From an optimization exercise on the open Yosys and OpenROAD flow, aimed at small area; shortcuts taken in it are not production practice. In this exercise RTL edits were held to simulation tests only and were not proved equivalent to the original. Some runs may be left out. An edit can pass the tests and still lose a function that they never use.

==> design.v <==
`timescale 1ns / 1ps
module memtiming
  (
    input logic clk,
    input logic rst,
    input logic ACT, PR, RD, RDA, REF, SRF, WR, WRA,
    output logic isACT,      
    output logic isPR,       
    output logic isRD,       
    output logic isWR,       
    output logic isReading   
  );
  localparam logic [3:0]
    S_IDLE = 4'd0,
    S_ACT  = 4'd1,
    S_BA1  = 4'd2,
    S_BA2  = 4'd3,
    S_PRE  = 4'd4,
    S_REFA = 4'd5,
    S_REFB = 4'd6,
    S_SR   = 4'd7,
    S_R    = 4'd8,
    S_RA   = 4'd9,
    S_W    = 4'd10,
    S_WA   = 4'd11;
  logic [3:0] state, nxt;
  logic [4:0] c, s;
  logic [2:0] e;
  logic sw;
  logic c15, c24, c31, s7, s8, s14, s24;
  assign c15 = &c[3:0];
  assign c24 = c[4] & c[3];
  assign c31 = &c;
  assign s8  = s[4] | s[3];
  assign s7  = s8 | (&s[2:0]);
  assign s14 = s[4] | (&s[3:1]);
  assign s24 = s[4] & s[3];
  always_comb begin
    nxt = state;
    case (state)
      S_IDLE: if (ACT) nxt = S_ACT;
              else if (REF) nxt = S_REFA;
              else if (SRF) nxt = S_SR;
      S_ACT:  if (c15) nxt = S_BA1;
      S_BA1:  if (WR && c24) nxt = S_W;
              else if (WRA && c24) nxt = S_WA;
              else if (RD && c31) nxt = S_R;
              else if (RDA && c31) nxt = S_RA;
              else if (PR && c31) nxt = S_PRE;
      S_BA2:  if (WR) nxt = S_W;
              else if (WRA) nxt = S_WA;
              else if (RD && e == 3'd0) nxt = S_R;
              else if (RDA && e == 3'd0) nxt = S_RA;
              else if (PR && c31) nxt = S_PRE;
      S_PRE:  if (c15) nxt = S_IDLE;
      S_REFA: if (c31) nxt = S_REFB;
      S_REFB: nxt = S_IDLE;
      S_R:    if (RDA) nxt = S_RA;
              else if (PR && s7 && c31) nxt = S_PRE;
              else if (WR) nxt = S_W;
              else if (s24) nxt = S_BA2;
              else if (WRA) nxt = S_WA;
      S_RA:   if ((s8 || (s7 && sw)) && c31) nxt = S_PRE;
      S_W:    if (WRA) nxt = S_WA;
              else if (PR && s14 && c31) nxt = S_PRE;
              else if (RD) nxt = S_R;
              else if (s24) nxt = S_BA2;
              else if (RDA) nxt = S_RA;
      S_WA:   if (s14 && c31) nxt = S_PRE;
      default: nxt = state;
    endcase
  end
  always_ff @(posedge clk)
    if (rst) state <= S_IDLE;
    else state <= nxt;
  logic rside, wside, rside_n, wside_n, same;
  assign rside   = state == S_R || state == S_RA;
  assign wside   = state == S_W || state == S_WA;
  assign rside_n = nxt == S_R || nxt == S_RA;
  assign wside_n = nxt == S_W || nxt == S_WA;
  assign same    = (rside && rside_n) || (wside && wside_n);
  logic [2:0] tcl1;
  assign tcl1 = (state == S_BA1) ? ~c[2:0] : e;
  always_ff @(posedge clk) begin
    if (state == S_IDLE || (nxt == S_PRE && state != S_PRE)) c <= '0;
    else if (!c31) c <= c + 1'b1;
    if (nxt == S_R) e <= tcl1;
    else e <= (tcl1 == 3'd0) ? 3'd0 : tcl1 - 1'b1;
    if (same) begin
      if (!s24) s <= s + 1'b1;
    end
    else begin
      s <= 5'd1;
      sw <= rside || wside;
    end
  end
  assign isACT = state == S_ACT;
  assign isPR = state == S_PRE;
  assign isRD = rside;
  assign isWR = wside;
  assign isReading = state == S_R;
endmodule
`timescale 1ns / 1ps
module TimingFSM
    #(parameter NBANKS = 8)
    (
    input logic clk,
    input logic reset_n,
    input logic [2:0] bank,
    input logic ACT, PR, RD, RDA, REF, SRF, WR, WRA,
    output logic [NBANKS-1:0] isACT, isPR, isRD, isWR, isReading
    );
    genvar b;
    generate
        for (b = 0; b < NBANKS; b = b + 1)
        begin:MT
            logic sel;
            assign sel = bank == b;
            memtiming MTi (
                .clk(clk), .rst(!reset_n),
                .ACT(sel && ACT), .PR(sel && PR), .RD(sel && RD), .RDA(sel && RDA),
                .REF(sel && REF), .SRF(sel && SRF), .WR(sel && WR), .WRA(sel && WRA),
                .isACT(isACT[b]), .isPR(isPR[b]), .isRD(isRD[b]), .isWR(isWR[b]),
                .isReading(isReading[b])
            );
        end
    endgenerate
endmodule
`timescale 1ns / 1ps
module CMD
    #(parameter ADDRWIDTH = 17,
    parameter COLWIDTH = 10,
    parameter NBANKS = 8
    )
    (
    input logic cke,
    input logic cs_n,
    input logic clk,
    input logic reset_n,
    input logic act_n,
    input logic [2:0] bank,
    input logic [ADDRWIDTH-1:0] A,
    output logic [NBANKS-1:0][ADDRWIDTH-1:0] RowId,
    output logic [NBANKS-1:0][COLWIDTH-1:0] ColId,
    output logic [NBANKS-1:0] rd_o_wr,
    output logic ACT, PR, RD, RDA, REF, SRF, WR, WRA
    );
    logic A16, A15, A14, A10, cmd;
    assign A16 = A[ADDRWIDTH-1];  
    assign A15 = A[ADDRWIDTH-2];  
    assign A14 = A[ADDRWIDTH-3];  
    assign A10 = A[ADDRWIDTH-4];  
    assign cmd = !cs_n && act_n;
    assign ACT = !cs_n && !act_n;
    assign PR  = cmd && !A16 &&  A15 && !A14 && !A10;
    assign RD  = cmd &&  A16 && !A15 &&  A14 && !A10;
    assign RDA = cmd &&  A16 && !A15 &&  A14 &&  A10;
    assign REF = cmd && !A16 && !A15 &&  A14 &&  cke;
    assign SRF = cmd && !A16 && !A15 &&  A14 && !cke;
    assign WR  = cmd &&  A16 && !A15 && !A14 && !A10;
    assign WRA = cmd &&  A16 && !A15 && !A14 &&  A10;
    logic CAS;  
    assign CAS = cmd && A16 && !A15;
    always_ff @(posedge clk)
        for (int b = 0; b < NBANKS; b++)
            if (ACT && bank == b) RowId[b] <= A;
    logic [NBANKS-1:0] Burst;
    always_ff @(posedge clk)
    begin
        if (!reset_n) begin
            ColId <= '0;
            Burst <= '0;
        end
        else if (CAS) begin
            ColId[bank] <= A[COLWIDTH-1:0];
            Burst[bank] <= 1'b1;
        end
        else if (PR) begin
            Burst[bank] <= 1'b0;
        end
        else begin
            for (int b = 0; b < NBANKS; b++)
                if (Burst[b]) ColId[b] <= ColId[b] + 1'b1;
        end
    end
    always_ff @(posedge clk)
    begin
        if (!reset_n) rd_o_wr <= '0;
        else if (WR || WRA) rd_o_wr[bank] <= 1'b1;
        else if (PR || RD || RDA) rd_o_wr[bank] <= 1'b0;
    end
endmodule
`timescale 1ns / 1ps
module MEMSync #(
    parameter CHWIDTH = 3,
    parameter ADDRWIDTH = 17,
    localparam CHROWS = 2**CHWIDTH
)
  (
  output logic [CHWIDTH-1:0] cRowId,
  output logic stall,
  input logic ACT,
  input logic PR,
  input logic RD,
  input logic WR,
  input logic [ADDRWIDTH-1:0] RowId,
  input logic clk,
  input logic rst,
  input logic sync
);
  localparam logic [3:0]
    M_IDLE  = 4'd0,
    M_ALLOC = 4'd1,
    M_CTH   = 4'd2,   
    M_CTM   = 4'd3,   
    M_UTD   = 4'd4,   
    M_UTC   = 4'd5,   
    M_WB    = 4'd6,
    M_HRD   = 4'd7,
    M_HWR   = 4'd8;
  logic [3:0] state, nxt;
  logic [CHWIDTH-1:0] nRowId;
  logic wrapped;
  logic [CHROWS-1:0] dirtyt;
  logic [CHROWS-1:0][ADDRWIDTH-1:0] rowaddr;
  logic [CHROWS-1:0] match;
  logic anyhit;
  logic [CHWIDTH-1:0] hidx;
  always_comb begin
    hidx = '0;
    for (int i = 0; i < CHROWS; i++) begin
      match[i] = (wrapped || i < nRowId) && (rowaddr[i] == RowId);
      if (match[i]) hidx = i;
    end
  end
  assign anyhit = |match;
  logic vdirty;
  assign vdirty = wrapped && dirtyt[nRowId];
  logic [3:0] ct, ut;
  assign ct = anyhit ? M_CTH : M_CTM;
  assign ut = vdirty ? M_UTD : M_UTC;
  always_comb begin
    nxt = state;
    case (state)
      M_IDLE:  if (ACT || RD || WR) nxt = ct;
      M_ALLOC: if (sync) nxt = ct;
      M_CTH:   if (RD) nxt = M_HRD;
               else if (WR) nxt = M_HWR;
               else if (PR) nxt = M_IDLE;
               else nxt = ct;
      M_CTM:   nxt = ut;
      M_UTD:   nxt = M_WB;
      M_UTC:   nxt = M_ALLOC;
      M_WB:    if (sync) nxt = M_ALLOC;
      M_HRD:   if (PR) nxt = M_IDLE;
               else if (WR) nxt = M_HWR;
               else if (!RD) nxt = ct;
      M_HWR:   if (PR) nxt = M_IDLE;
               else if (RD) nxt = M_HRD;
               else if (!WR) nxt = ct;
      default: nxt = state;
    endcase
  end
  logic toCT, toUT;
  assign toCT = nxt == M_CTH;
  assign toUT = nxt == M_UTD || nxt == M_UTC;
  always_ff @(posedge clk) begin
    if (rst) begin
      state <= M_IDLE;
      cRowId <= '0;
      nRowId <= '0;
      wrapped <= 1'b0;
    end
    else begin
      state <= nxt;
      if (toCT) cRowId <= hidx;
      else if (toUT) cRowId <= nRowId;
      if (toUT) begin
        nRowId <= nRowId + 1'b1;
        if (&nRowId) wrapped <= 1'b1;
      end
    end
  end
  always_ff @(posedge clk) begin
    for (int i = 0; i < CHROWS; i++) begin
      if (nxt == M_ALLOC && cRowId == i) rowaddr[i] <= RowId;
      if ((nxt == M_ALLOC || nxt == M_HWR) && cRowId == i) dirtyt[i] <= nxt == M_HWR;
    end
  end
  assign stall = state == M_ALLOC || state == M_WB;
endmodule
`timescale 1ns / 1ps
module MEMSyncTop #(
    parameter NBANKS = 8,
    parameter CHWIDTH = 3,
    parameter ADDRWIDTH = 17
    )
    (
    input logic clk,
    input logic reset_n,
    input logic [NBANKS-1:0][ADDRWIDTH-1:0] RowId,
    input logic [NBANKS-1:0] isACT, isPR, isRD, isWR,
    input logic [NBANKS-1:0] sync,
    output logic [NBANKS-1:0][CHWIDTH-1:0] cRowId,
    output logic stall
    );
    logic [NBANKS-1:0] stalls;
    assign stall = |stalls;
    genvar b;
    generate
        for (b = 0; b < NBANKS; b = b + 1)
        begin:B
            MEMSync #(.CHWIDTH(CHWIDTH), .ADDRWIDTH(ADDRWIDTH)) Mi (
                .cRowId(cRowId[b]),
                .stall(stalls[b]),
                .ACT(isACT[b]),
                .PR(isPR[b]),
                .RD(isRD[b]),
                .WR(isWR[b]),
                .RowId(RowId[b]),
                .clk(clk),
                .rst(!reset_n),
                .sync(sync[b])
            );
        end
    endgenerate
endmodule
`timescale 1ns / 1ps
module DIMM  
  #(parameter BGWIDTH = 1,
  parameter BAWIDTH = 2,
  parameter ADDRWIDTH = 17,
  parameter COLWIDTH = 10,
  parameter CHWIDTH = 3,
  localparam NBANKS = 2**(BGWIDTH+BAWIDTH)
  )
  (
  input logic act_n,
  input logic [ADDRWIDTH-1:0] A,
  input logic [BGWIDTH-1:0] bg,
  input logic [BAWIDTH-1:0] ba,
  input logic ck2x,
  input logic cke,
  input logic cs_n,
  input logic reset_n,
  output logic stall,
  input logic [NBANKS-1:0] sync,
  output logic rden,
  output logic dqs_en,
  output logic [NBANKS*CHWIDTH-1:0] cRowId,
  output logic [NBANKS*COLWIDTH-1:0] ColId,
  output logic [NBANKS-1:0] rd_o_wr
  );
  logic clk;
  assign clk = ck2x;
  logic [BGWIDTH+BAWIDTH-1:0] bank;
  assign bank = {bg, ba};
  logic ACT, PR, RD, RDA, REF, SRF, WR, WRA;
  logic [NBANKS-1:0][ADDRWIDTH-1:0] RowId;
  logic [NBANKS-1:0][COLWIDTH-1:0] ColIdA;
  CMD #(.ADDRWIDTH(ADDRWIDTH), .COLWIDTH(COLWIDTH), .NBANKS(NBANKS)) CMDi (
    .cke(cke), .cs_n(cs_n), .clk(clk), .reset_n(reset_n), .act_n(act_n),
    .bank(bank), .A(A), .RowId(RowId), .ColId(ColIdA), .rd_o_wr(rd_o_wr),
    .ACT(ACT), .PR(PR), .RD(RD), .RDA(RDA), .REF(REF), .SRF(SRF), .WR(WR), .WRA(WRA)
  );
  logic [NBANKS-1:0] isACT, isPR, isRD, isWR, isReading;
  TimingFSM #(.NBANKS(NBANKS)) TimingFSMi (
    .clk(clk), .reset_n(reset_n), .bank(bank),
    .ACT(ACT), .PR(PR), .RD(RD), .RDA(RDA), .REF(REF), .SRF(SRF), .WR(WR), .WRA(WRA),
    .isACT(isACT), .isPR(isPR), .isRD(isRD), .isWR(isWR), .isReading(isReading)
  );
  logic [NBANKS-1:0][CHWIDTH-1:0] cRowIdA;
  MEMSyncTop #(.NBANKS(NBANKS), .CHWIDTH(CHWIDTH), .ADDRWIDTH(ADDRWIDTH)) MEMSyncTopi (
    .clk(clk), .reset_n(reset_n), .RowId(RowId),
    .isACT(isACT), .isPR(isPR), .isRD(isRD), .isWR(isWR),
    .sync(sync), .cRowId(cRowIdA), .stall(stall)
  );
  assign rden = |isReading;
  assign dqs_en = RD || RDA;
  assign cRowId = cRowIdA;
  assign ColId = ColIdA;
endmodule
==> run.sh <==
#!/bin/bash
# synth_recipe.tcl (not shown) runs the flow's synth.tcl, then flattens the netlist and writes it again
# the make line also repeats each setting of config.mk as NAME=value (left out here)
make -C /OpenROAD-flow-scripts/flow DESIGN_CONFIG=/design/flow/config.mk WORK_HOME=/design/flow/orfs CLKGATE_MAP_FILE= SYNTH_SCRIPT=/design/flow/synth_recipe.tcl finish
==> config.mk <==
export PLATFORM = sky130hd
export DESIGN_NAME = DIMM
export DESIGN_NICKNAME = DIMM
export VERILOG_FILES = /design/flow/design.v
export SDC_FILE = /design/flow/constraint.sdc
export NUM_CORES = 4
export LEC_CHECK = 0
export CAP_MARGIN = 20
export CORE_MARGIN = 2
export CORE_UTILIZATION = 40
export SLEW_MARGIN = 20
==> constraint.sdc <==
create_clock -name core_clock -period 8.0 [get_ports {ck2x}]
set_input_delay 1.6000 -clock core_clock [delete_from_list [all_inputs] [get_ports {ck2x}]]
set_output_delay 1.6000 -clock core_clock [all_outputs]
set_load 0.01 [all_outputs]
==> run summary, run 1 <==
metal2 WL=100700 µm; end point of the critical path=dqs_en; clock sink total=1616; first-pass GRT wire length=335100 µm; Adder-Cell Fraction of Synth Area=0.01208; Tcrit/Tclk final=0.7095; CP endpoint kind=primary output; hold buffers post-CTS=0; post-layout min period=5.676 ns; top-level port count=148; critical path type=in2out; FF+latch count, synth=1616; RR Startpoint=CMDi.RowId[6]; Post-Place Setup Slack=1.631 ns; Worst Hold Path Cells=2; TritonCTS clock tree=built; critical path required time=6.40 ns; Mapped Area=79350 µm²; I/O Buffers=147; # DRC=0; nets@finish=7073; Hold WS=0.5050 ns; Post-synth EDFFs=1296; RSZ-0062 raised after global routing=no; Cell Count, Final, Fillers Out=9761; post-CTS setup buffers=0; Post-Synth Simple-Gate Area=0.1470; Post-Route M1 WL=96830 µm; largest net degree at the start of global routing=145; initial antenna violation count=21; # H-tree levels=4; Placed Cells=9429; Post-DP Area=84170 µm²; Synth Warn #=3; Final Hold Viols=0; grt ovf=0; cts bufs inserted=173; post-synthesis sequential area ratio=0.5712; die span in x=449.4 µm; Setup crit start kind=input pin; Slew Viols, Final=0; Die Area=202000 µm²; Critical Path Start=act_n; ys async rst share=0; RD Place Congestion=0.9267; Compound-Gate Fraction of Synth Area=0.1013; Iter 0 DRT Violations=5126; R2R cell count=8; First-pass DRT Iterations=6; WL per Instance=22.56 µm; CP Max Fanout=11; most frequent cells after synthesis=edfxtp_1 (1296), xor2_1 (665), xnor2_1 (479); count leader, synth=edfxtp_1; Post-CTS Resized=0; top cells by area, synth=edfxtp_1 (49%), dfxtp_1 (8.1%), xor2_1 (7.3%); largest family of logic cells by synthesized area=simple AND/OR/NAND/NOR gates; synth unique cells=101; syn avg cell area=11.56 µm²; vias in the first global route=53590; final WL=220200 µm; Setup Viol. Count Final=0; Worst EP arrival=4.08 ns; final setup TNS=0 ns; top-area cell type share of the netlist area=0.4904; via count=55730; Worst Max-Slew Pin Slew=1.126 ns; R2R Path End=MEMSyncTopi.B[0].Mi.rowaddr[74]; fmax=176.2 MHz; CTS root buffer=clkbuf_16; clock skew=0.03062 ns; outcome=timing/DRC/antenna clean; cells after synthesis=6866; dpl hpwl=142000 µm; uppermost routed layer=met5; Largest register FFs=1088; Synth Flop Type=edfxtp_1; met3 routed WL=13530 µm; most frequent cells in the layout=edfxtp_1 (1296), xor2_1 (664), xnor2_1 (479)
==> run 1: cell type report <==
type / count / area (µm²) / area share
flip-flops and latches: 1616 / 45320 / 0.5045
inverters: 93 / 354.1 / 0.003942
well taps: 2640 / 3303 / 0.03677
repair buffers: 356 / 3013 / 0.03354
diodes: 8 / 20.02 / 0.0002228
multi-input cells: 4725 / 32210 / 0.3585
clock buffers: 235 / 4696 / 0.05227
clock inverters: 88 / 918.4 / 0.01022
==> run 1: worst max-delay path, cell delays in order <==
cell and delay [ns]:
clkdlybuf4s50_1 0.74, nor4bb_4 0.45, nand2_1 0.17, clkinv_1 0.37
clkdlybuf4s50_1 0.75
==> run 1: routing by layer <==
metal  vias up  track usage
li1      25850            -
met1     27500       0.2902
met2      1958       0.3345
met3       416      0.03356
met4         6      0.09296
met5         -            0
==> run 1: worst min-delay path by stage <==
stage	from	to
floorplan	flop	flop
global placement	flop	flop
detailed placement	flop	flop
CTS	flop	flop
global route	CMDi.RowId[87]	MEMSyncTopi.B[5].Mi.rowaddr[19]
finish	flop	flop
Fig. 1: run 1, PDN straps and rails
Bar = 100 µm. Pins as bars on the die edge. Tap cells in gray.
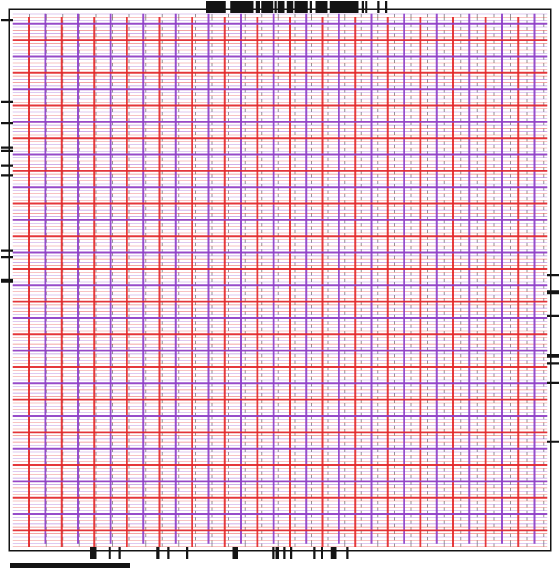
[red] VSS
[purple] VDD
signal pins: 148
met1 rails: 164
met4 straps: 32
met5 straps: 32
Die Ht: 449.4 µm
core area: 197200 µm²

Fig. 2: run 1, placement by cell class
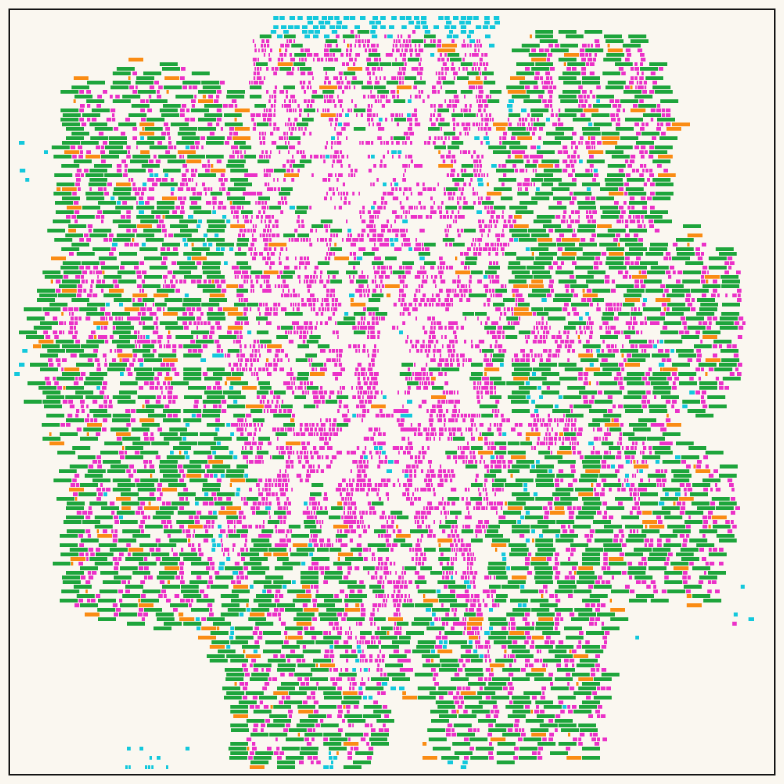
[orange] clock drivers and dummy loads | cells: 323
[magenta] remaining logic cells | cells: 4818
[green] registers | cells: 1616
[cyan] remaining buffers and delay cells | cells: 356
Util after Layout: 0.4555
fin area: 89840 µm²
sequential share of cell area: 0.5045

Fig. 3: run 1, clock network drawn from the DEF
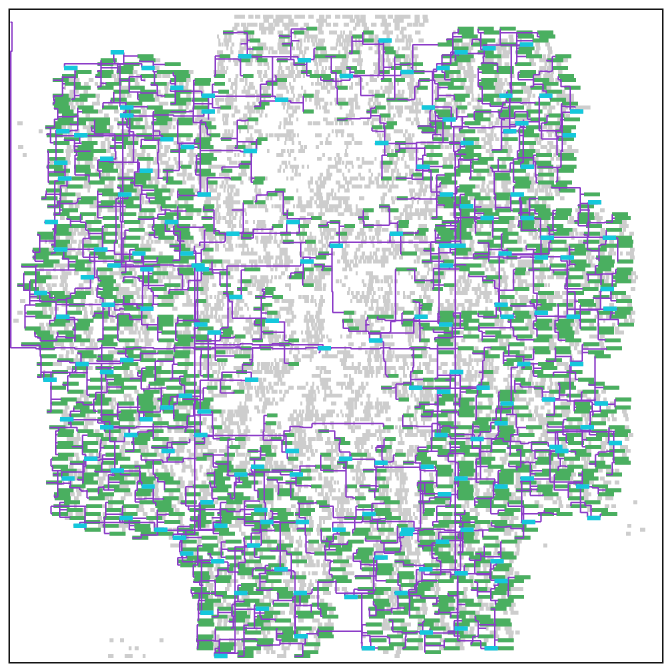
[purple] clock wires | length: 20.4 mm
[cyan] clock-net drivers | count: 173
[green] flip-flops | count: 1616
flops lie: spread over the die
worst skew pair latency: 0.85 ns

Fig. 4: run 1, signal wires by layer
Two of the layers only.
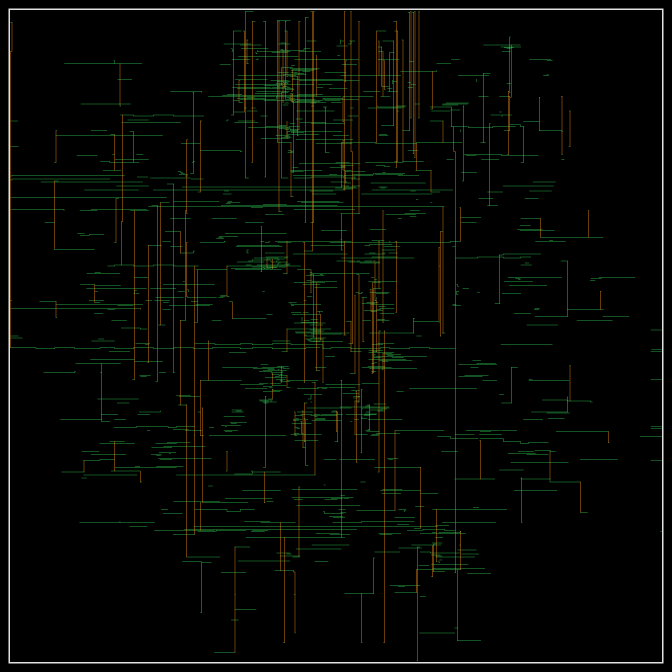

--- run 2 (diff from run 1) ---
--- a/config.mk
+++ b/config.mk
@@ -5,6 +5,7 @@
 export SDC_FILE = /design/flow/constraint.sdc
 export NUM_CORES = 4
 export LEC_CHECK = 0
+export ABC_AREA = 1
 export CAP_MARGIN = 20
 export CORE_MARGIN = 2
 export CORE_UTILIZATION = 40
Fig. 5: run 2, signal wires by layer
Two of the layers only.
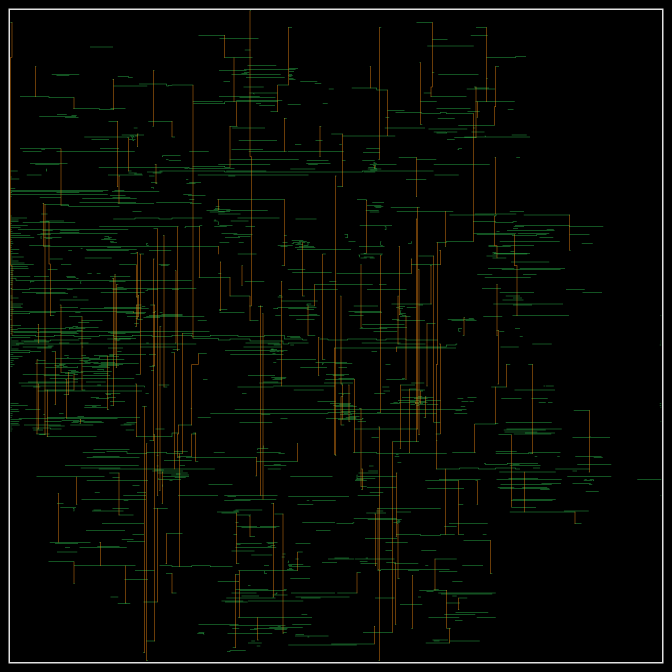
[green] M3 | wire length: 16000 µm
[orange] M4 | wire length: 8480 µm
WL per Instance: 19.90 µm
gr usage total: 0.2296

Fig. 6: run 2, path with the least slack
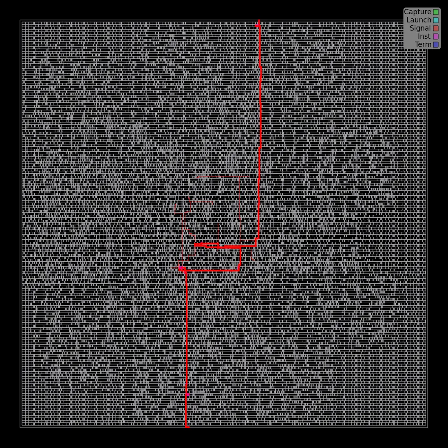
post-layout min period: 6.258 ns
Util after Layout: 0.4543

==> run 2 against run 1 <==
Compared with the run above:
- worst hold slack worse by 0.041 ns
- final cell count is 24% higher
- fmax is 9.3% lower
- non-clock buffer count is 43 lower
- utilization is 0.12 points lower
- highest routed layer unchanged
- synthesized cell count is 31% higher
- largest cell class unchanged
- first-iteration DRC count is 24% higher
- clock-buffer cell count is 16 lower
- routed wire length is 9.3% higher
- sequential cell count stayed put
==> run summary, run 2 <==
GR peak layer=met2 (unchanged); Tcrit/Tclk final=0.7822 (was 0.7095); Critical Path Start=A[15] (was act_n); M3 GR Usage=0.03363 (was 0.03356); die span in x=453.8 µm (was 449.4 µm); Cell Count, Final, Fillers Out=12090 (was 9761); slowest stage cell, crit path=inv_1 (was clkdlybuf4s50_1); Leading cell kind=registers (unchanged); GRT met2 Usage=0.3688 (was 0.3345); Clock buf/inv share=0.06177 (was 0.06249); first-pass GRT wire length=365300 µm (was 335100 µm); clock skew=0.03468 ns (was 0.03062 ns); Slew Viols, Final=0 (unchanged); top-level port count=148 (unchanged); outcome=timing/DRC/antenna clean (unchanged); Largest register FFs=1088 (unchanged); # H-tree levels=4 (unchanged); I/O Buffers=147 (unchanged); combined area of the multi-input logic cells=31290 µm² (was 32210 µm²); hold buffers post-CTS=0 (unchanged); Setup Viol. Count Final=0 (unchanged); critical path required time=6.40 ns (about the same); cells after synthesis=9020 (was 6866); post-synthesis sequential area ratio=0.5600 (was 0.5712); syn avg cell area=8.973 µm² (was 11.56 µm²); Non-clock buffers, area share=0.02960 (was 0.03354); nonclk buf count=313 (was 356); top-area cell type share of the netlist area=0.4809 (was 0.4904); dpl hpwl=163600 µm (was 142000 µm); Placed Cells=11760 (was 9429); First-pass DRT Iterations=6 (unchanged); nets@finish=9368 (was 7073); grt ovf=0 (unchanged); largest net degree at the start of global routing=115 (was 145); ys async rst share=0 (unchanged); vias in the first global route=60740 (was 53590); Mapped Area=80930 µm² (was 79350 µm²); top cells by area, synth=edfxtp_1 (48%), nand2_1 (10%), dfxtp_1 (7.9%) (was edfxtp_1 (49%), dfxtp_1 (8.1%), xor2_1 (7.3%)); register with the most flip-flops=MEMSyncTopi.B.Mi.rowaddr (unchanged); TritonCTS clock tree=built (unchanged); multi-input gates=6286 (was 4725); final setup TNS=0 ns (unchanged); post-CTS setup buffers=0 (unchanged); Largest stage delay, worst path=0.86 ns (was 0.75 ns); Hold WS=0.4636 ns (was 0.5050 ns); Adder-Cell Fraction of Synth Area=0.01159 (was 0.01208); via count=64210 (was 55730); final WL=240700 µm (was 220200 µm); Post-DP Area=85930 µm² (was 84170 µm²); Setup crit start kind=input pin (unchanged); Area Growth Syn to Fin=13.22% (was 13.21%); RD Place Congestion=0.9218 (was 0.9267); Die Area=205900 µm² (was 202000 µm²); uppermost routed layer=met5 (unchanged); largest family of logic cells by synthesized area=simple AND/OR/NAND/NOR gates (unchanged); initial antenna violation count=21 (unchanged); fmax=159.8 MHz (was 176.2 MHz); most frequent cells after synthesis=nand2_1 (2214), edfxtp_1 (1296), nor2_1 (1157) (was edfxtp_1 (1296), xor2_1 (665), xnor2_1 (479)); met1 usage=0.3140 (was 0.2902); Iter 0 DRT Violations=6333 (was 5126); Post-Route M1 WL=106000 µm (was 96830 µm); metal2 WL=110300 µm (was 100700 µm); clkbuf count=219 (was 235); met3 routed WL=15960 µm (was 13530 µm); fraction of area in multi-input gates=0.3414 (was 0.3585); Post-Place Setup Slack=1.658 ns (was 1.631 ns); Post-Synth Simple-Gate Area=0.2218 (was 0.1470); count leader, synth=nand2_1 (was edfxtp_1); tap cells=2672 (was 2640); # DRC=0 (unchanged); FF/Latch Area=45320 µm² (unchanged); commonest non-fill, non-tap cell in the layout=nand2_1 (was edfxtp_1); FFs & Latches=1616 (unchanged); Synth Warn #=3 (unchanged); Largest regs=MEMSyncTopi.B.Mi.rowaddr: 1088 flops, CMDi.RowId: 136 flops, CMDi.ColId: 80 flops (unchanged); Compound-Gate Fraction of Synth Area=0.08897 (was 0.1013); CP Max Fanout=12 (was 11); CTS root buffer=clkbuf_16 (unchanged); Die Ht=453.8 µm (was 449.4 µm); worst skew pair latency=0.85 ns (about the same); cts bufs inserted=173 (unchanged); Synth Flop Type=edfxtp_1 (unchanged); crit path cell chain=clkdlybuf4s50_1 > inv_1 > nand2_1 > nor2_4 > nand2_1 > inv_1 > clkdlybuf4s50_1 (was clkdlybuf4s50_1 > nor4bb_4 > nand2_1 > clkinv_1 > clkdlybuf4s50_1); Post-synth EDFFs=1296 (unchanged); Post-CTS Resized=0 (unchanged); vias per inst=5.309 (was 5.709); Worst EP arrival=4.66 ns (was 4.08 ns); critical path type=in2out (unchanged); RR Startpoint=CMDi.RowId[30] (was CMDi.RowId[6]); RSZ-0062 raised after global routing=no (unchanged); synth unique cells=69 (was 101); most frequent cells in the layout=nand2_1 (2214), edfxtp_1 (1296), nor2_1 (1148) (was edfxtp_1 (1296), xor2_1 (664), xnor2_1 (479)); slew margin rel.=0.2514 (was 0.2437); Worst Max-Slew Pin Slew=1.122 ns (was 1.126 ns); FF+latch count, synth=1616 (unchanged); # diodes=14 (was 8); inverters=870 (was 93); CP endpoint kind=primary output (unchanged); clock sink total=1616 (unchanged); Final Hold Viols=0 (unchanged)
Fig. 7: run 2, placement by cell class
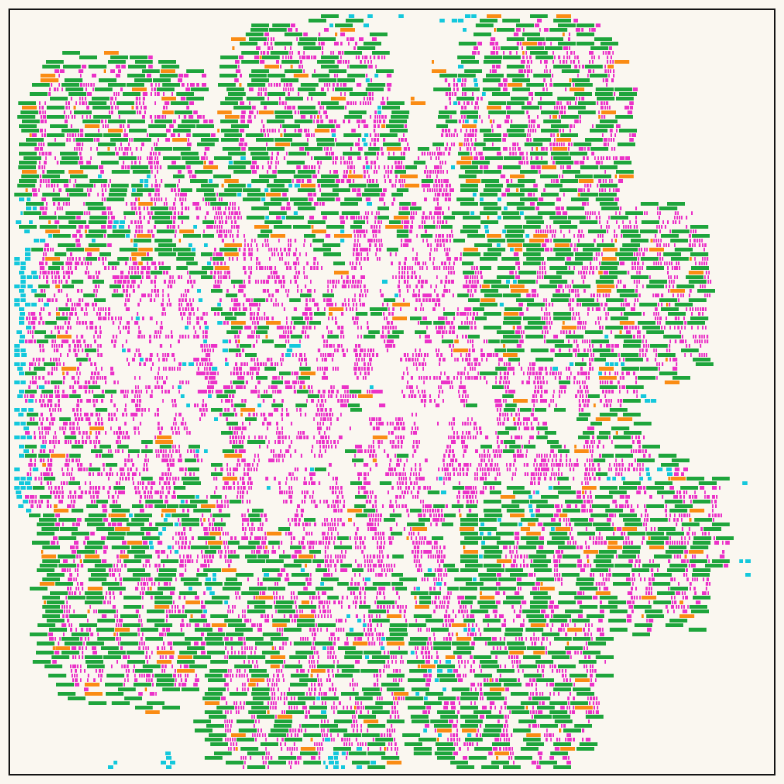
[orange] clock drivers and dummy loads | cells: 323
[cyan] remaining buffers and delay cells | cells: 313
[magenta] remaining logic cells | cells: 7156
[green] registers | cells: 1616
core area: 201700 µm²
fin area: 91630 µm²
site row count: 165
sequential share of cell area: 0.4946

## run 2: changes by cell type in the layout (fill, tap and decap cells not counted), sizes merged, moves of 62 or more
cell	previous run	this run
o22ai	35	119
xnor2	479	294
nand2	394	2224
xor2	665	275
a21oi	275	389
nor3	245	140
a31oi	80	18
nor4	212	17
nor2	448	1186
nand2b	81	3
nand3	226	540
o21ai	220	631
nor2b	72	1
inv	99	862
## run 2: final timing paths
| check | slack, ns | to | cells after the start |
|---|---|---|---|
| worst max-delay path | 1.74 | dqs_en | 7 |
| worst min-delay path | 0.46 | flop | 2 |
| worst max register to register | 4.07 | MEMSyncTopi.B[1].Mi.rowaddr[48] | 15 |
| worst min register to register | 0.46 | flop | 2 |
## run 2: worst max-delay path, delay by kind of cell
| family | cells | cell delay, ns |
|---|---|---|
| buffers and inverters | 4 | 2.23 |
| and+or+nand+nor | 3 | 0.80 |
Fig. 8: run 2, PDN straps and rails
Bar = 100 µm. Pins as bars on the die edge. Tap cells in gray.
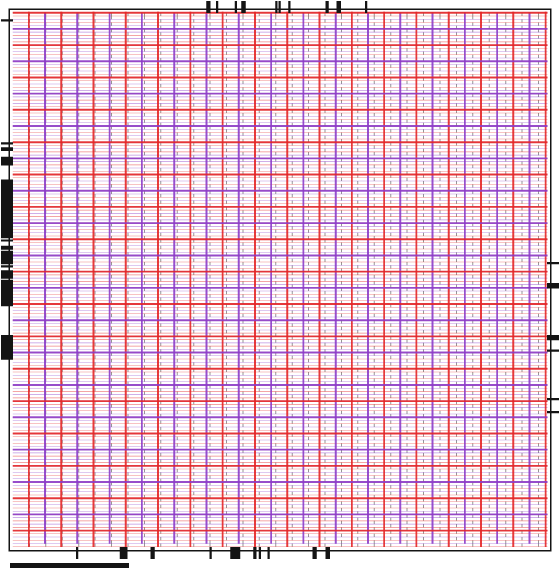

--- run 3 (diff from run 2) ---
--- a/design.v
+++ b/design.v
@@ -140,7 +140,6 @@
     input logic act_n,
     input logic [2:0] bank,
     input logic [ADDRWIDTH-1:0] A,
-    output logic [NBANKS-1:0][ADDRWIDTH-1:0] RowId,
     output logic [NBANKS-1:0][COLWIDTH-1:0] ColId,
     output logic [NBANKS-1:0] rd_o_wr,
     output logic ACT, PR, RD, RDA, REF, SRF, WR, WRA
@@ -161,34 +160,33 @@
     assign WRA = cmd &&  A16 && !A15 && !A14 &&  A10;
     logic CAS;  
     assign CAS = cmd && A16 && !A15;
-    always_ff @(posedge clk)
-        for (int b = 0; b < NBANKS; b++)
-            if (ACT && bank == b) RowId[b] <= A;
+    logic incen;  
+    assign incen = !CAS && !PR;
     logic [NBANKS-1:0] Burst;
-    always_ff @(posedge clk)
-    begin
-        if (!reset_n) begin
-            ColId <= '0;
-            Burst <= '0;
-        end
-        else if (CAS) begin
-            ColId[bank] <= A[COLWIDTH-1:0];
-            Burst[bank] <= 1'b1;
-        end
-        else if (PR) begin
-            Burst[bank] <= 1'b0;
-        end
-        else begin
-            for (int b = 0; b < NBANKS; b++)
-                if (Burst[b]) ColId[b] <= ColId[b] + 1'b1;
+    genvar b;
+    generate
+        for (b = 0; b < NBANKS; b = b + 1)
+        begin:BK
+            logic sel;
+            assign sel = bank == b;
+            always_ff @(posedge clk)
+            begin
+                if (!reset_n) begin
+                    ColId[b] <= '0;
+                    Burst[b] <= 1'b0;
+                    rd_o_wr[b] <= 1'b0;
+                end
+                else begin
+                    if (sel && CAS) ColId[b] <= A[COLWIDTH-1:0];
+                    else if (incen && Burst[b]) ColId[b] <= ColId[b] + 1'b1;
+                    if (sel && CAS) Burst[b] <= 1'b1;
+                    else if (sel && PR) Burst[b] <= 1'b0;
+                    if (sel && (WR || WRA)) rd_o_wr[b] <= 1'b1;
+                    else if (sel && (PR || RD || RDA)) rd_o_wr[b] <= 1'b0;
+                end
+            end
         end
-    end
-    always_ff @(posedge clk)
-    begin
-        if (!reset_n) rd_o_wr <= '0;
-        else if (WR || WRA) rd_o_wr[bank] <= 1'b1;
-        else if (PR || RD || RDA) rd_o_wr[bank] <= 1'b0;
-    end
+    endgenerate
 endmodule
 `timescale 1ns / 1ps
 module MEMSync #(
@@ -203,7 +201,8 @@
   input logic PR,
   input logic RD,
   input logic WR,
-  input logic [ADDRWIDTH-1:0] RowId,
+  input logic act_cmd,                
+  input logic [ADDRWIDTH-1:0] A,
   input logic clk,
   input logic rst,
   input logic sync
@@ -222,14 +221,15 @@
   logic [CHWIDTH-1:0] nRowId;
   logic wrapped;
   logic [CHROWS-1:0] dirtyt;
-  logic [CHROWS-1:0][ADDRWIDTH-1:0] rowaddr;
+  logic [ADDRWIDTH-1:0] RowId;
+  logic [CHROWS-1:0][ADDRWIDTH-1:0] diff;  
   logic [CHROWS-1:0] match;
   logic anyhit;
   logic [CHWIDTH-1:0] hidx;
   always_comb begin
     hidx = '0;
     for (int i = 0; i < CHROWS; i++) begin
-      match[i] = (wrapped || i < nRowId) && (rowaddr[i] == RowId);
+      match[i] = (wrapped || i < nRowId) && (diff[i] == '0);
       if (match[i]) hidx = i;
     end
   end
@@ -281,9 +281,12 @@
       end
     end
   end
+  logic [ADDRWIDTH-1:0] delta;
+  assign delta = act_cmd ? (RowId ^ A) : '0;
   always_ff @(posedge clk) begin
+    if (act_cmd) RowId <= A;
     for (int i = 0; i < CHROWS; i++) begin
-      if (nxt == M_ALLOC && cRowId == i) rowaddr[i] <= RowId;
+      diff[i] <= ((nxt == M_ALLOC && cRowId == i) ? '0 : diff[i]) ^ delta;
       if ((nxt == M_ALLOC || nxt == M_HWR) && cRowId == i) dirtyt[i] <= nxt == M_HWR;
     end
   end
@@ -298,7 +301,9 @@
     (
     input logic clk,
     input logic reset_n,
-    input logic [NBANKS-1:0][ADDRWIDTH-1:0] RowId,
+    input logic [2:0] bank,
+    input logic ACT,                        
+    input logic [ADDRWIDTH-1:0] A,
     input logic [NBANKS-1:0] isACT, isPR, isRD, isWR,
     input logic [NBANKS-1:0] sync,
     output logic [NBANKS-1:0][CHWIDTH-1:0] cRowId,
@@ -317,7 +322,8 @@
                 .PR(isPR[b]),
                 .RD(isRD[b]),
                 .WR(isWR[b]),
-                .RowId(RowId[b]),
+                .act_cmd(ACT && bank == b),
+                .A(A),
                 .clk(clk),
                 .rst(!reset_n),
                 .sync(sync[b])
@@ -356,11 +362,10 @@
   logic [BGWIDTH+BAWIDTH-1:0] bank;
   assign bank = {bg, ba};
   logic ACT, PR, RD, RDA, REF, SRF, WR, WRA;
-  logic [NBANKS-1:0][ADDRWIDTH-1:0] RowId;
   logic [NBANKS-1:0][COLWIDTH-1:0] ColIdA;
   CMD #(.ADDRWIDTH(ADDRWIDTH), .COLWIDTH(COLWIDTH), .NBANKS(NBANKS)) CMDi (
     .cke(cke), .cs_n(cs_n), .clk(clk), .reset_n(reset_n), .act_n(act_n),
-    .bank(bank), .A(A), .RowId(RowId), .ColId(ColIdA), .rd_o_wr(rd_o_wr),
+    .bank(bank), .A(A), .ColId(ColIdA), .rd_o_wr(rd_o_wr),
     .ACT(ACT), .PR(PR), .RD(RD), .RDA(RDA), .REF(REF), .SRF(SRF), .WR(WR), .WRA(WRA)
   );
   logic [NBANKS-1:0] isACT, isPR, isRD, isWR, isReading;
@@ -371,7 +376,7 @@
   );
   logic [NBANKS-1:0][CHWIDTH-1:0] cRowIdA;
   MEMSyncTop #(.NBANKS(NBANKS), .CHWIDTH(CHWIDTH), .ADDRWIDTH(ADDRWIDTH)) MEMSyncTopi (
-    .clk(clk), .reset_n(reset_n), .RowId(RowId),
+    .clk(clk), .reset_n(reset_n), .bank(bank), .ACT(ACT), .A(A),
     .isACT(isACT), .isPR(isPR), .isRD(isRD), .isWR(isWR),
     .sync(sync), .cRowId(cRowIdA), .stall(stall)
   );
--- a/config.mk
+++ b/config.mk
@@ -5,7 +5,6 @@
 export SDC_FILE = /design/flow/constraint.sdc
 export NUM_CORES = 4
 export LEC_CHECK = 0
-export ABC_AREA = 1
 export CAP_MARGIN = 20
 export CORE_MARGIN = 2
 export CORE_UTILIZATION = 40
Fig. 9: run 3, PDN straps and rails
Bar = 100 µm. Pins as bars on the die edge. Tap cells in gray.
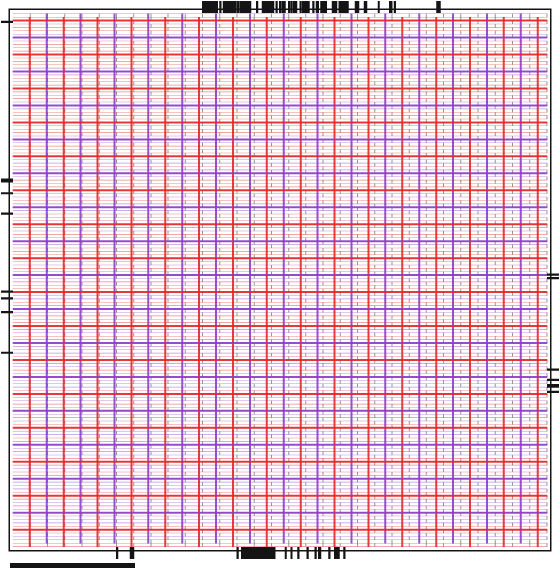
[purple] VDD
[red] VSS
signal pins: 148
tap cells: 2464
met5 straps: 31
rows: 157
met1 rails: 158
Die Ht: 432.8 µm
die span in x: 432.8 µm
core area: 182900 µm²

Fig. 10: run 3, path with the least slack
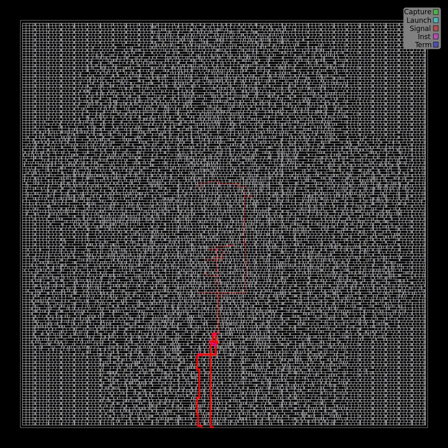
Cell Count, Final, Fillers Out: 10450
final setup TNS: 0 ns
post-route setup slack: 2.262 ns

Fig. 11: run 3, clock network drawn from the DEF
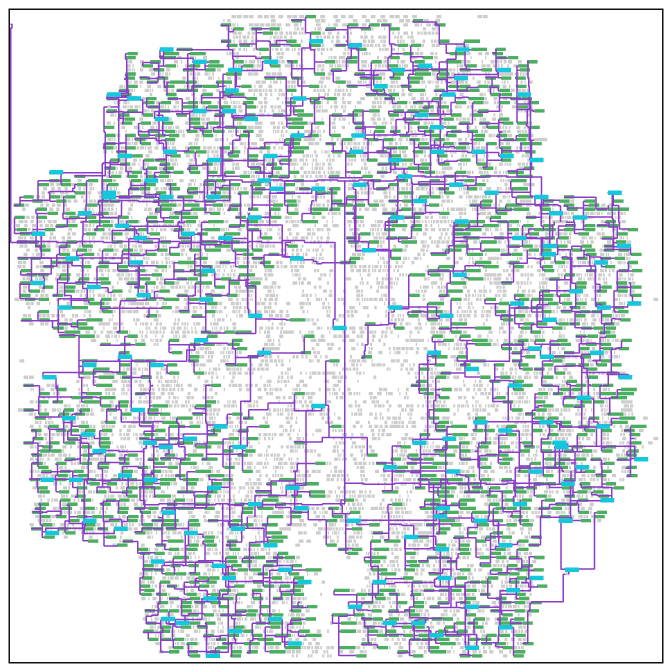
[purple] clock wires | length: 21.2 mm
[green] flip-flops | count: 1616
[cyan] clock-net drivers | count: 175
routed clock nets: 176
flops lie: spread over the die
clock skew: 0.04820 ns

==> run 3 against run 2 <==
Compared with the run above:
- sequential cell count is the same
- utilization fell by 0.22 points
- register-to-register slack got worse by 0.27 ns
- largest cell class is now multi-input combinational cells
- non-clock buffer count shrank 90
- still clean on timing, DRC and antenna
- routed wire length fell by 10%
==> run summary, run 3 <==
outcome=timing/DRC/antenna clean (unchanged); # diodes=5 (was 14); R2R Path End=TimingFSMi.MT[0].MTi.c[1] (was MEMSyncTopi.B[1].Mi.rowaddr[48]); XOR/XNOR share of the synthesized area=0.1521 (was 0.06167); Clock buf/inv share=0.07029 (was 0.06177); Compound-Gate Fraction of Synth Area=0.1422 (was 0.08897); register with the most flip-flops=MEMSyncTopi.B.Mi.diff (was MEMSyncTopi.B.Mi.rowaddr); grt ovf=0 (unchanged); FFs & Latches=1616 (unchanged); Mapped Area=73560 µm² (was 80930 µm²); end point of the critical path=dqs_en (unchanged); Worst Hold Path Cells=2 (unchanged); Reg2Reg Setup Slack=3.80 ns (was 4.07 ns); clkbuf count=266 (was 219); Tcrit/Tclk final=0.7172 (was 0.7822); Slew Viols, Final=0 (unchanged); Synthesized Nets=8011 (was 9128); nonclk buf count=223 (was 313); clock-pin transition on the worst setup and hold timing paths=0.06 ns (about the same); RSZ-0062 raised after global routing=no (unchanged); R2R cell count=12 (was 15); vias per inst=5.591 (was 5.309); Worst EP arrival=4.14 ns (was 4.66 ns); synth unique cells=107 (was 69); CP Max Fanout=19 (was 12); Post-Synth Simple-Gate Area=0.1769 (was 0.2218); post-synthesis mux area share=0.01538 (was 0.001979); Area Growth Syn to Fin=12.41% (was 13.22%); Iter 0 DRT Violations=4925 (was 6333); dpl hpwl=143200 µm (was 163600 µm); post-layout min period=5.738 ns (was 6.258 ns); site row count=157 (was 165); Setup Viol. Count Final=0 (unchanged); Largest register FFs=1088 (unchanged); share of post-route cells with drive strength above 1=0.06330 (was 0.06069); Critical Path Start=cs_n (was A[15]); I/O Buffers=147 (unchanged); Post-DP Area=76820 µm² (was 85930 µm²); Non-clock buffers, area share=0.02402 (was 0.02960); fraction of area in multi-input gates=0.4443 (was 0.3414); Post-synth EDFFs=208 (was 1296); via count=58410 (was 64210); RR Startpoint=TimingFSMi.MT[0].MTi.c[0] (was CMDi.RowId[30]); Leading cell kind=multi-input combinational cells (was registers); top-area cell type share of the netlist area=0.3832 (was 0.4809); FF+latch count, synth=1616 (unchanged); Synth Warn #=3 (unchanged); vias in the first global route=56560 (was 60740); final WL=216100 µm (was 240700 µm); ys async rst share=0 (unchanged); CTS root buffer=clkbuf_16 (unchanged); # DRC=0 (unchanged); tap cells=2464 (was 2672); top-level port count=148 (unchanged); most frequent cells after synthesis=dfxtp_1 (1408), xor2_1 (1163), nand2_1 (845) (was nand2_1 (2214), edfxtp_1 (1296), nor2_1 (1157)); post-synthesis sequential area ratio=0.4681 (was 0.5600); initial antenna violation count=8 (was 21); # H-tree levels=4 (unchanged); slew margin rel.=0.2557 (was 0.2514); critical path type=in2out (unchanged); Die Area=187300 µm² (was 205900 µm²); post-CTS setup buffers=0 (unchanged); critical path required time=6.40 ns (about the same); fill count=17530 (was 19200); first-pass GRT wire length=333500 µm (was 365300 µm); multi-input gates=5651 (was 6286); Post-Place Setup Slack=2.058 ns (was 1.658 ns); inverters=164 (was 870); largest net degree at the start of global routing=145 (was 115); commonest non-fill, non-tap cell in the layout=dfxtp_1 (was nand2_1); hold path endpoint=MEMSyncTopi.B[7].Mi.diff[56]; TritonCTS clock tree=built (unchanged); top cells by area, synth=dfxtp_1 (38%), xor2_1 (14%), edfxtp_1 (8.5%) (was edfxtp_1 (48%), nand2_1 (10%), dfxtp_1 (7.9%)); fin area=82680 µm² (was 91630 µm²); RD Place Congestion=0.9410 (was 0.9218); Starting Density=0.4022 (was 0.4013); Adder-Cell Fraction of Synth Area=0.01089 (was 0.01159); Largest regs=MEMSyncTopi.B.Mi.diff: 1088 flops, MEMSyncTopi.B.Mi.RowId: 136 flops, CMDi.ColId: 80 flops (was MEMSyncTopi.B.Mi.rowaddr: 1088 flops, CMDi.RowId: 136 flops, CMDi.ColId: 80 flops); count leader, synth=dfxtp_1 (was nand2_1); nets@finish=7928 (was 9368); dominant cell type by area after synthesis=dfxtp_1 (was edfxtp_1); worst skew pair latency=0.85 ns (about the same); largest family of logic cells by synthesized area=simple AND/OR/NAND/NOR gates (unchanged); sequential share of cell area=0.4165 (was 0.4946); FF/Latch Area=34430 µm² (was 45320 µm²); cells after synthesis=7914 (was 9020); Synth Flop Type=dfxtp_1 (was edfxtp_1); Clock Path Buffers=3 (unchanged); hold buffers post-CTS=0 (unchanged); Placed Cells=10120 (was 11760); Final Hold Viols=0 (unchanged); most frequent cells in the layout=dfxtp_1 (1408), xor2_1 (1163), nand2_1 (845) (was nand2_1 (2214), edfxtp_1 (1296), nor2_1 (1148)); cts bufs inserted=175 (was 173); combined area of the multi-input logic cells=36740 µm² (was 31290 µm²); max_cap viols=0 (unchanged); CP endpoint kind=primary output (unchanged); Min-Delay Path Class=reg2reg (unchanged); Setup crit start kind=input pin (unchanged); post-route ant nets=0 (unchanged); Worst Max-Slew Pin Slew=1.117 ns (was 1.122 ns); WL per Instance=20.68 µm (was 19.90 µm); start point of the worst hold path=MEMSyncTopi.B[7].Mi.diff[56]; syn avg cell area=9.294 µm² (was 8.973 µm²); clock sink total=1616 (unchanged); fmax=174.3 MHz (was 159.8 MHz); Post-CTS Resized=0 (unchanged); First-pass DRT Iterations=6 (unchanged); gr usage total=0.2249 (was 0.2296)
run 3: routing by layer:
metal,up-vias,GRT usage,routed length (µm)
li1,27870,-,-
met5,-,0,8
met3,446,0.02979,10160
met2,1634,0.3673,100500
met1,28450,0.2919,94550
met4,2,0.1105,10800
run 3: per-stage QoR:
stage          hold WS [ns]  utilization
2_1_floorplan        0.4465            -
3_3_place_gp         0.4542       0.4198
3_5_place_dp         0.4599       0.4201
4_1_cts              0.4702       0.4518
5_1_grt              0.4807       0.4521
6_report             0.4654       0.4521
run 3: worst max-delay path, stage by stage:
cell and delay, ns:
clkdlybuf4s50_1 0.97, and3b_1 0.27, nand2_1 0.09, clkinv_1 0.48, clkdlybuf4s50_1 0.73
run 3: logic make-up (layout without fill, tap and decap cells):
family / Yosys count / after routing
AOI/OAI and AO/OA: 1694 / 1694
xor gates and xnor gates: 1277 / 1277
adders and majority gates: 64 / 64
buffers and inverters: 647 / 711
DFF: 1616 / 1616
muxes: 93 / 93
other: 0 / 5
and+or+nand+nor: 2523 / 2523
Fig. 12: run 3, signal wires by layer
Two of the layers only.
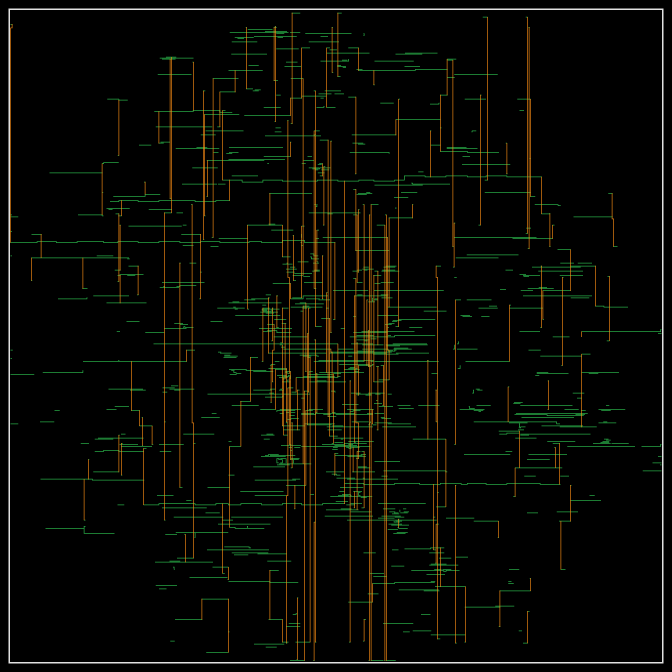

--- run 4 (diff from run 3) ---
--- a/config.mk
+++ b/config.mk
@@ -8,4 +8,6 @@
 export CAP_MARGIN = 20
 export CORE_MARGIN = 2
 export CORE_UTILIZATION = 40
+export CTS_CLUSTER_DIAMETER = 80
+export CTS_CLUSTER_SIZE = 24
 export SLEW_MARGIN = 20
Fig. 13: run 4, signal wires by layer
Two of the layers only.
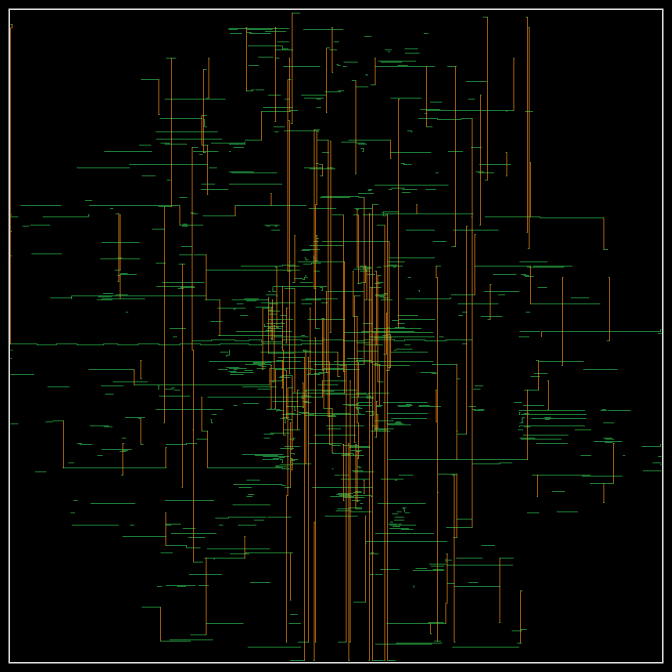
[orange] M4 | wire length: 9910 µm
[green] M3 | wire length: 9390 µm
gr usage total: 0.2215
via count: 57620

Fig. 14: run 4, placement by cell class
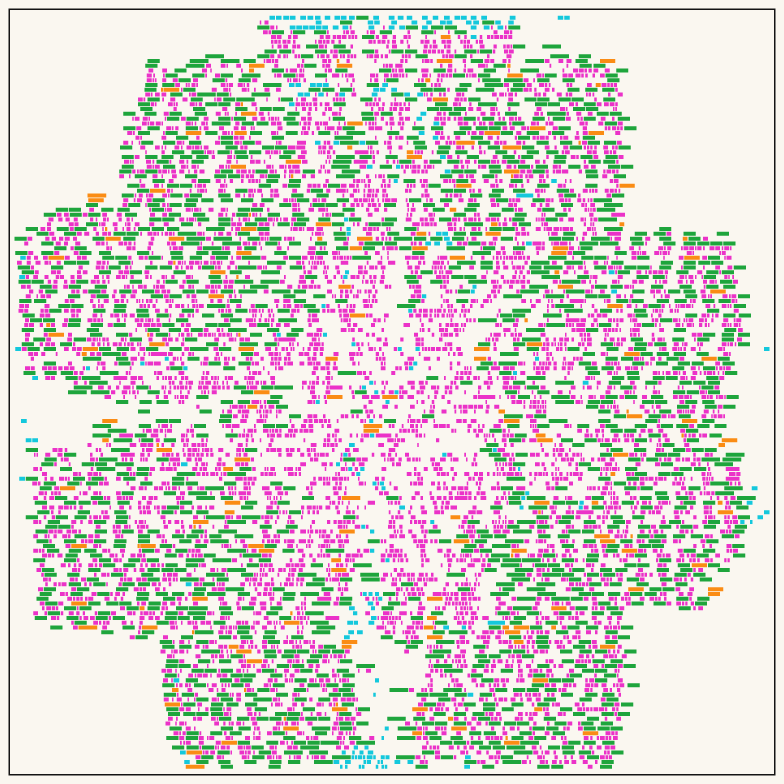
[green] registers | cells: 1616
[cyan] remaining buffers and delay cells | cells: 223
[magenta] remaining logic cells | cells: 5815
[orange] clock drivers and dummy loads | cells: 183
site row count: 157
Util after Layout: 0.4395
sequential share of cell area: 0.4284
fin area: 80370 µm²

==> run 4 against run 3 <==
Compared with the run above:
- still clean on timing, DRC and antenna
- first-iteration DRC count rose by 1.0%
- final cell count fell by 1.4%
- global-route usage fell by 0.34 points
- worst setup slack got worse by 0.023 ns
- sequential share of layout area rose by 1.2 points
- design area fell by 2.8%
- critical path depth did not move
==> run summary, run 4 <==
outcome=timing/DRC/antenna clean (unchanged); grt ovf=0 (unchanged); metal2 WL=99820 µm (was 100500 µm); R2R Path End=TimingFSMi.MT[0].MTi.c[1] (unchanged); critical path type=in2out (unchanged); Tcrit/Tclk final=0.7200 (was 0.7172); max_cap viols=0 (unchanged); synth unique cells=107 (unchanged); Min-Delay Path Class=reg2reg (unchanged); worst skew pair latency=0.80 ns (was 0.85 ns); # H-tree levels=3 (was 4); R2R cell count=12 (unchanged); commonest non-fill, non-tap cell in the layout=dfxtp_1 (unchanged); Setup Viol. Count Final=0 (unchanged); tap cells=2464 (unchanged); first-pass GRT wire length=329400 µm (was 333500 µm); cells after synthesis=7914 (unchanged); crit path cell chain=clkdlybuf4s50_1 > and3b_1 > nand2_1 > clkinv_1 > clkdlybuf4s50_1 (unchanged); most frequent cells in the layout=dfxtp_1 (1408), xor2_1 (1163), nand2_1 (845) (unchanged); vias per inst=5.592 (was 5.591); critical path required time=6.40 ns (about the same); Synth Warn #=3 (unchanged); Synthesized Nets=8011 (unchanged); Slew Viols, Final=0 (unchanged); Worst Path Buf+Inv=3 (unchanged); core area=182900 µm² (unchanged); Post-synth EDFFs=208 (unchanged); Non-clock buffers, area share=0.02480 (was 0.02402); Area Growth Syn to Fin=9.265% (was 12.41%); # diodes=4 (was 5); combined area of the multi-input logic cells=36740 µm² (unchanged); vias in the first global route=55470 (was 56560); Post-Route M1 WL=94550 µm (about the same); FF+latch count, synth=1616 (unchanged); uppermost routed layer=met5 (unchanged); die span in x=432.8 µm (unchanged); Mapped Area=73560 µm² (unchanged); hold buffers post-CTS=0 (unchanged); FF/Latch Area=34430 µm² (unchanged); Worst EP arrival=4.16 ns (was 4.14 ns); Die Ht=432.8 µm (unchanged); delay-heaviest family, CP=buffers and inverters (unchanged); Clock Path Buffers=3 (unchanged); final setup TNS=0 ns (unchanged); post-synthesis sequential area ratio=0.4681 (unchanged); Worst Hold Path Cells=2 (unchanged); post-CTS setup buffers=0 (unchanged); post-route ant nets=0 (unchanged); dominant cell type by area after synthesis=dfxtp_1 (unchanged); RSZ-0062 raised after global routing=no (unchanged); top-level port count=148 (unchanged); Starting Density=0.4022 (unchanged); Hold WS=0.4692 ns (was 0.4654 ns); most frequent cells after synthesis=dfxtp_1 (1408), xor2_1 (1163), nand2_1 (845) (unchanged); most used cell, CP=clkdlybuf4s50_1 (unchanged); met3 routed WL=9389 µm (was 10160 µm); fill count=17730 (was 17530); RR Startpoint=TimingFSMi.MT[0].MTi.c[0] (unchanged); CP endpoint kind=primary output (unchanged); RD Place Congestion=0.9410 (unchanged); I/O Buffers=147 (unchanged); clock sink total=1616 (unchanged); syn avg cell area=9.294 µm² (unchanged); largest net degree at the start of global routing=145 (unchanged); share of post-route cells with drive strength above 1=0.05040 (was 0.06330); top-area cell type share of the netlist area=0.3832 (unchanged); Synth Flop Type=dfxtp_1 (unchanged); CTS root buffer=clkbuf_16 (unchanged); CP Max Fanout=19 (unchanged); register with the most flip-flops=MEMSyncTopi.B.Mi.diff (unchanged); Largest register FFs=1088 (unchanged); Worst Max-Slew Pin Slew=1.120 ns (was 1.117 ns); Placed Cells=10120 (unchanged); nets@finish=7853 (was 7928); Critical Path Start=cs_n (unchanged); FFs & Latches=1616 (unchanged); slew margin rel.=0.2531 (was 0.2557); nonclk buf count=223 (unchanged); M3 GR Usage=0.02254 (was 0.02979); clock-pin transition on the worst setup and hold timing paths=0.08 ns (was 0.06 ns); dpl hpwl=143200 µm (unchanged); Final Hold Viols=0 (unchanged); Iter 0 DRT Violations=4975 (was 4925); start point of the worst hold path=MEMSyncTopi.B[7].Mi.diff[56] (unchanged); clkbuf count=127 (was 266); met1 usage=0.2922 (was 0.2919); Setup crit start kind=input pin (unchanged); Largest regs=MEMSyncTopi.B.Mi.diff: 1088 flops, MEMSyncTopi.B.Mi.RowId: 136 flops, CMDi.ColId: 80 flops (unchanged); Reg2Reg Setup Slack=3.80 ns (about the same); WP depth=5 (unchanged); clock skew=0.05510 ns (was 0.04820 ns); Leading cell kind=multi-input combinational cells (unchanged); Post-DP Area=76820 µm² (unchanged); Clock buf/inv share=0.04350 (was 0.07029); inverters=164 (unchanged); hold path endpoint=MEMSyncTopi.B[7].Mi.diff[56] (unchanged); fraction of area in multi-input gates=0.4571 (was 0.4443); slowest stage cell, crit path=clkdlybuf4s50_1 (unchanged); TritonCTS clock tree=built (unchanged); ys async rst share=0 (unchanged); Largest stage delay, worst path=0.99 ns (was 0.97 ns); GRT met2 Usage=0.3648 (was 0.3673); # DRC=0 (unchanged); cts bufs inserted=100 (was 175); multi-input gates=5651 (unchanged); Post-Place Setup Slack=2.058 ns (unchanged); top cells by area, synth=dfxtp_1 (38%), xor2_1 (14%), edfxtp_1 (8.5%) (unchanged); count leader, synth=dfxtp_1 (unchanged); Die Area=187300 µm² (unchanged); WL per Instance=20.74 µm (was 20.68 µm); final WL=213700 µm (was 216100 µm); GR peak layer=met2 (unchanged); First-pass DRT Iterations=6 (unchanged); fmax=173.6 MHz (was 174.3 MHz); initial antenna violation count=5 (was 8); Post-CTS Resized=0 (unchanged)
Fig. 15: run 4, path with the least slack
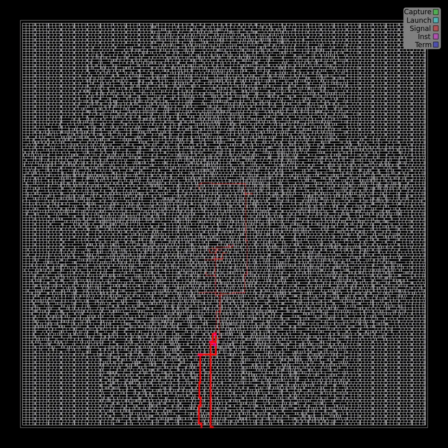
Cell Count, Final, Fillers Out: 10310
post-route setup slack: 2.240 ns
post-layout min period: 5.760 ns

run 4: cell families (layout without fill, tap and decap cells):
| kind of cell | after synthesis | in the layout | share of synthesized area |
|---|---|---|---|
| AND/OR/NAND/NOR | 2523 | 2523 | 0.1769 |
| AO/OA/AOI/OAI | 1694 | 1694 | 0.1422 |
| flip-flops | 1616 | 1616 | 0.4681 |
| XOR/XNOR | 1277 | 1277 | 0.1521 |
| buffers and inverters | 647 | 570 | 0.03450 |
| multiplexers | 93 | 93 | 0.01538 |
| adder cells (fa/ha/maj) | 64 | 64 | 0.01089 |
| other | 0 | 4 | 0 |
run 4: how the worst max path moves through the flow:
stage                                               end  slack (ns)
final                                            dqs_en        2.24
after floorplan           MEMSyncTopi.B[2].Mi.diff[100]        3.83
after CTS                                        dqs_en        2.30
after global routing                             dqs_en        2.20
after global placement        TimingFSMi.MT[0].MTi.c[1]        2.26
after detailed placement      TimingFSMi.MT[0].MTi.c[1]        2.06
Fig. 16: run 4, clock network drawn from the DEF
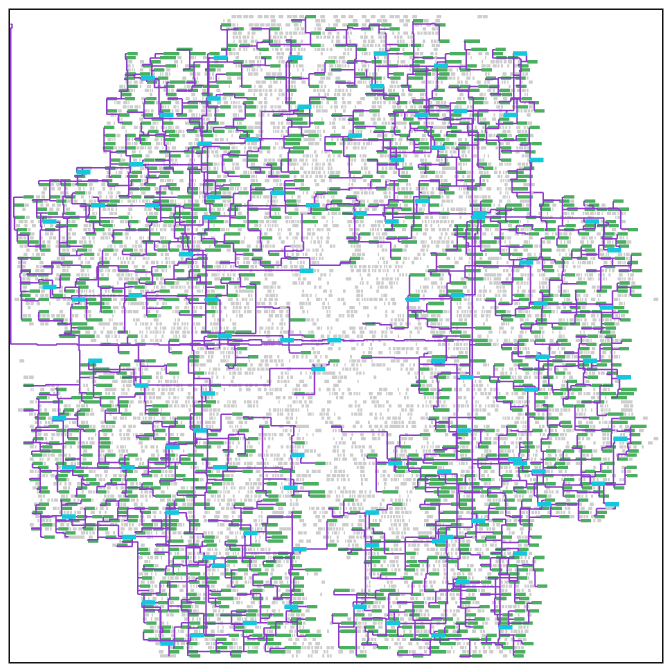

--- run 5 (diff from run 4) ---
--- a/config.mk
+++ b/config.mk
@@ -8,6 +8,6 @@
 export CAP_MARGIN = 20
 export CORE_MARGIN = 2
 export CORE_UTILIZATION = 40
-export CTS_CLUSTER_DIAMETER = 80
-export CTS_CLUSTER_SIZE = 24
+export CTS_CLUSTER_DIAMETER = 60
+export CTS_CLUSTER_SIZE = 20
 export SLEW_MARGIN = 20
Fig. 17: run 5, clock network drawn from the DEF
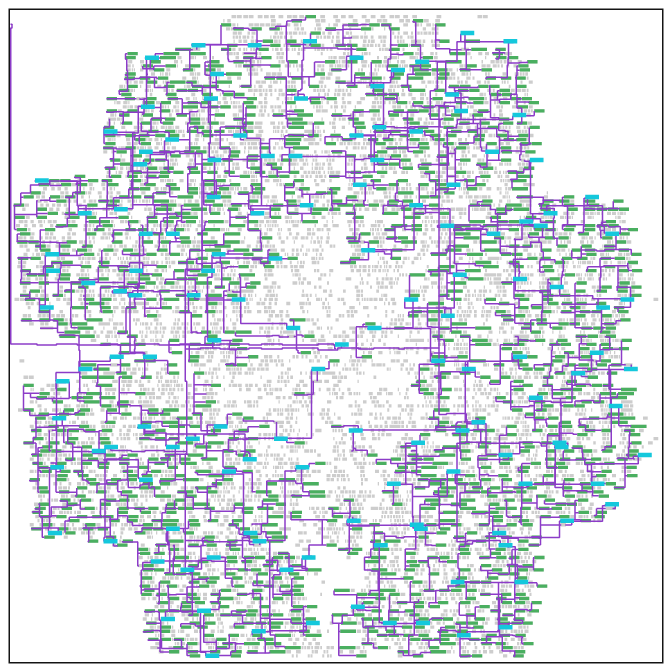
[cyan] clock-net drivers | count: 141
[green] flip-flops | count: 1616
[purple] clock wires | length: 20.3 mm
routed clock nets: 142
clock skew: 0.04333 ns

Fig. 18: run 5, path with the least slack
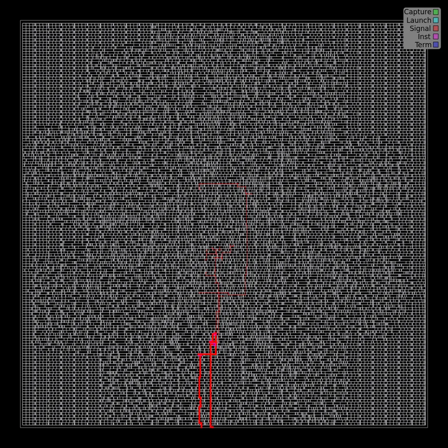
Util after Layout: 0.4483
post-route setup slack: 2.260 ns
Cell Count, Final, Fillers Out: 10380

==> run 5 against run 4 <==
Compared with the run above:
- register-to-register slack got worse by 0.04 ns
- global-route usage rose by 0.20 points
- clock-buffer cell count rose by 40
- area after synthesis did not move
- first-iteration DRC count rose by 1.4%
- sequential cell count did not move
- utilization rose by 0.88 points
==> run summary, run 5 <==
outcome=timing/DRC/antenna clean (unchanged); vias per inst=5.587 (was 5.592); Final Hold Viols=0 (unchanged); M3 GR Usage=0.02782 (was 0.02254); CP Max Fanout=19 (unchanged); Synth Flop Type=dfxtp_1 (unchanged); # DRC=0 (unchanged); slew margin rel.=0.2572 (was 0.2531); RSZ-0062 raised after global routing=no (unchanged); uppermost routed layer=met5 (unchanged); fill count=17530 (was 17730); largest net degree at the start of global routing=145 (unchanged); initial antenna violation count=7 (was 5); vias in the first global route=56040 (was 55470); site row count=157 (unchanged); met1 usage=0.2920 (was 0.2922); most frequent cells in the layout=dfxtp_1 (1408), xor2_1 (1163), nand2_1 (845) (unchanged); hold path endpoint=MEMSyncTopi.B[7].Mi.diff[56] (unchanged); Starting Density=0.4022 (unchanged); post-route ant nets=0 (unchanged); post-layout min period=5.740 ns (was 5.760 ns); metal2 WL=99730 µm (was 99820 µm); Critical Path Start=cs_n (unchanged); Synth Warn #=3 (unchanged); core area=182900 µm² (unchanged); Mapped Area=73560 µm² (unchanged); Slew Viols, Final=0 (unchanged); syn avg cell area=9.294 µm² (unchanged); fmax=174.2 MHz (was 173.6 MHz); ys async rst share=0 (unchanged); R2R Path End=TimingFSMi.MT[0].MTi.c[2] (was TimingFSMi.MT[0].MTi.c[1]); Area Growth Syn to Fin=11.46% (was 9.265%); top-area cell type share of the netlist area=0.3832 (unchanged); CP endpoint kind=primary output (unchanged); RD Place Congestion=0.9410 (unchanged); WL per Instance=20.67 µm (was 20.74 µm); Die Ht=432.8 µm (unchanged); die span in x=432.8 µm (unchanged); grt ovf=0 (unchanged); via count=58010 (was 57620); synth unique cells=107 (unchanged); register with the most flip-flops=MEMSyncTopi.B.Mi.diff (unchanged); First-pass DRT Iterations=6 (unchanged); Largest register FFs=1088 (unchanged); R2R cell count=12 (unchanged); # H-tree levels=4 (was 3); final WL=214700 µm (was 213700 µm); CTS root buffer=clkbuf_16 (unchanged); Post-synth EDFFs=208 (unchanged); clock sink total=1616 (unchanged); TritonCTS clock tree=built (unchanged); Die Area=187300 µm² (unchanged); commonest non-fill, non-tap cell in the layout=dfxtp_1 (unchanged); Synthesized Nets=8011 (unchanged); gr usage total=0.2234 (was 0.2215); most frequent cells after synthesis=dfxtp_1 (1408), xor2_1 (1163), nand2_1 (845) (unchanged); Clock Path Buffers=3 (unchanged); start point of the worst hold path=MEMSyncTopi.B[7].Mi.diff[56] (unchanged); dpl hpwl=143200 µm (unchanged); max_cap viols=0 (unchanged); Adder-Cell Fraction of Synth Area=0.01089 (unchanged); post-synthesis sequential area ratio=0.4681 (unchanged); Worst Max-Slew Pin Slew=1.114 ns (was 1.120 ns); top-level port count=148 (unchanged); end point of the critical path=dqs_en (unchanged); FF+latch count, synth=1616 (unchanged); RR Startpoint=TimingFSMi.MT[0].MTi.c[0] (unchanged); worst skew pair latency=0.82 ns (was 0.80 ns); critical path type=in2out (unchanged); cts bufs inserted=141 (was 100); post-CTS setup buffers=0 (unchanged); count leader, synth=dfxtp_1 (unchanged); met3 routed WL=10020 µm (was 9389 µm); cells after synthesis=7914 (unchanged); Worst EP arrival=4.14 ns (was 4.16 ns); Largest regs=MEMSyncTopi.B.Mi.diff: 1088 flops, MEMSyncTopi.B.Mi.RowId: 136 flops, CMDi.ColId: 80 flops (unchanged); largest family of logic cells by synthesized area=simple AND/OR/NAND/NOR gates (unchanged); Setup Viol. Count Final=0 (unchanged); Hold WS=0.4676 ns (was 0.4692 ns); critical path required time=6.40 ns (about the same); XOR/XNOR share of the synthesized area=0.1521 (unchanged); nets@finish=7895 (was 7853); share of post-route cells with drive strength above 1=0.06090 (was 0.05040); Post-Route M1 WL=94470 µm (was 94550 µm); Reg2Reg Setup Slack=3.76 ns (was 3.80 ns); Tcrit/Tclk final=0.7175 (was 0.7200); Compound-Gate Fraction of Synth Area=0.1422 (unchanged); hold buffers post-CTS=0 (unchanged); Post-CTS Resized=0 (unchanged); Setup crit start kind=input pin (unchanged); Post-Synth Simple-Gate Area=0.1769 (unchanged); clock-pin transition on the worst setup and hold timing paths=0.07 ns (was 0.08 ns); first-pass GRT wire length=331300 µm (was 329400 µm); Iter 0 DRT Violations=5047 (was 4975); Min-Delay Path Class=reg2reg (unchanged); GRT met2 Usage=0.3647 (was 0.3648); final setup TNS=0 ns (unchanged); top cells by area, synth=dfxtp_1 (38%), xor2_1 (14%), edfxtp_1 (8.5%) (unchanged); GR peak layer=met2 (unchanged); dominant cell type by area after synthesis=dfxtp_1 (unchanged); post-synthesis mux area share=0.01538 (unchanged); I/O Buffers=147 (unchanged); Worst Hold Path Cells=2 (unchanged)
Fig. 19: run 5, placement by cell class
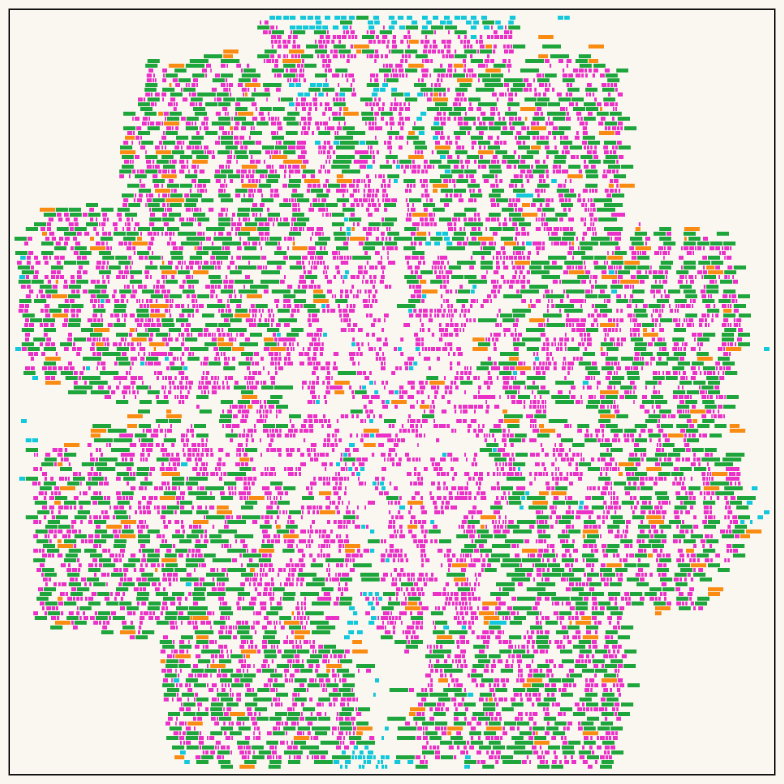
[green] registers | cells: 1616
[magenta] remaining logic cells | cells: 5815
[cyan] remaining buffers and delay cells | cells: 224
[orange] clock drivers and dummy loads | cells: 260
fin area: 81990 µm²
sequential share of cell area: 0.4200

[run 5: cell counts after synthesis]
No cell type changed its count.
[run 5: metrics by stage]
| step | cell area, µm² | setup WS (ns) | instances |
|---|---|---|---|
| after floorplan | 73560 | 3.826 | 7914 |
| after global placement | 76770 | 2.265 | 10120 |
| after detailed placement | 76820 | 2.058 | 10120 |
| after CTS | 81930 | 2.302 | 10380 |
| after global routing | 81990 | 2.205 | 10380 |
| final | 81990 | 2.260 | 10380 |
[run 5: cell type report]
class,instances,area (µm²),share of cell area
tap,2464,3083,0.03760
multi-input combinational,5651,36730,0.4480
sequential,1616,34430,0.4200
clock inverter,93,1247,0.01522
inverter,164,620.6,0.007570
antenna,5,12.51,0.0001526
timing repair buffer,224,2001,0.02440
clock buffer,167,3856,0.04703
[run 5: critical path, stage by stage]
cell,delay (ns)
clkdlybuf4s50_1,0.97
and3b_1,0.27
nand2_1,0.09
clkinv_1,0.48
clkdlybuf4s50_1,0.73
Fig. 20: run 5, signal wires by layer
Two of the layers only.
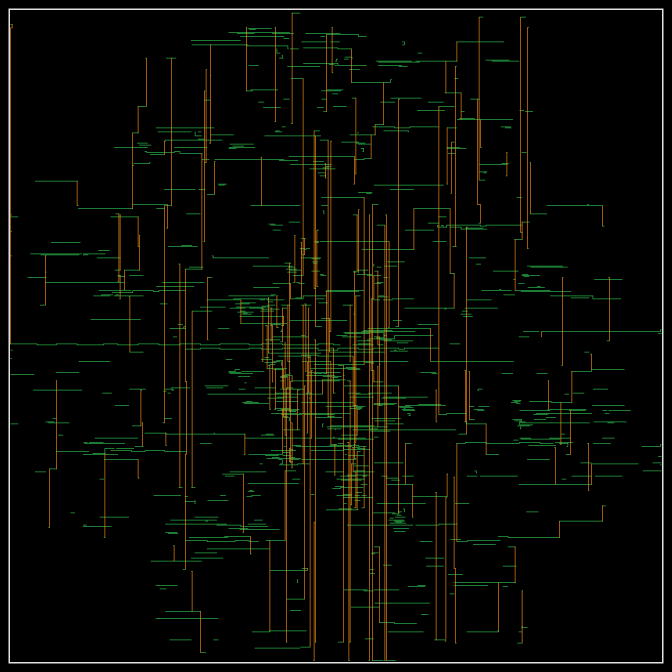

--- run 6 (diff from run 5) ---
--- a/config.mk
+++ b/config.mk
@@ -7,7 +7,6 @@
 export LEC_CHECK = 0
 export CAP_MARGIN = 20
 export CORE_MARGIN = 2
-export CORE_UTILIZATION = 40
-export CTS_CLUSTER_DIAMETER = 60
-export CTS_CLUSTER_SIZE = 20
+export CORE_UTILIZATION = 60
+export CTS_BUF_LIST = sky130_fd_sc_hd__clkbuf_4 sky130_fd_sc_hd__clkbuf_8
 export SLEW_MARGIN = 20
Fig. 21: run 6, signal wires by layer
Two of the layers only.
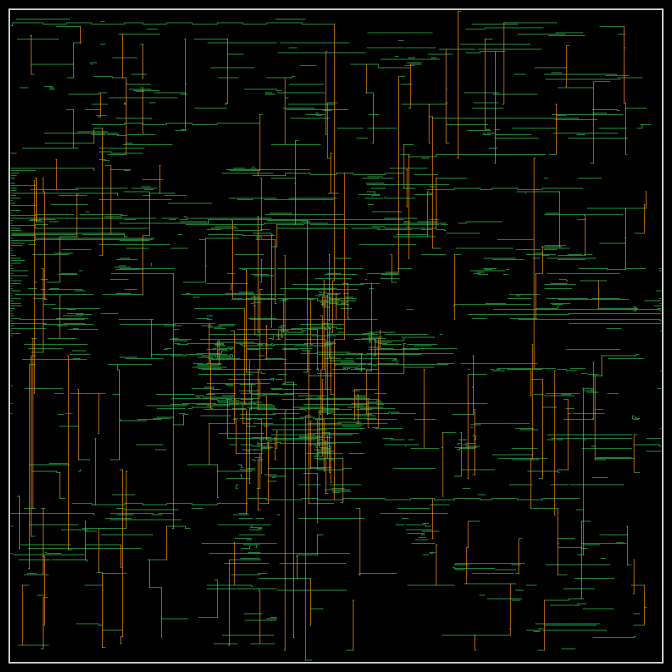
[orange] M4 | wire length: 7450 µm
[green] M3 | wire length: 15600 µm
WL per Instance: 21.27 µm
gr usage total: 0.3216

Fig. 22: run 6, path with the least slack
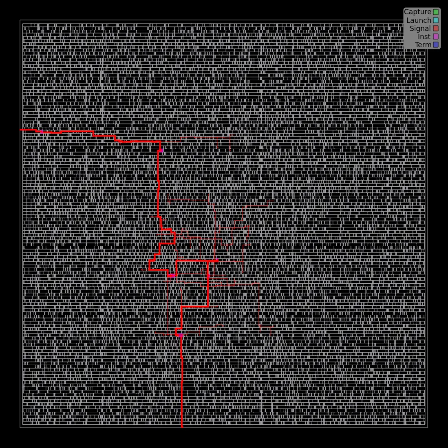
post-layout min period: 6.053 ns
Util after Layout: 0.6704
post-route setup slack: 1.947 ns

Fig. 23: run 6, clock network drawn from the DEF
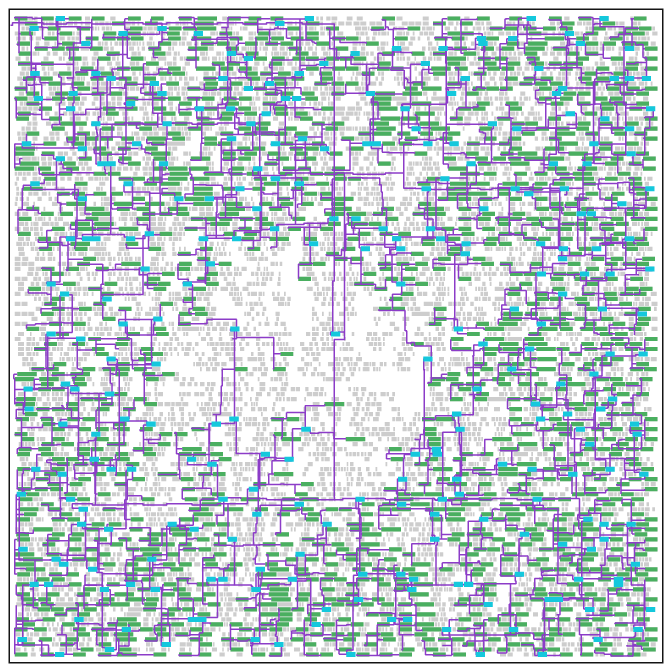
[cyan] clock-net drivers | count: 283
[green] flip-flops | count: 1616
[purple] clock wires | length: 21.2 mm
routed clock nets: 284
clock skew: 0.06675 ns
worst skew pair latency: 0.98 ns

==> run 6 against run 5 <==
Compared with the run above:
- still clean on timing, DRC and antenna
- critical path depth is 2 higher
- non-clock buffer count fell by 12
- clock skew rose by 0.023 ns
- critical endpoint unchanged
==> run summary, run 6 <==
outcome=timing/DRC/antenna clean (unchanged); Post-CTS Resized=0 (unchanged); Die Area=125400 µm² (was 187300 µm²); fin area=81600 µm² (was 81990 µm²); Compound-Gate Fraction of Synth Area=0.1422 (unchanged); post-synthesis mux area share=0.01538 (unchanged); post-route ant nets=0 (unchanged); commonest non-fill, non-tap cell in the layout=dfxtp_1 (unchanged); Tcrit/Tclk final=0.7566 (was 0.7175); First-pass DRT Iterations=6 (unchanged); Hold WS=0.4660 ns (was 0.4676 ns); Placed Cells=9268 (was 10120); Largest regs=MEMSyncTopi.B.Mi.diff: 1088 flops, MEMSyncTopi.B.Mi.RowId: 136 flops, CMDi.ColId: 80 flops (unchanged); Worst Max-Slew Pin Slew=1.110 ns (was 1.114 ns); Post-DP Area=75690 µm² (was 76820 µm²); fmax=165.2 MHz (was 174.2 MHz); Min-Delay Path Class=reg2reg (unchanged); Worst Path Buf+Inv=5 (was 3); Synthesized Nets=8011 (unchanged); # H-tree levels=5 (was 4); via count=59340 (was 58010); Largest register FFs=1088 (unchanged); Setup crit start kind=input pin (unchanged); critical path type=in2out (unchanged); count leader, synth=dfxtp_1 (unchanged); vias in the first global route=56000 (was 56040); slowest stage cell, crit path=clkdlybuf4s50_1 (unchanged); Synth Flop Type=dfxtp_1 (unchanged); Starting Density=0.6043 (was 0.4022); delay-heaviest family, CP=buffers and inverters (unchanged); Post-synth EDFFs=208 (unchanged); most frequent cells in the layout=dfxtp_1 (1408), xor2_1 (1163), nand2_1 (845) (unchanged); initial antenna violation count=14 (was 7); cells after synthesis=7914 (unchanged); Iter 0 DRT Violations=6132 (was 5047); Synth Warn #=3 (unchanged); cts bufs inserted=283 (was 141); RD Place Congestion=0.9393 (was 0.9410); Die Ht=354.1 µm (was 432.8 µm); Area Growth Syn to Fin=10.94% (was 11.46%); Worst EP arrival=4.45 ns (was 4.14 ns); dpl hpwl=135900 µm (was 143200 µm); nets@finish=8025 (was 7895); Adder-Cell Fraction of Synth Area=0.01089 (unchanged); Final Hold Viols=0 (unchanged); synth unique cells=107 (unchanged); I/O Buffers=147 (unchanged); die span in x=354.1 µm (was 432.8 µm); final WL=207700 µm (was 214700 µm); hold buffers post-CTS=0 (unchanged); largest family of logic cells by synthesized area=simple AND/OR/NAND/NOR gates (unchanged); Post-Synth Simple-Gate Area=0.1769 (unchanged); clock-pin transition on the worst setup and hold timing paths=0.05 ns (was 0.07 ns); FF+latch count, synth=1616 (unchanged); clock sink total=1616 (unchanged); critical path required time=6.40 ns (about the same); vias per inst=6.075 (was 5.587); Reg2Reg Setup Slack=3.64 ns (was 3.76 ns); site row count=128 (was 157); CP Max Fanout=29 (was 19); CTS root buffer=clkbuf_8 (was clkbuf_16); post-synthesis sequential area ratio=0.4681 (unchanged); share of post-route cells with drive strength above 1=0.08632 (was 0.06090); final setup TNS=0 ns (unchanged); ys async rst share=0 (unchanged); top cells by area, synth=dfxtp_1 (38%), xor2_1 (14%), edfxtp_1 (8.5%) (unchanged); Largest stage delay, worst path=0.70 ns (was 0.97 ns); XOR/XNOR share of the synthesized area=0.1521 (unchanged); Mapped Area=73560 µm² (unchanged)
==> run 6: per-layer routing <==
layer	up-vias	global-route usage	wire length, µm
li1	28080	-	-
met1	28410	0.4535	92850
met2	2338	0.4938	91710
met5	-	0	43
met3	500	0.05517	15650
met4	6	0.1231	7449
==> run 6: area by class of cell <==
cell class,instances,area [µm²]
tap,1625,2033
timing repair buffer,212,1871
multi-input combinational,5651,36740
inverter,164,623.1
clock buffer,438,5472
clock inverter,52,410.4
sequential,1616,34430
antenna,9,22.52
fill,9918,40110
==> run 6: worst paths after layout <==
kind	cells past startpoint	to
worst max-delay path	7	dqs_en
worst min-delay path	2	MEMSyncTopi.B[7].Mi.diff[37]
worst max register to register	9	MEMSyncTopi.B[2].Mi.dirtyt[0]
worst min register to register	2	MEMSyncTopi.B[7].Mi.diff[37]
Fig. 24: run 6, PDN straps and rails
Bar = 100 µm. Pins as bars on the die edge. Tap cells in gray.
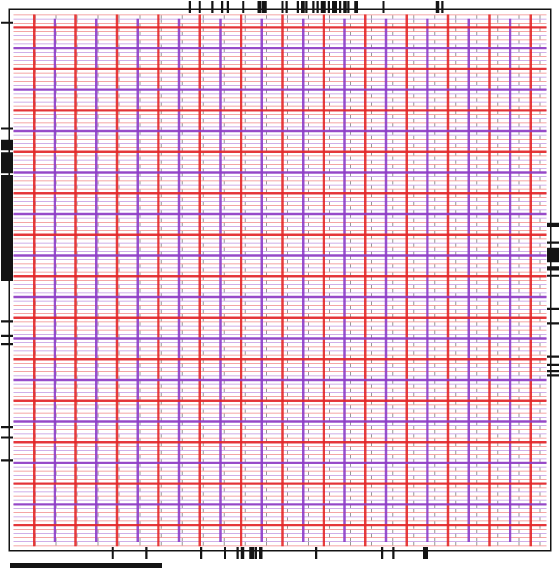

--- run 7 (diff from run 6) ---
--- a/design.v
+++ b/design.v
@@ -12,17 +12,17 @@
   );
   localparam logic [3:0]
     S_IDLE = 4'd0,
-    S_ACT  = 4'd1,
-    S_BA1  = 4'd2,
-    S_BA2  = 4'd3,
-    S_PRE  = 4'd4,
-    S_REFA = 4'd5,
-    S_REFB = 4'd6,
-    S_SR   = 4'd7,
-    S_R    = 4'd8,
-    S_RA   = 4'd9,
-    S_W    = 4'd10,
-    S_WA   = 4'd11;
+    S_ACT  = 4'd9,
+    S_BA1  = 4'd3,
+    S_BA2  = 4'd7,
+    S_PRE  = 4'd2,
+    S_REFA = 4'd13,
+    S_REFB = 4'd15,
+    S_SR   = 4'd12,
+    S_R    = 4'd6,
+    S_RA   = 4'd14,
+    S_W    = 4'd11,
+    S_WA   = 4'd10;
   logic [3:0] state, nxt;
   logic [4:0] c, s;
   logic [2:0] e;
@@ -209,13 +209,13 @@
 );
   localparam logic [3:0]
     M_IDLE  = 4'd0,
-    M_ALLOC = 4'd1,
-    M_CTH   = 4'd2,   
-    M_CTM   = 4'd3,   
-    M_UTD   = 4'd4,   
-    M_UTC   = 4'd5,   
-    M_WB    = 4'd6,
-    M_HRD   = 4'd7,
+    M_ALLOC = 4'd11,
+    M_CTH   = 4'd10,   
+    M_CTM   = 4'd14,   
+    M_UTD   = 4'd1,   
+    M_UTC   = 4'd9,   
+    M_WB    = 4'd15,
+    M_HRD   = 4'd12,
     M_HWR   = 4'd8;
   logic [3:0] state, nxt;
   logic [CHWIDTH-1:0] nRowId;
@@ -283,10 +283,14 @@
   end
   logic [ADDRWIDTH-1:0] delta;
   assign delta = act_cmd ? (RowId ^ A) : '0;
+  logic [CHROWS-1:0] alloc;  
+  always_comb
+    for (int i = 0; i < CHROWS; i++)
+      alloc[i] = nxt == M_ALLOC && cRowId == i;
   always_ff @(posedge clk) begin
     if (act_cmd) RowId <= A;
     for (int i = 0; i < CHROWS; i++) begin
-      diff[i] <= ((nxt == M_ALLOC && cRowId == i) ? '0 : diff[i]) ^ delta;
+      diff[i] <= (alloc[i] ? '0 : diff[i]) ^ delta;
       if ((nxt == M_ALLOC || nxt == M_HWR) && cRowId == i) dirtyt[i] <= nxt == M_HWR;
     end
   end
--- a/config.mk
+++ b/config.mk
@@ -7,6 +7,7 @@
 export LEC_CHECK = 0
 export CAP_MARGIN = 20
 export CORE_MARGIN = 2
-export CORE_UTILIZATION = 60
-export CTS_BUF_LIST = sky130_fd_sc_hd__clkbuf_4 sky130_fd_sc_hd__clkbuf_8
+export CORE_UTILIZATION = 40
+export CTS_CLUSTER_DIAMETER = 80
+export CTS_CLUSTER_SIZE = 24
 export SLEW_MARGIN = 20
Fig. 25: run 7, PDN straps and rails
Bar = 100 µm. Pins as bars on the die edge. Tap cells in gray.
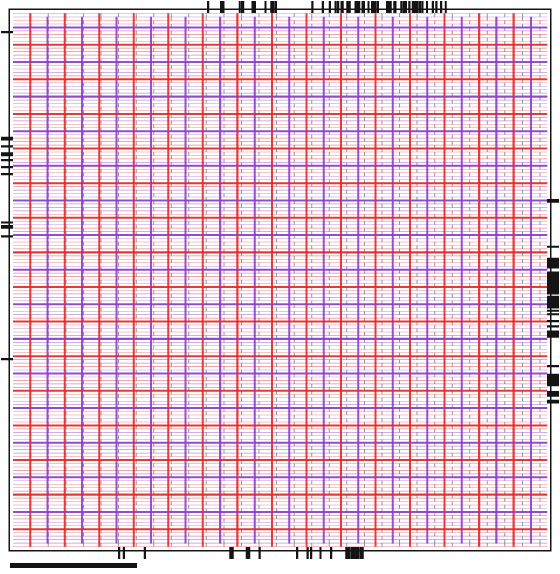
[red] VSS
[purple] VDD
met5 straps: 30
met4 straps: 30
rows: 154
signal pins: 148
die span in x: 424.4 µm
core area: 175900 µm²

Fig. 26: run 7, clock network drawn from the DEF
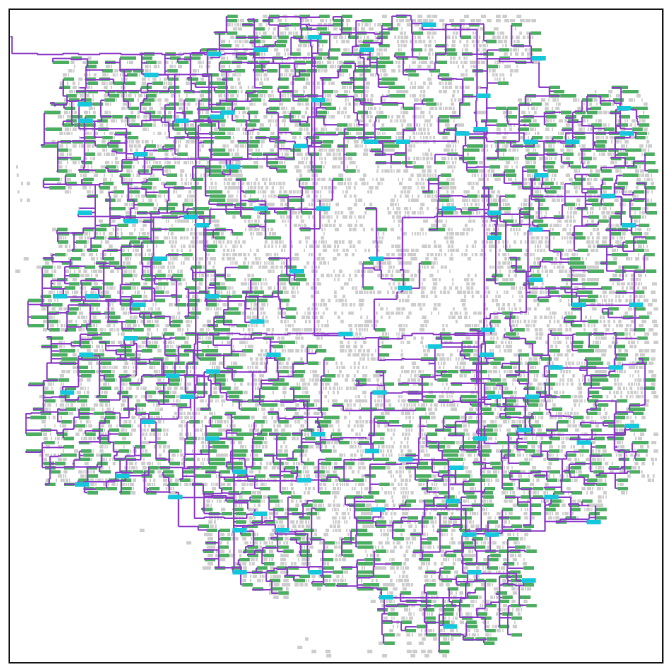
[cyan] clock-net drivers | count: 96
[green] flip-flops | count: 1616
[purple] clock wires | length: 18900 µm
routed clock nets: 97
flops lie: spread over the die
clock skew: 0.04372 ns

Fig. 27: run 7, path with the least slack
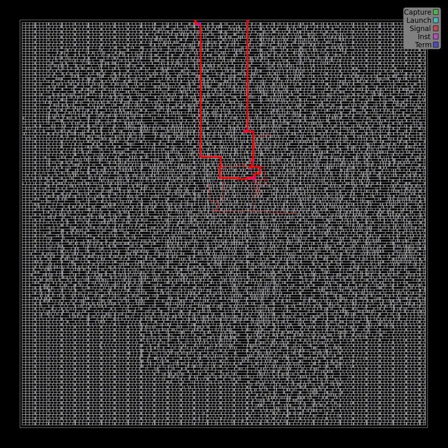
Cell Count, Final, Fillers Out: 9899
post-layout min period: 6.212 ns
post-route setup slack: 1.788 ns

==> run 7 against run 6 <==
Compared with the run above:
- routed wire length decreased by 5.3%
- clock skew decreased by 0.023 ns
- fmax decreased by 2.6%
- highest routed layer unchanged
- largest cell class unchanged
- still clean
- global-route usage decreased by 11 points
==> run summary, run 7 <==
Tcrit/Tclk final=0.7765 (was 0.7566); CTS root buffer=clkbuf_16 (was clkbuf_8); commonest non-fill, non-tap cell in the layout=nand2_1 (was dfxtp_1); initial antenna violation count=7 (was 14); nets@finish=7576 (was 8025); hold buffers post-CTS=0 (unchanged); combined area of the multi-input logic cells=34540 µm² (was 36740 µm²); most used cell, CP=clkdlybuf4s50_1 (was buf_4); top-area cell type share of the netlist area=0.3987 (was 0.3832); crit path cell chain=clkdlybuf4s50_1 > nor3b_4 > nand2_1 > clkinv_1 > clkdlybuf4s50_1 (was buf_2 > buf_4 > nor2b_1 > buf_4 > nand2_1 > clkinv_1 > clkdlybuf4s50_1); Worst Max-Slew Pin Slew=1.148 ns (was 1.110 ns); Clock buf/inv share=0.04277 (was 0.07208); metal2 WL=89480 µm (was 91710 µm); grt ovf=0 (unchanged); max_cap viols=0 (unchanged); syn avg cell area=9.366 µm² (was 9.294 µm²); share of post-route cells with drive strength above 1=0.04829 (was 0.08632); Placed Cells=9719 (was 9268); outcome=timing/DRC/antenna clean (unchanged); # diodes=1 (was 9); FFs & Latches=1616 (unchanged); met3 routed WL=10060 µm (was 15650 µm); clock-pin transition on the worst setup and hold timing paths=0.09 ns (was 0.05 ns); Mapped Area=70700 µm² (was 73560 µm²); Die Area=180100 µm² (was 125400 µm²); Final Hold Viols=0 (unchanged); Worst EP arrival=4.61 ns (was 4.45 ns); Synth Flop Type=dfxtp_1 (unchanged); post-route ant nets=0 (unchanged); Non-clock buffers, area share=0.02299 (was 0.02292); sequential share of cell area=0.4453 (was 0.4219); worst skew pair latency=0.75 ns (was 0.98 ns); RSZ-0062 raised after global routing=no (unchanged); first-pass GRT wire length=303600 µm (was 322600 µm); GRT met2 Usage=0.3427 (was 0.4938); Largest regs=MEMSyncTopi.B.Mi.diff: 1088 flops, MEMSyncTopi.B.Mi.RowId: 136 flops, CMDi.ColId: 80 flops (unchanged); CP Max Fanout=15 (was 29); synth unique cells=111 (was 107); multi-input gates=5481 (was 5651); Critical Path Start=cs_n (was A[15]); met1 usage=0.2946 (was 0.4535); CP endpoint kind=primary output (unchanged); vias per inst=5.366 (was 6.075); critical path type=in2out (unchanged); I/O Buffers=147 (unchanged); top cells by area, synth=dfxtp_1 (40%), xor2_1 (15%), edfxtp_1 (8.8%) (was dfxtp_1 (38%), xor2_1 (14%), edfxtp_1 (8.5%)); Setup crit start kind=input pin (unchanged); register with the most flip-flops=MEMSyncTopi.B.Mi.diff (unchanged); start point of the worst hold path=MEMSyncTopi.B[1].Mi.diff[21] (was MEMSyncTopi.B[7].Mi.diff[37]); Post-Route M1 WL=91560 µm (was 92850 µm); inverters=87 (was 164); Post-synth EDFFs=208 (unchanged); gr usage total=0.2126 (was 0.3216); First-pass DRT Iterations=5 (was 6); ys async rst share=0 (unchanged); Starting Density=0.4019 (was 0.6043); cells after synthesis=7548 (was 7914); Setup Viol. Count Final=0 (unchanged); Largest register FFs=1088 (unchanged); fill count=17000 (was 9918); Post-CTS Resized=0 (unchanged); Leading cell kind=multi-input combinational cells (unchanged); dominant cell type by area after synthesis=dfxtp_1 (unchanged); WL per Instance=19.88 µm (was 21.27 µm); clkbuf count=129 (was 438); slowest stage cell, crit path=clkdlybuf4s50_1 (unchanged); uppermost routed layer=met5 (unchanged); via count=53120 (was 59340); dpl hpwl=136200 µm (was 135900 µm); Slew Viols, Final=0 (unchanged); RD Place Congestion=0.9086 (was 0.9393); slew margin rel.=0.2241 (was 0.2531); tap cells=2340 (was 1625); largest net degree at the start of global routing=115 (was 134); Clock Path Buffers=3 (was 4); GR peak layer=met2 (unchanged); Min-Delay Path Class=reg2reg (unchanged); critical path required time=6.40 ns (about the same); Synthesized Nets=7645 (was 8011); cts bufs inserted=96 (was 283); fraction of area in multi-input gates=0.4467 (was 0.4502); # H-tree levels=3 (was 5); # DRC=0 (unchanged); Hold WS=0.4690 ns (was 0.4660 ns); fmax=161.0 MHz (was 165.2 MHz); top-level port count=148 (unchanged); M3 GR Usage=0.02768 (was 0.05517); RR Startpoint=TimingFSMi.MT[6].MTi.state[1] (was MEMSyncTopi.B[2].Mi.wrapped); final WL=196800 µm (was 207700 µm); FF+latch count, synth=1616 (unchanged); most frequent cells after synthesis=nand2_1 (1414), dfxtp_1 (1408), xor2_1 (1243) (was dfxtp_1 (1408), xor2_1 (1163), nand2_1 (845)); FF/Latch Area=34430 µm² (unchanged); Iter 0 DRT Violations=4158 (was 6132); post-CTS setup buffers=0 (unchanged); Post-Place Setup Slack=1.796 ns (was 2.089 ns); Post-DP Area=73950 µm² (was 75690 µm²); Area Growth Syn to Fin=9.369% (was 10.94%); final setup TNS=0 ns (unchanged); site row count=154 (was 128); nonclk buf count=197 (was 212); fin area=77320 µm² (was 81600 µm²); vias in the first global route=51130 (was 56000); most frequent cells in the layout=nand2_1 (1414), dfxtp_1 (1408), xor2_1 (1243) (was dfxtp_1 (1408), xor2_1 (1163), nand2_1 (845)); clock sink total=1616 (unchanged); Synth Warn #=3 (unchanged); count leader, synth=nand2_1 (was dfxtp_1); post-synthesis sequential area ratio=0.4871 (was 0.4681); TritonCTS clock tree=built (unchanged); Largest stage delay, worst path=0.88 ns (was 0.70 ns); Util after Layout=0.4395 (was 0.6704)
-- run 7: final timing paths --
| check | to | slack (ns) | depth (start not counted) |
|---|---|---|---|
| worst max-delay path | dqs_en | 1.79 | 5 |
| worst min-delay path | MEMSyncTopi.B[1].Mi.diff[21] | 0.47 | 2 |
| worst max register to register | MEMSyncTopi.B[6].Mi.diff[104] | 3.79 | 8 |
| worst min register to register | MEMSyncTopi.B[1].Mi.diff[21] | 0.47 | 2 |
-- run 7: kinds of logic (layout without fill, tap and decap cells) --
family,after synthesis,count (layout),synth area share
buffers and inverters,451,461,0.02557
adder cells (fa/ha/maj),65,65,0.01147
other,0,1,0
AND/OR/NAND/NOR,3135,3135,0.2166
multiplexers,70,70,0.01306
AO/OA/AOI/OAI,927,927,0.08615
flip-flops,1616,1616,0.4871
XOR/XNOR,1284,1284,0.1601
-- run 7: critical path, delay by kind of cell --
| family | cells | cell delay (ns) |
|---|---|---|
| buffers and inverters | 3 | 1.96 |
| and+or+nand+nor | 2 | 1.03 |
Fig. 28: run 7, placement by cell class
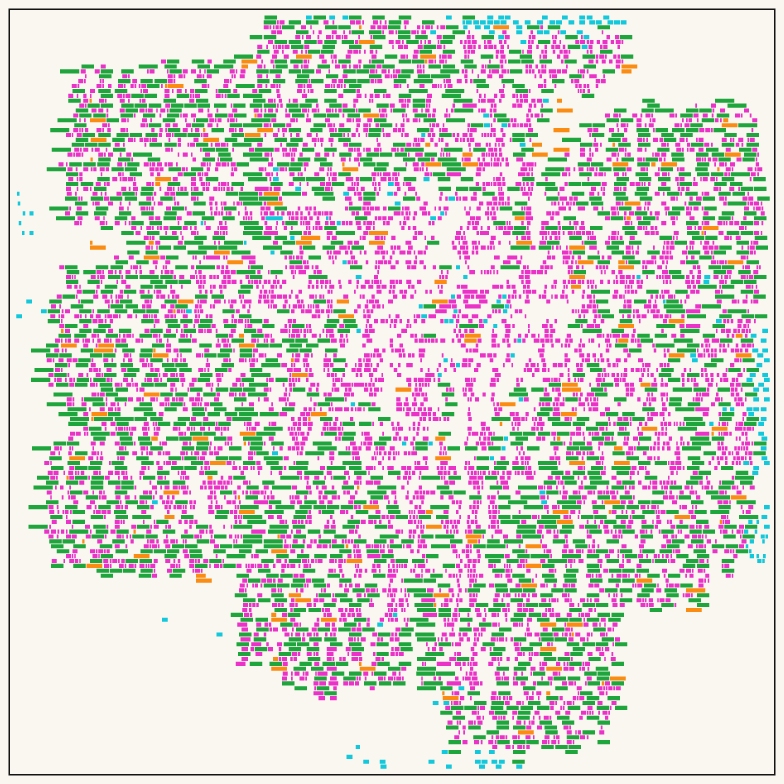

--- run 8 (diff from run 7) ---
--- a/config.mk
+++ b/config.mk
@@ -9,5 +9,5 @@
 export CORE_MARGIN = 2
 export CORE_UTILIZATION = 40
 export CTS_CLUSTER_DIAMETER = 80
-export CTS_CLUSTER_SIZE = 24
+export CTS_CLUSTER_SIZE = 30
 export SLEW_MARGIN = 20
Fig. 29: run 8, placement by cell class
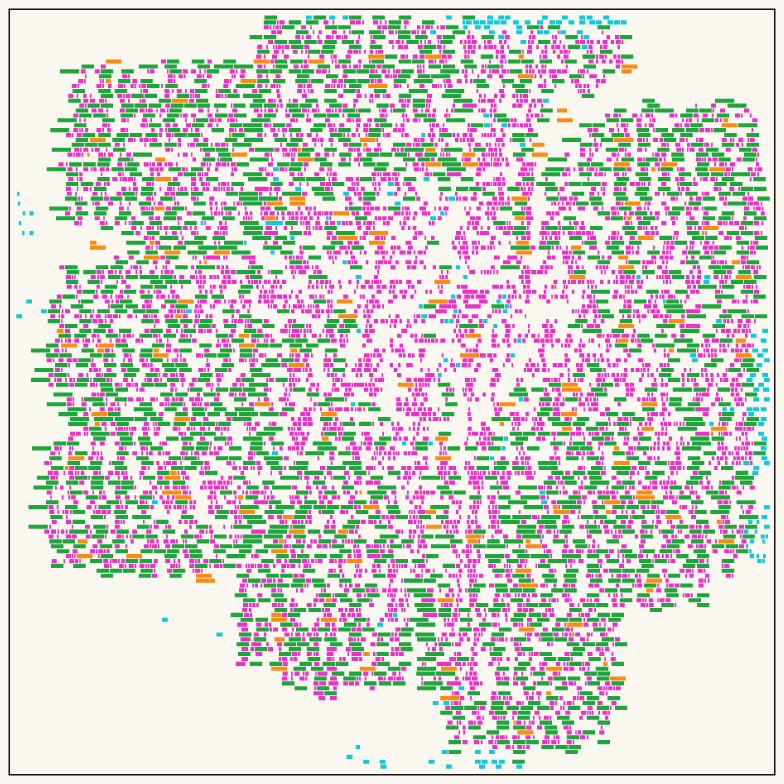
[green] registers | cells: 1616
[orange] clock drivers and dummy loads | cells: 174
[magenta] remaining logic cells | cells: 5568
[cyan] remaining buffers and delay cells | cells: 197
fin area: 77550 µm²
sequential share of cell area: 0.4440
Util after Layout: 0.4408
site row count: 154

Fig. 30: run 8, signal wires by layer
Two of the layers only.
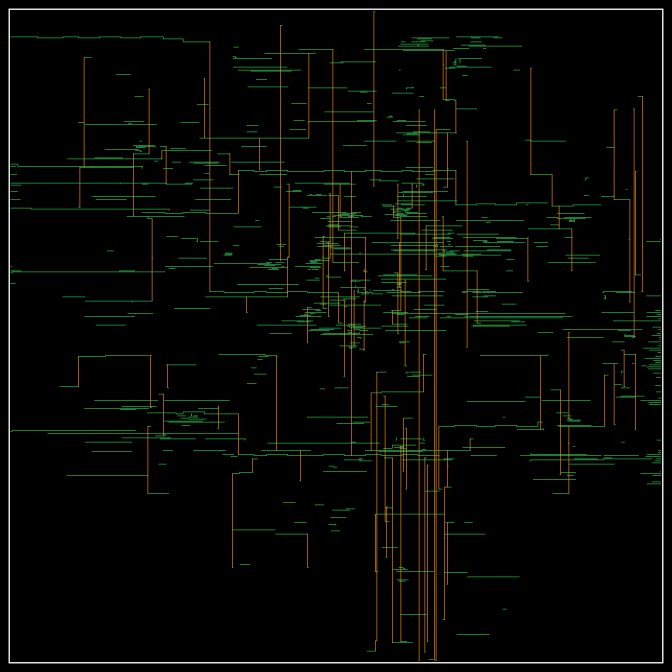
[green] M3 | wire length: 9790 µm
[orange] M4 | wire length: 5850 µm
final WL: 196800 µm
via count: 53170
gr usage total: 0.2126
WL per Instance: 19.89 µm

==> run 8 against run 7 <==
Compared with the run above:
- first-iteration DRC count rose by 6.1%
- die area did not move
- area after synthesis did not move
- sequential cell count did not move
- non-clock buffer count did not move
- global-route usage did not move
- critical path type unchanged
==> run summary, run 8 <==
RSZ-0062 raised after global routing=no (unchanged); FF/Latch Area=34430 µm² (unchanged); top cells by area, synth=dfxtp_1 (40%), xor2_1 (15%), edfxtp_1 (8.8%) (unchanged); Worst Max-Slew Pin Slew=1.154 ns (was 1.148 ns); max_cap viols=0 (unchanged); Synthesized Nets=7645 (unchanged); post-synthesis sequential area ratio=0.4871 (unchanged); clock sink total=1616 (unchanged); nonclk buf count=197 (unchanged); Area Growth Syn to Fin=9.697% (was 9.369%); outcome=timing/DRC/antenna clean (unchanged); Largest regs=MEMSyncTopi.B.Mi.diff: 1088 flops, MEMSyncTopi.B.Mi.RowId: 136 flops, CMDi.ColId: 80 flops (unchanged); # H-tree levels=3 (unchanged); Worst Hold Path Cells=2 (unchanged); Critical Path Start=cs_n (unchanged); end point of the critical path=dqs_en (unchanged); uppermost routed layer=met5 (unchanged); Clock buf/inv share=0.04559 (was 0.04277); Min-Delay Path Class=reg2reg (unchanged); Post-synth EDFFs=208 (unchanged); Leading cell kind=multi-input combinational cells (unchanged); first-pass GRT wire length=303600 µm (about the same); Die Area=180100 µm² (unchanged); RR Startpoint=TimingFSMi.MT[6].MTi.state[1] (unchanged); count leader, synth=nand2_1 (unchanged); R2R Path End=MEMSyncTopi.B[6].Mi.diff[115] (was MEMSyncTopi.B[6].Mi.diff[104]); Non-clock buffers, area share=0.02293 (was 0.02299); commonest non-fill, non-tap cell in the layout=nand2_1 (unchanged); cells after synthesis=7548 (unchanged); most frequent cells in the layout=nand2_1 (1414), dfxtp_1 (1408), xor2_1 (1243) (unchanged); synth unique cells=111 (unchanged); grt ovf=0 (unchanged); share of post-route cells with drive strength above 1=0.05096 (was 0.04829); GRT met2 Usage=0.3433 (was 0.3427); Largest register FFs=1088 (unchanged); Final Hold Viols=0 (unchanged); die span in x=424.4 µm (unchanged); Iter 0 DRT Violations=4412 (was 4158); Mapped Area=70700 µm² (unchanged); Synth Warn #=3 (unchanged); metal2 WL=89830 µm (was 89480 µm); dpl hpwl=136200 µm (unchanged); slew margin rel.=0.2280 (was 0.2241); inverters=87 (unchanged); critical path required time=6.40 ns (about the same); Slew Viols, Final=0 (unchanged); top-level port count=148 (unchanged); most frequent cells after synthesis=nand2_1 (1414), dfxtp_1 (1408), xor2_1 (1243) (unchanged); nets@finish=7573 (was 7576); post-route ant nets=0 (unchanged); First-pass DRT Iterations=6 (was 5); Post-CTS Resized=0 (unchanged); # DRC=0 (unchanged); Post-Place Setup Slack=1.796 ns (unchanged); register with the most flip-flops=MEMSyncTopi.B.Mi.diff (unchanged); I/O Buffers=147 (unchanged); Synth Flop Type=dfxtp_1 (unchanged); fmax=160.5 MHz (was 161.0 MHz); clkbuf count=98 (was 129); fraction of area in multi-input gates=0.4454 (was 0.4467); vias per inst=5.373 (was 5.366); WP depth=5 (unchanged); combined area of the multi-input logic cells=34540 µm² (unchanged); post-layout min period=6.230 ns (was 6.212 ns); Tcrit/Tclk final=0.7788 (was 0.7765); syn avg cell area=9.366 µm² (unchanged); Clock Path Buffers=3 (unchanged); slowest stage cell, crit path=clkdlybuf4s50_1 (unchanged); crit path cell chain=clkdlybuf4s50_1 > nor3b_4 > nand2_1 > clkinv_1 > clkdlybuf4s50_1 (unchanged); Starting Density=0.4019 (unchanged); initial antenna violation count=8 (was 7); Reg2Reg Setup Slack=3.86 ns (was 3.79 ns); fill count=16960 (was 17000); FFs & Latches=1616 (unchanged); multi-input gates=5481 (unchanged); post-CTS setup buffers=0 (unchanged); delay-heaviest family, CP=buffers and inverters (unchanged); hold path endpoint=MEMSyncTopi.B[1].Mi.diff[21] (unchanged); Setup Viol. Count Final=0 (unchanged); largest net degree at the start of global routing=115 (unchanged); top-area cell type share of the netlist area=0.3987 (unchanged); CTS root buffer=clkbuf_16 (unchanged); M3 GR Usage=0.02836 (was 0.02768); Largest stage delay, worst path=0.88 ns (about the same); final setup TNS=0 ns (unchanged); dominant cell type by area after synthesis=dfxtp_1 (unchanged); RD Place Congestion=0.9086 (unchanged); vias in the first global route=51160 (was 51130); start point of the worst hold path=MEMSyncTopi.B[1].Mi.diff[21] (unchanged); CP endpoint kind=primary output (unchanged); clock-pin transition on the worst setup and hold timing paths=0.09 ns (about the same); met3 routed WL=9787 µm (was 10060 µm); # diodes=2 (was 1); TritonCTS clock tree=built (unchanged); Worst Path Buf+Inv=3 (unchanged); FF+latch count, synth=1616 (unchanged); Worst EP arrival=4.63 ns (was 4.61 ns); Setup crit start kind=input pin (unchanged); most used cell, CP=clkdlybuf4s50_1 (unchanged); cts bufs inserted=93 (was 96); core area=175900 µm² (unchanged); Post-Route M1 WL=91310 µm (was 91560 µm); ys async rst share=0 (unchanged); GR peak layer=met2 (unchanged); R2R cell count=8 (unchanged); hold buffers post-CTS=0 (unchanged); critical path type=in2out (unchanged)
Fig. 31: run 8, clock network drawn from the DEF
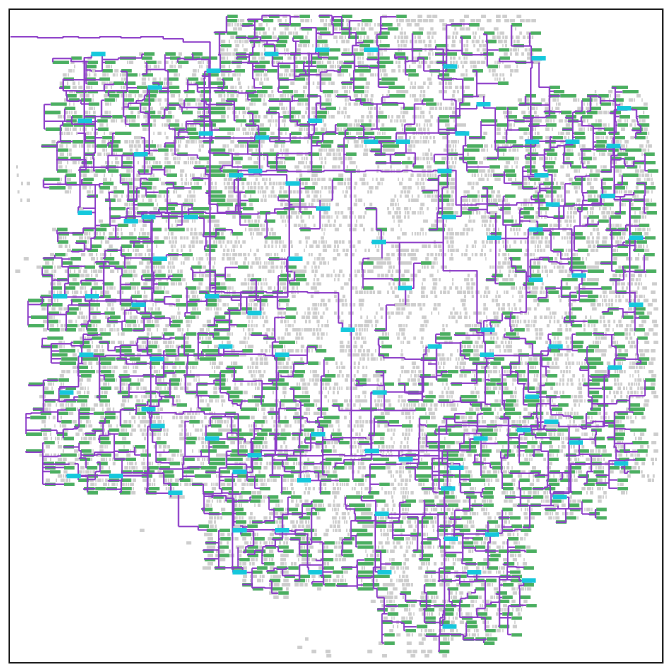
[cyan] clock-net drivers | count: 93
[purple] clock wires | length: 18600 µm
[green] flip-flops | count: 1616
routed clock nets: 94
flops lie: spread over the die
clock skew: 0.05953 ns
worst skew pair latency: 0.78 ns

==> run 8: logic make-up (layout without fill, tap and decap cells) <==
logic type,count (synthesis),count (layout),share of synthesized area
buf+inv,451,458,0.02557
compound gates,927,927,0.08615
fa+ha+maj,65,65,0.01147
other cells,0,2,0
flops,1616,1616,0.4871
mux,70,70,0.01306
xor+xnor,1284,1284,0.1601
simple gates,3135,3135,0.2166
==> run 8: metrics by stage <==
| stage | hold slack, ns | instance area [µm²] | utilization | instances |
|---|---|---|---|---|
| floorplan | 0.4465 | 70700 | - | 7548 |
| global placement | 0.4545 | 73940 | 0.4203 | 9718 |
| detailed placement | 0.4563 | 73950 | 0.4204 | 9719 |
| CTS | 0.4722 | 77490 | 0.4405 | 9893 |
| global route | 0.4853 | 77550 | 0.4408 | 9895 |
| finish | 0.4702 | 77550 | 0.4408 | 9897 |
Fig. 32: run 8, path with the least slack
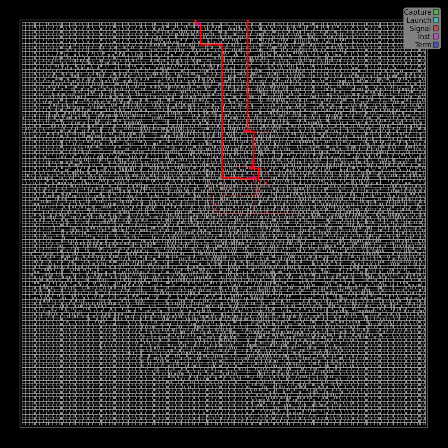

--- run 9 (diff from run 8) ---
--- a/config.mk
+++ b/config.mk
@@ -7,7 +7,7 @@
 export LEC_CHECK = 0
 export CAP_MARGIN = 20
 export CORE_MARGIN = 2
-export CORE_UTILIZATION = 40
+export CORE_UTILIZATION = 60
 export CTS_CLUSTER_DIAMETER = 80
-export CTS_CLUSTER_SIZE = 30
+export CTS_CLUSTER_SIZE = 24
 export SLEW_MARGIN = 20
Fig. 33: run 9, path with the least slack
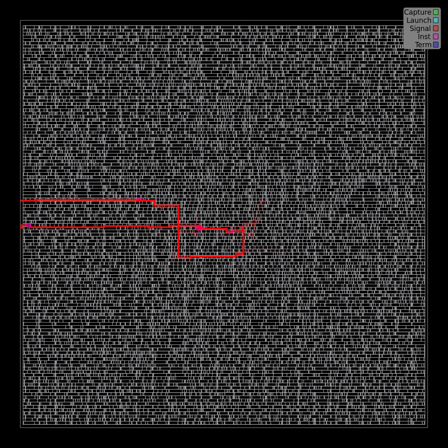
post-layout min period: 5.937 ns
Cell Count, Final, Fillers Out: 9035
post-route setup slack: 2.063 ns
Util after Layout: 0.6463

Fig. 34: run 9, placement by cell class
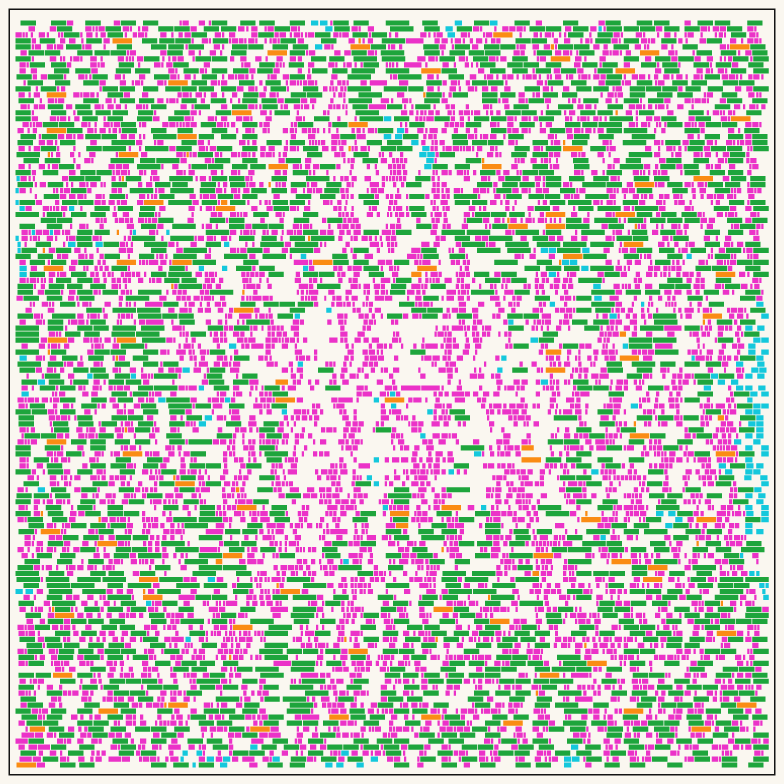
[orange] clock drivers and dummy loads | cells: 137
[green] registers | cells: 1616
[cyan] remaining buffers and delay cells | cells: 190
[magenta] remaining logic cells | cells: 5568
fin area: 75300 µm²
core area: 116500 µm²

Fig. 35: run 9, signal wires by layer
Two of the layers only.
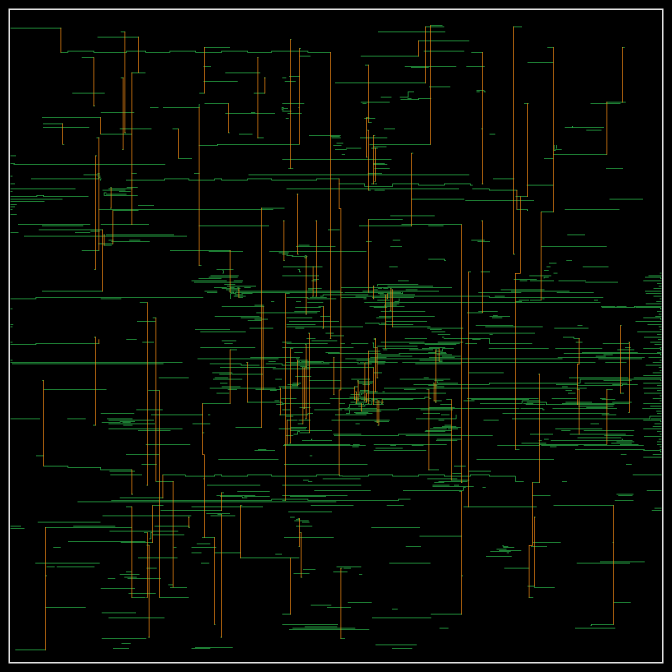
[green] M3 | wire length: 12800 µm
[orange] M4 | wire length: 4850 µm
WL per Instance: 20.41 µm
final WL: 184400 µm
gr usage total: 0.2994

==> run 9 against run 8 <==
Compared with the run above:
- design area is 2.9% lower
- clock-buffer cell count is 27 higher
- synthesized cell count stayed put
- worst hold slack better by 0.00052 ns
- final cell count is 8.7% lower
- via count up 0.39%
- critical path type unchanged
- critical endpoint unchanged
- largest cell class unchanged
- highest routed layer unchanged
==> run summary, run 9 <==
commonest non-fill, non-tap cell in the layout=nand2_1 (unchanged); RSZ-0062 raised after global routing=no (unchanged); Setup Viol. Count Final=0 (unchanged); Post-CTS Resized=0 (unchanged); R2R cell count=8 (unchanged); first-pass GRT wire length=288900 µm (was 303600 µm); clock-pin transition on the worst setup and hold timing paths=0.09 ns (about the same); R2R Path End=MEMSyncTopi.B[5].Mi.diff[40] (was MEMSyncTopi.B[6].Mi.diff[115]); Critical Path Start=cs_n (unchanged); uppermost routed layer=met5 (unchanged); met1 usage=0.4208 (was 0.2947); Reg2Reg Setup Slack=3.79 ns (was 3.86 ns); inverters=87 (unchanged); top cells by area, synth=dfxtp_1 (40%), xor2_1 (15%), edfxtp_1 (8.8%) (unchanged); register with the most flip-flops=MEMSyncTopi.B.Mi.diff (unchanged); Largest regs=MEMSyncTopi.B.Mi.diff: 1088 flops, MEMSyncTopi.B.Mi.RowId: 136 flops, CMDi.ColId: 80 flops (unchanged); slew margin rel.=0.1877 (was 0.2280); post-synthesis sequential area ratio=0.4871 (unchanged); top-level port count=148 (unchanged); Iter 0 DRT Violations=4919 (was 4412); Setup crit start kind=input pin (unchanged); Synth Warn #=3 (unchanged); nonclk buf count=190 (was 197); post-synthesis mux area share=0.01306 (unchanged); Synthesized Nets=7645 (unchanged); grt ovf=0 (unchanged); final setup TNS=0 ns (unchanged); CP endpoint kind=primary output (unchanged); Largest register FFs=1088 (unchanged); dpl hpwl=127000 µm (was 136200 µm); cells after synthesis=7548 (unchanged); GRT met2 Usage=0.4796 (was 0.3433); site row count=125 (was 154); ys async rst share=0 (unchanged); Clock buf/inv share=0.03199 (was 0.04559); FF+latch count, synth=1616 (unchanged); end point of the critical path=dqs_en (unchanged); Final Hold Viols=0 (unchanged); worst skew pair latency=0.70 ns (was 0.78 ns); Tcrit/Tclk final=0.7422 (was 0.7788); syn avg cell area=9.366 µm² (unchanged); most frequent cells in the layout=nand2_1 (1414), dfxtp_1 (1408), xor2_1 (1243) (unchanged); Min-Delay Path Class=reg2reg (unchanged); Synth Flop Type=dfxtp_1 (unchanged); post-CTS setup buffers=0 (unchanged); outcome=timing/DRC/antenna clean (unchanged); Compound-Gate Fraction of Synth Area=0.08615 (unchanged); Adder-Cell Fraction of Synth Area=0.01147 (unchanged); die span in x=347.3 µm (was 424.4 µm); hold path endpoint=MEMSyncTopi.B[4].Mi.diff[35] (was MEMSyncTopi.B[1].Mi.diff[21]); Largest stage delay, worst path=0.73 ns (was 0.88 ns); Clock Path Buffers=3 (unchanged); tap cells=1524 (was 2340); clkbuf count=125 (was 98); GR peak layer=met2 (unchanged); clock skew=0.03151 ns (was 0.05953 ns); Non-clock buffers, area share=0.02260 (was 0.02293); multi-input gates=5481 (unchanged); dominant cell type by area after synthesis=dfxtp_1 (unchanged); Worst EP arrival=4.34 ns (was 4.63 ns); Hold WS=0.4707 ns (was 0.4702 ns); Post-Synth Simple-Gate Area=0.2166 (unchanged); CTS root buffer=clkbuf_16 (unchanged); Post-synth EDFFs=208 (unchanged); Post-Route M1 WL=83270 µm (was 91310 µm); First-pass DRT Iterations=7 (was 6); fraction of area in multi-input gates=0.4584 (was 0.4454); max_cap viols=0 (unchanged); share of post-route cells with drive strength above 1=0.04034 (was 0.05096); Slew Viols, Final=0 (unchanged); Worst Path Buf+Inv=3 (unchanged); Worst Max-Slew Pin Slew=1.214 ns (was 1.154 ns); XOR/XNOR share of the synthesized area=0.1601 (unchanged); most used cell, CP=clkdlybuf4s50_1 (unchanged); delay-heaviest family, CP=buffers and inverters (unchanged); fmax=168.4 MHz (was 160.5 MHz); fill count=9777 (was 16960); Die Ht=347.3 µm (was 424.4 µm); critical path type=in2out (unchanged); # diodes=0 (was 2); clock sink total=1616 (unchanged); # DRC=0 (unchanged); vias in the first global route=50350 (was 51160); initial antenna violation count=6 (was 8); start point of the worst hold path=MEMSyncTopi.B[4].Mi.diff[35] (was MEMSyncTopi.B[1].Mi.diff[21]); post-route ant nets=0 (unchanged); nets@finish=7554 (was 7573); RD Place Congestion=0.9423 (was 0.9086); M3 GR Usage=0.04902 (was 0.02836); Die Area=120600 µm² (was 180100 µm²); most frequent cells after synthesis=nand2_1 (1414), dfxtp_1 (1408), xor2_1 (1243) (unchanged); Worst Hold Path Cells=2 (unchanged); slowest stage cell, crit path=clkdlybuf4s50_1 (unchanged); critical path required time=6.40 ns (about the same); TritonCTS clock tree=built (unchanged); FFs & Latches=1616 (unchanged)
==> run 9: cell counts after synthesis <==
No cell type changed its count.
==> run 9: cell families (layout without fill, tap and decap cells) <==
| family | count (synthesis) | after routing |
|---|---|---|
| compound gates | 927 | 927 |
| xor+xnor | 1284 | 1284 |
| fa+ha+maj | 65 | 65 |
| buf+inv | 451 | 414 |
| flops | 1616 | 1616 |
| mux | 70 | 70 |
| simple gates | 3135 | 3135 |
==> run 9: through the flow <==
step	cell area (µm²)	utilization	std cells	setup WS (ns)
6_report	75300	0.6463	9035	2.063
5_1_grt	75300	0.6463	9035	2.018
4_1_cts	75280	0.6461	9034	2.190
3_5_place_dp	72880	0.6255	8897	2.061
3_3_place_gp	72880	0.6255	8897	2.123
2_1_floorplan	70700	-	7548	3.678
==> run 9: tightest hold or removal path: stages, from the launching register on <==
cell,delay [ns]
dfxtp_1,0.31
nand2_1,0.06
xor2_1,0.05

## afterwards: timing with drivers on the ports
How much do the figures lean on ideal ports? The routed layouts below were timed once more, with nothing changed but the port constraints. Step 1 assumes that a clkbuf_16 drives the clock port and a buf_2 every other input. Step 2 moves the port delays by t, midway between the first and last clock arrival at a register: inputs arrive t later, outputs are due t later. That takes back most of the time a late clock gives input paths. a / b / c = no drivers / after step 1 / after step 2; a / b = the first two.
run	t (ns)	setup slack, ns	latest minus earliest clock arrival (ns)
run 1	0.913	2.324 / 2.107 / 1.529	0.034 / 0.034
run 2	0.919	1.742 / 1.704 / 1.704	0.035 / 0.035
run 3	0.913	2.262 / 2.174 / 1.888	0.050 / 0.051
run 4	0.849	2.240 / 2.151 / 1.872	0.058 / 0.058
run 5	0.883	2.260 / 2.172 / 1.917	0.043 / 0.043
run 6	1.027	1.947 / 1.852 / 1.852	0.079 / 0.079
run 7	0.817	1.788 / 1.764 / 1.764	0.046 / 0.046
run 8	0.834	1.770 / 1.746 / 1.744	0.062 / 0.062
run 9	0.770	2.063 / 2.041 / 2.006	0.034 / 0.033
After both steps every run listed still meets setup and hold. For run 1, which loses most, drivers alone change the setup slack by -0.217 ns; drivers and shift together by -0.795 ns.
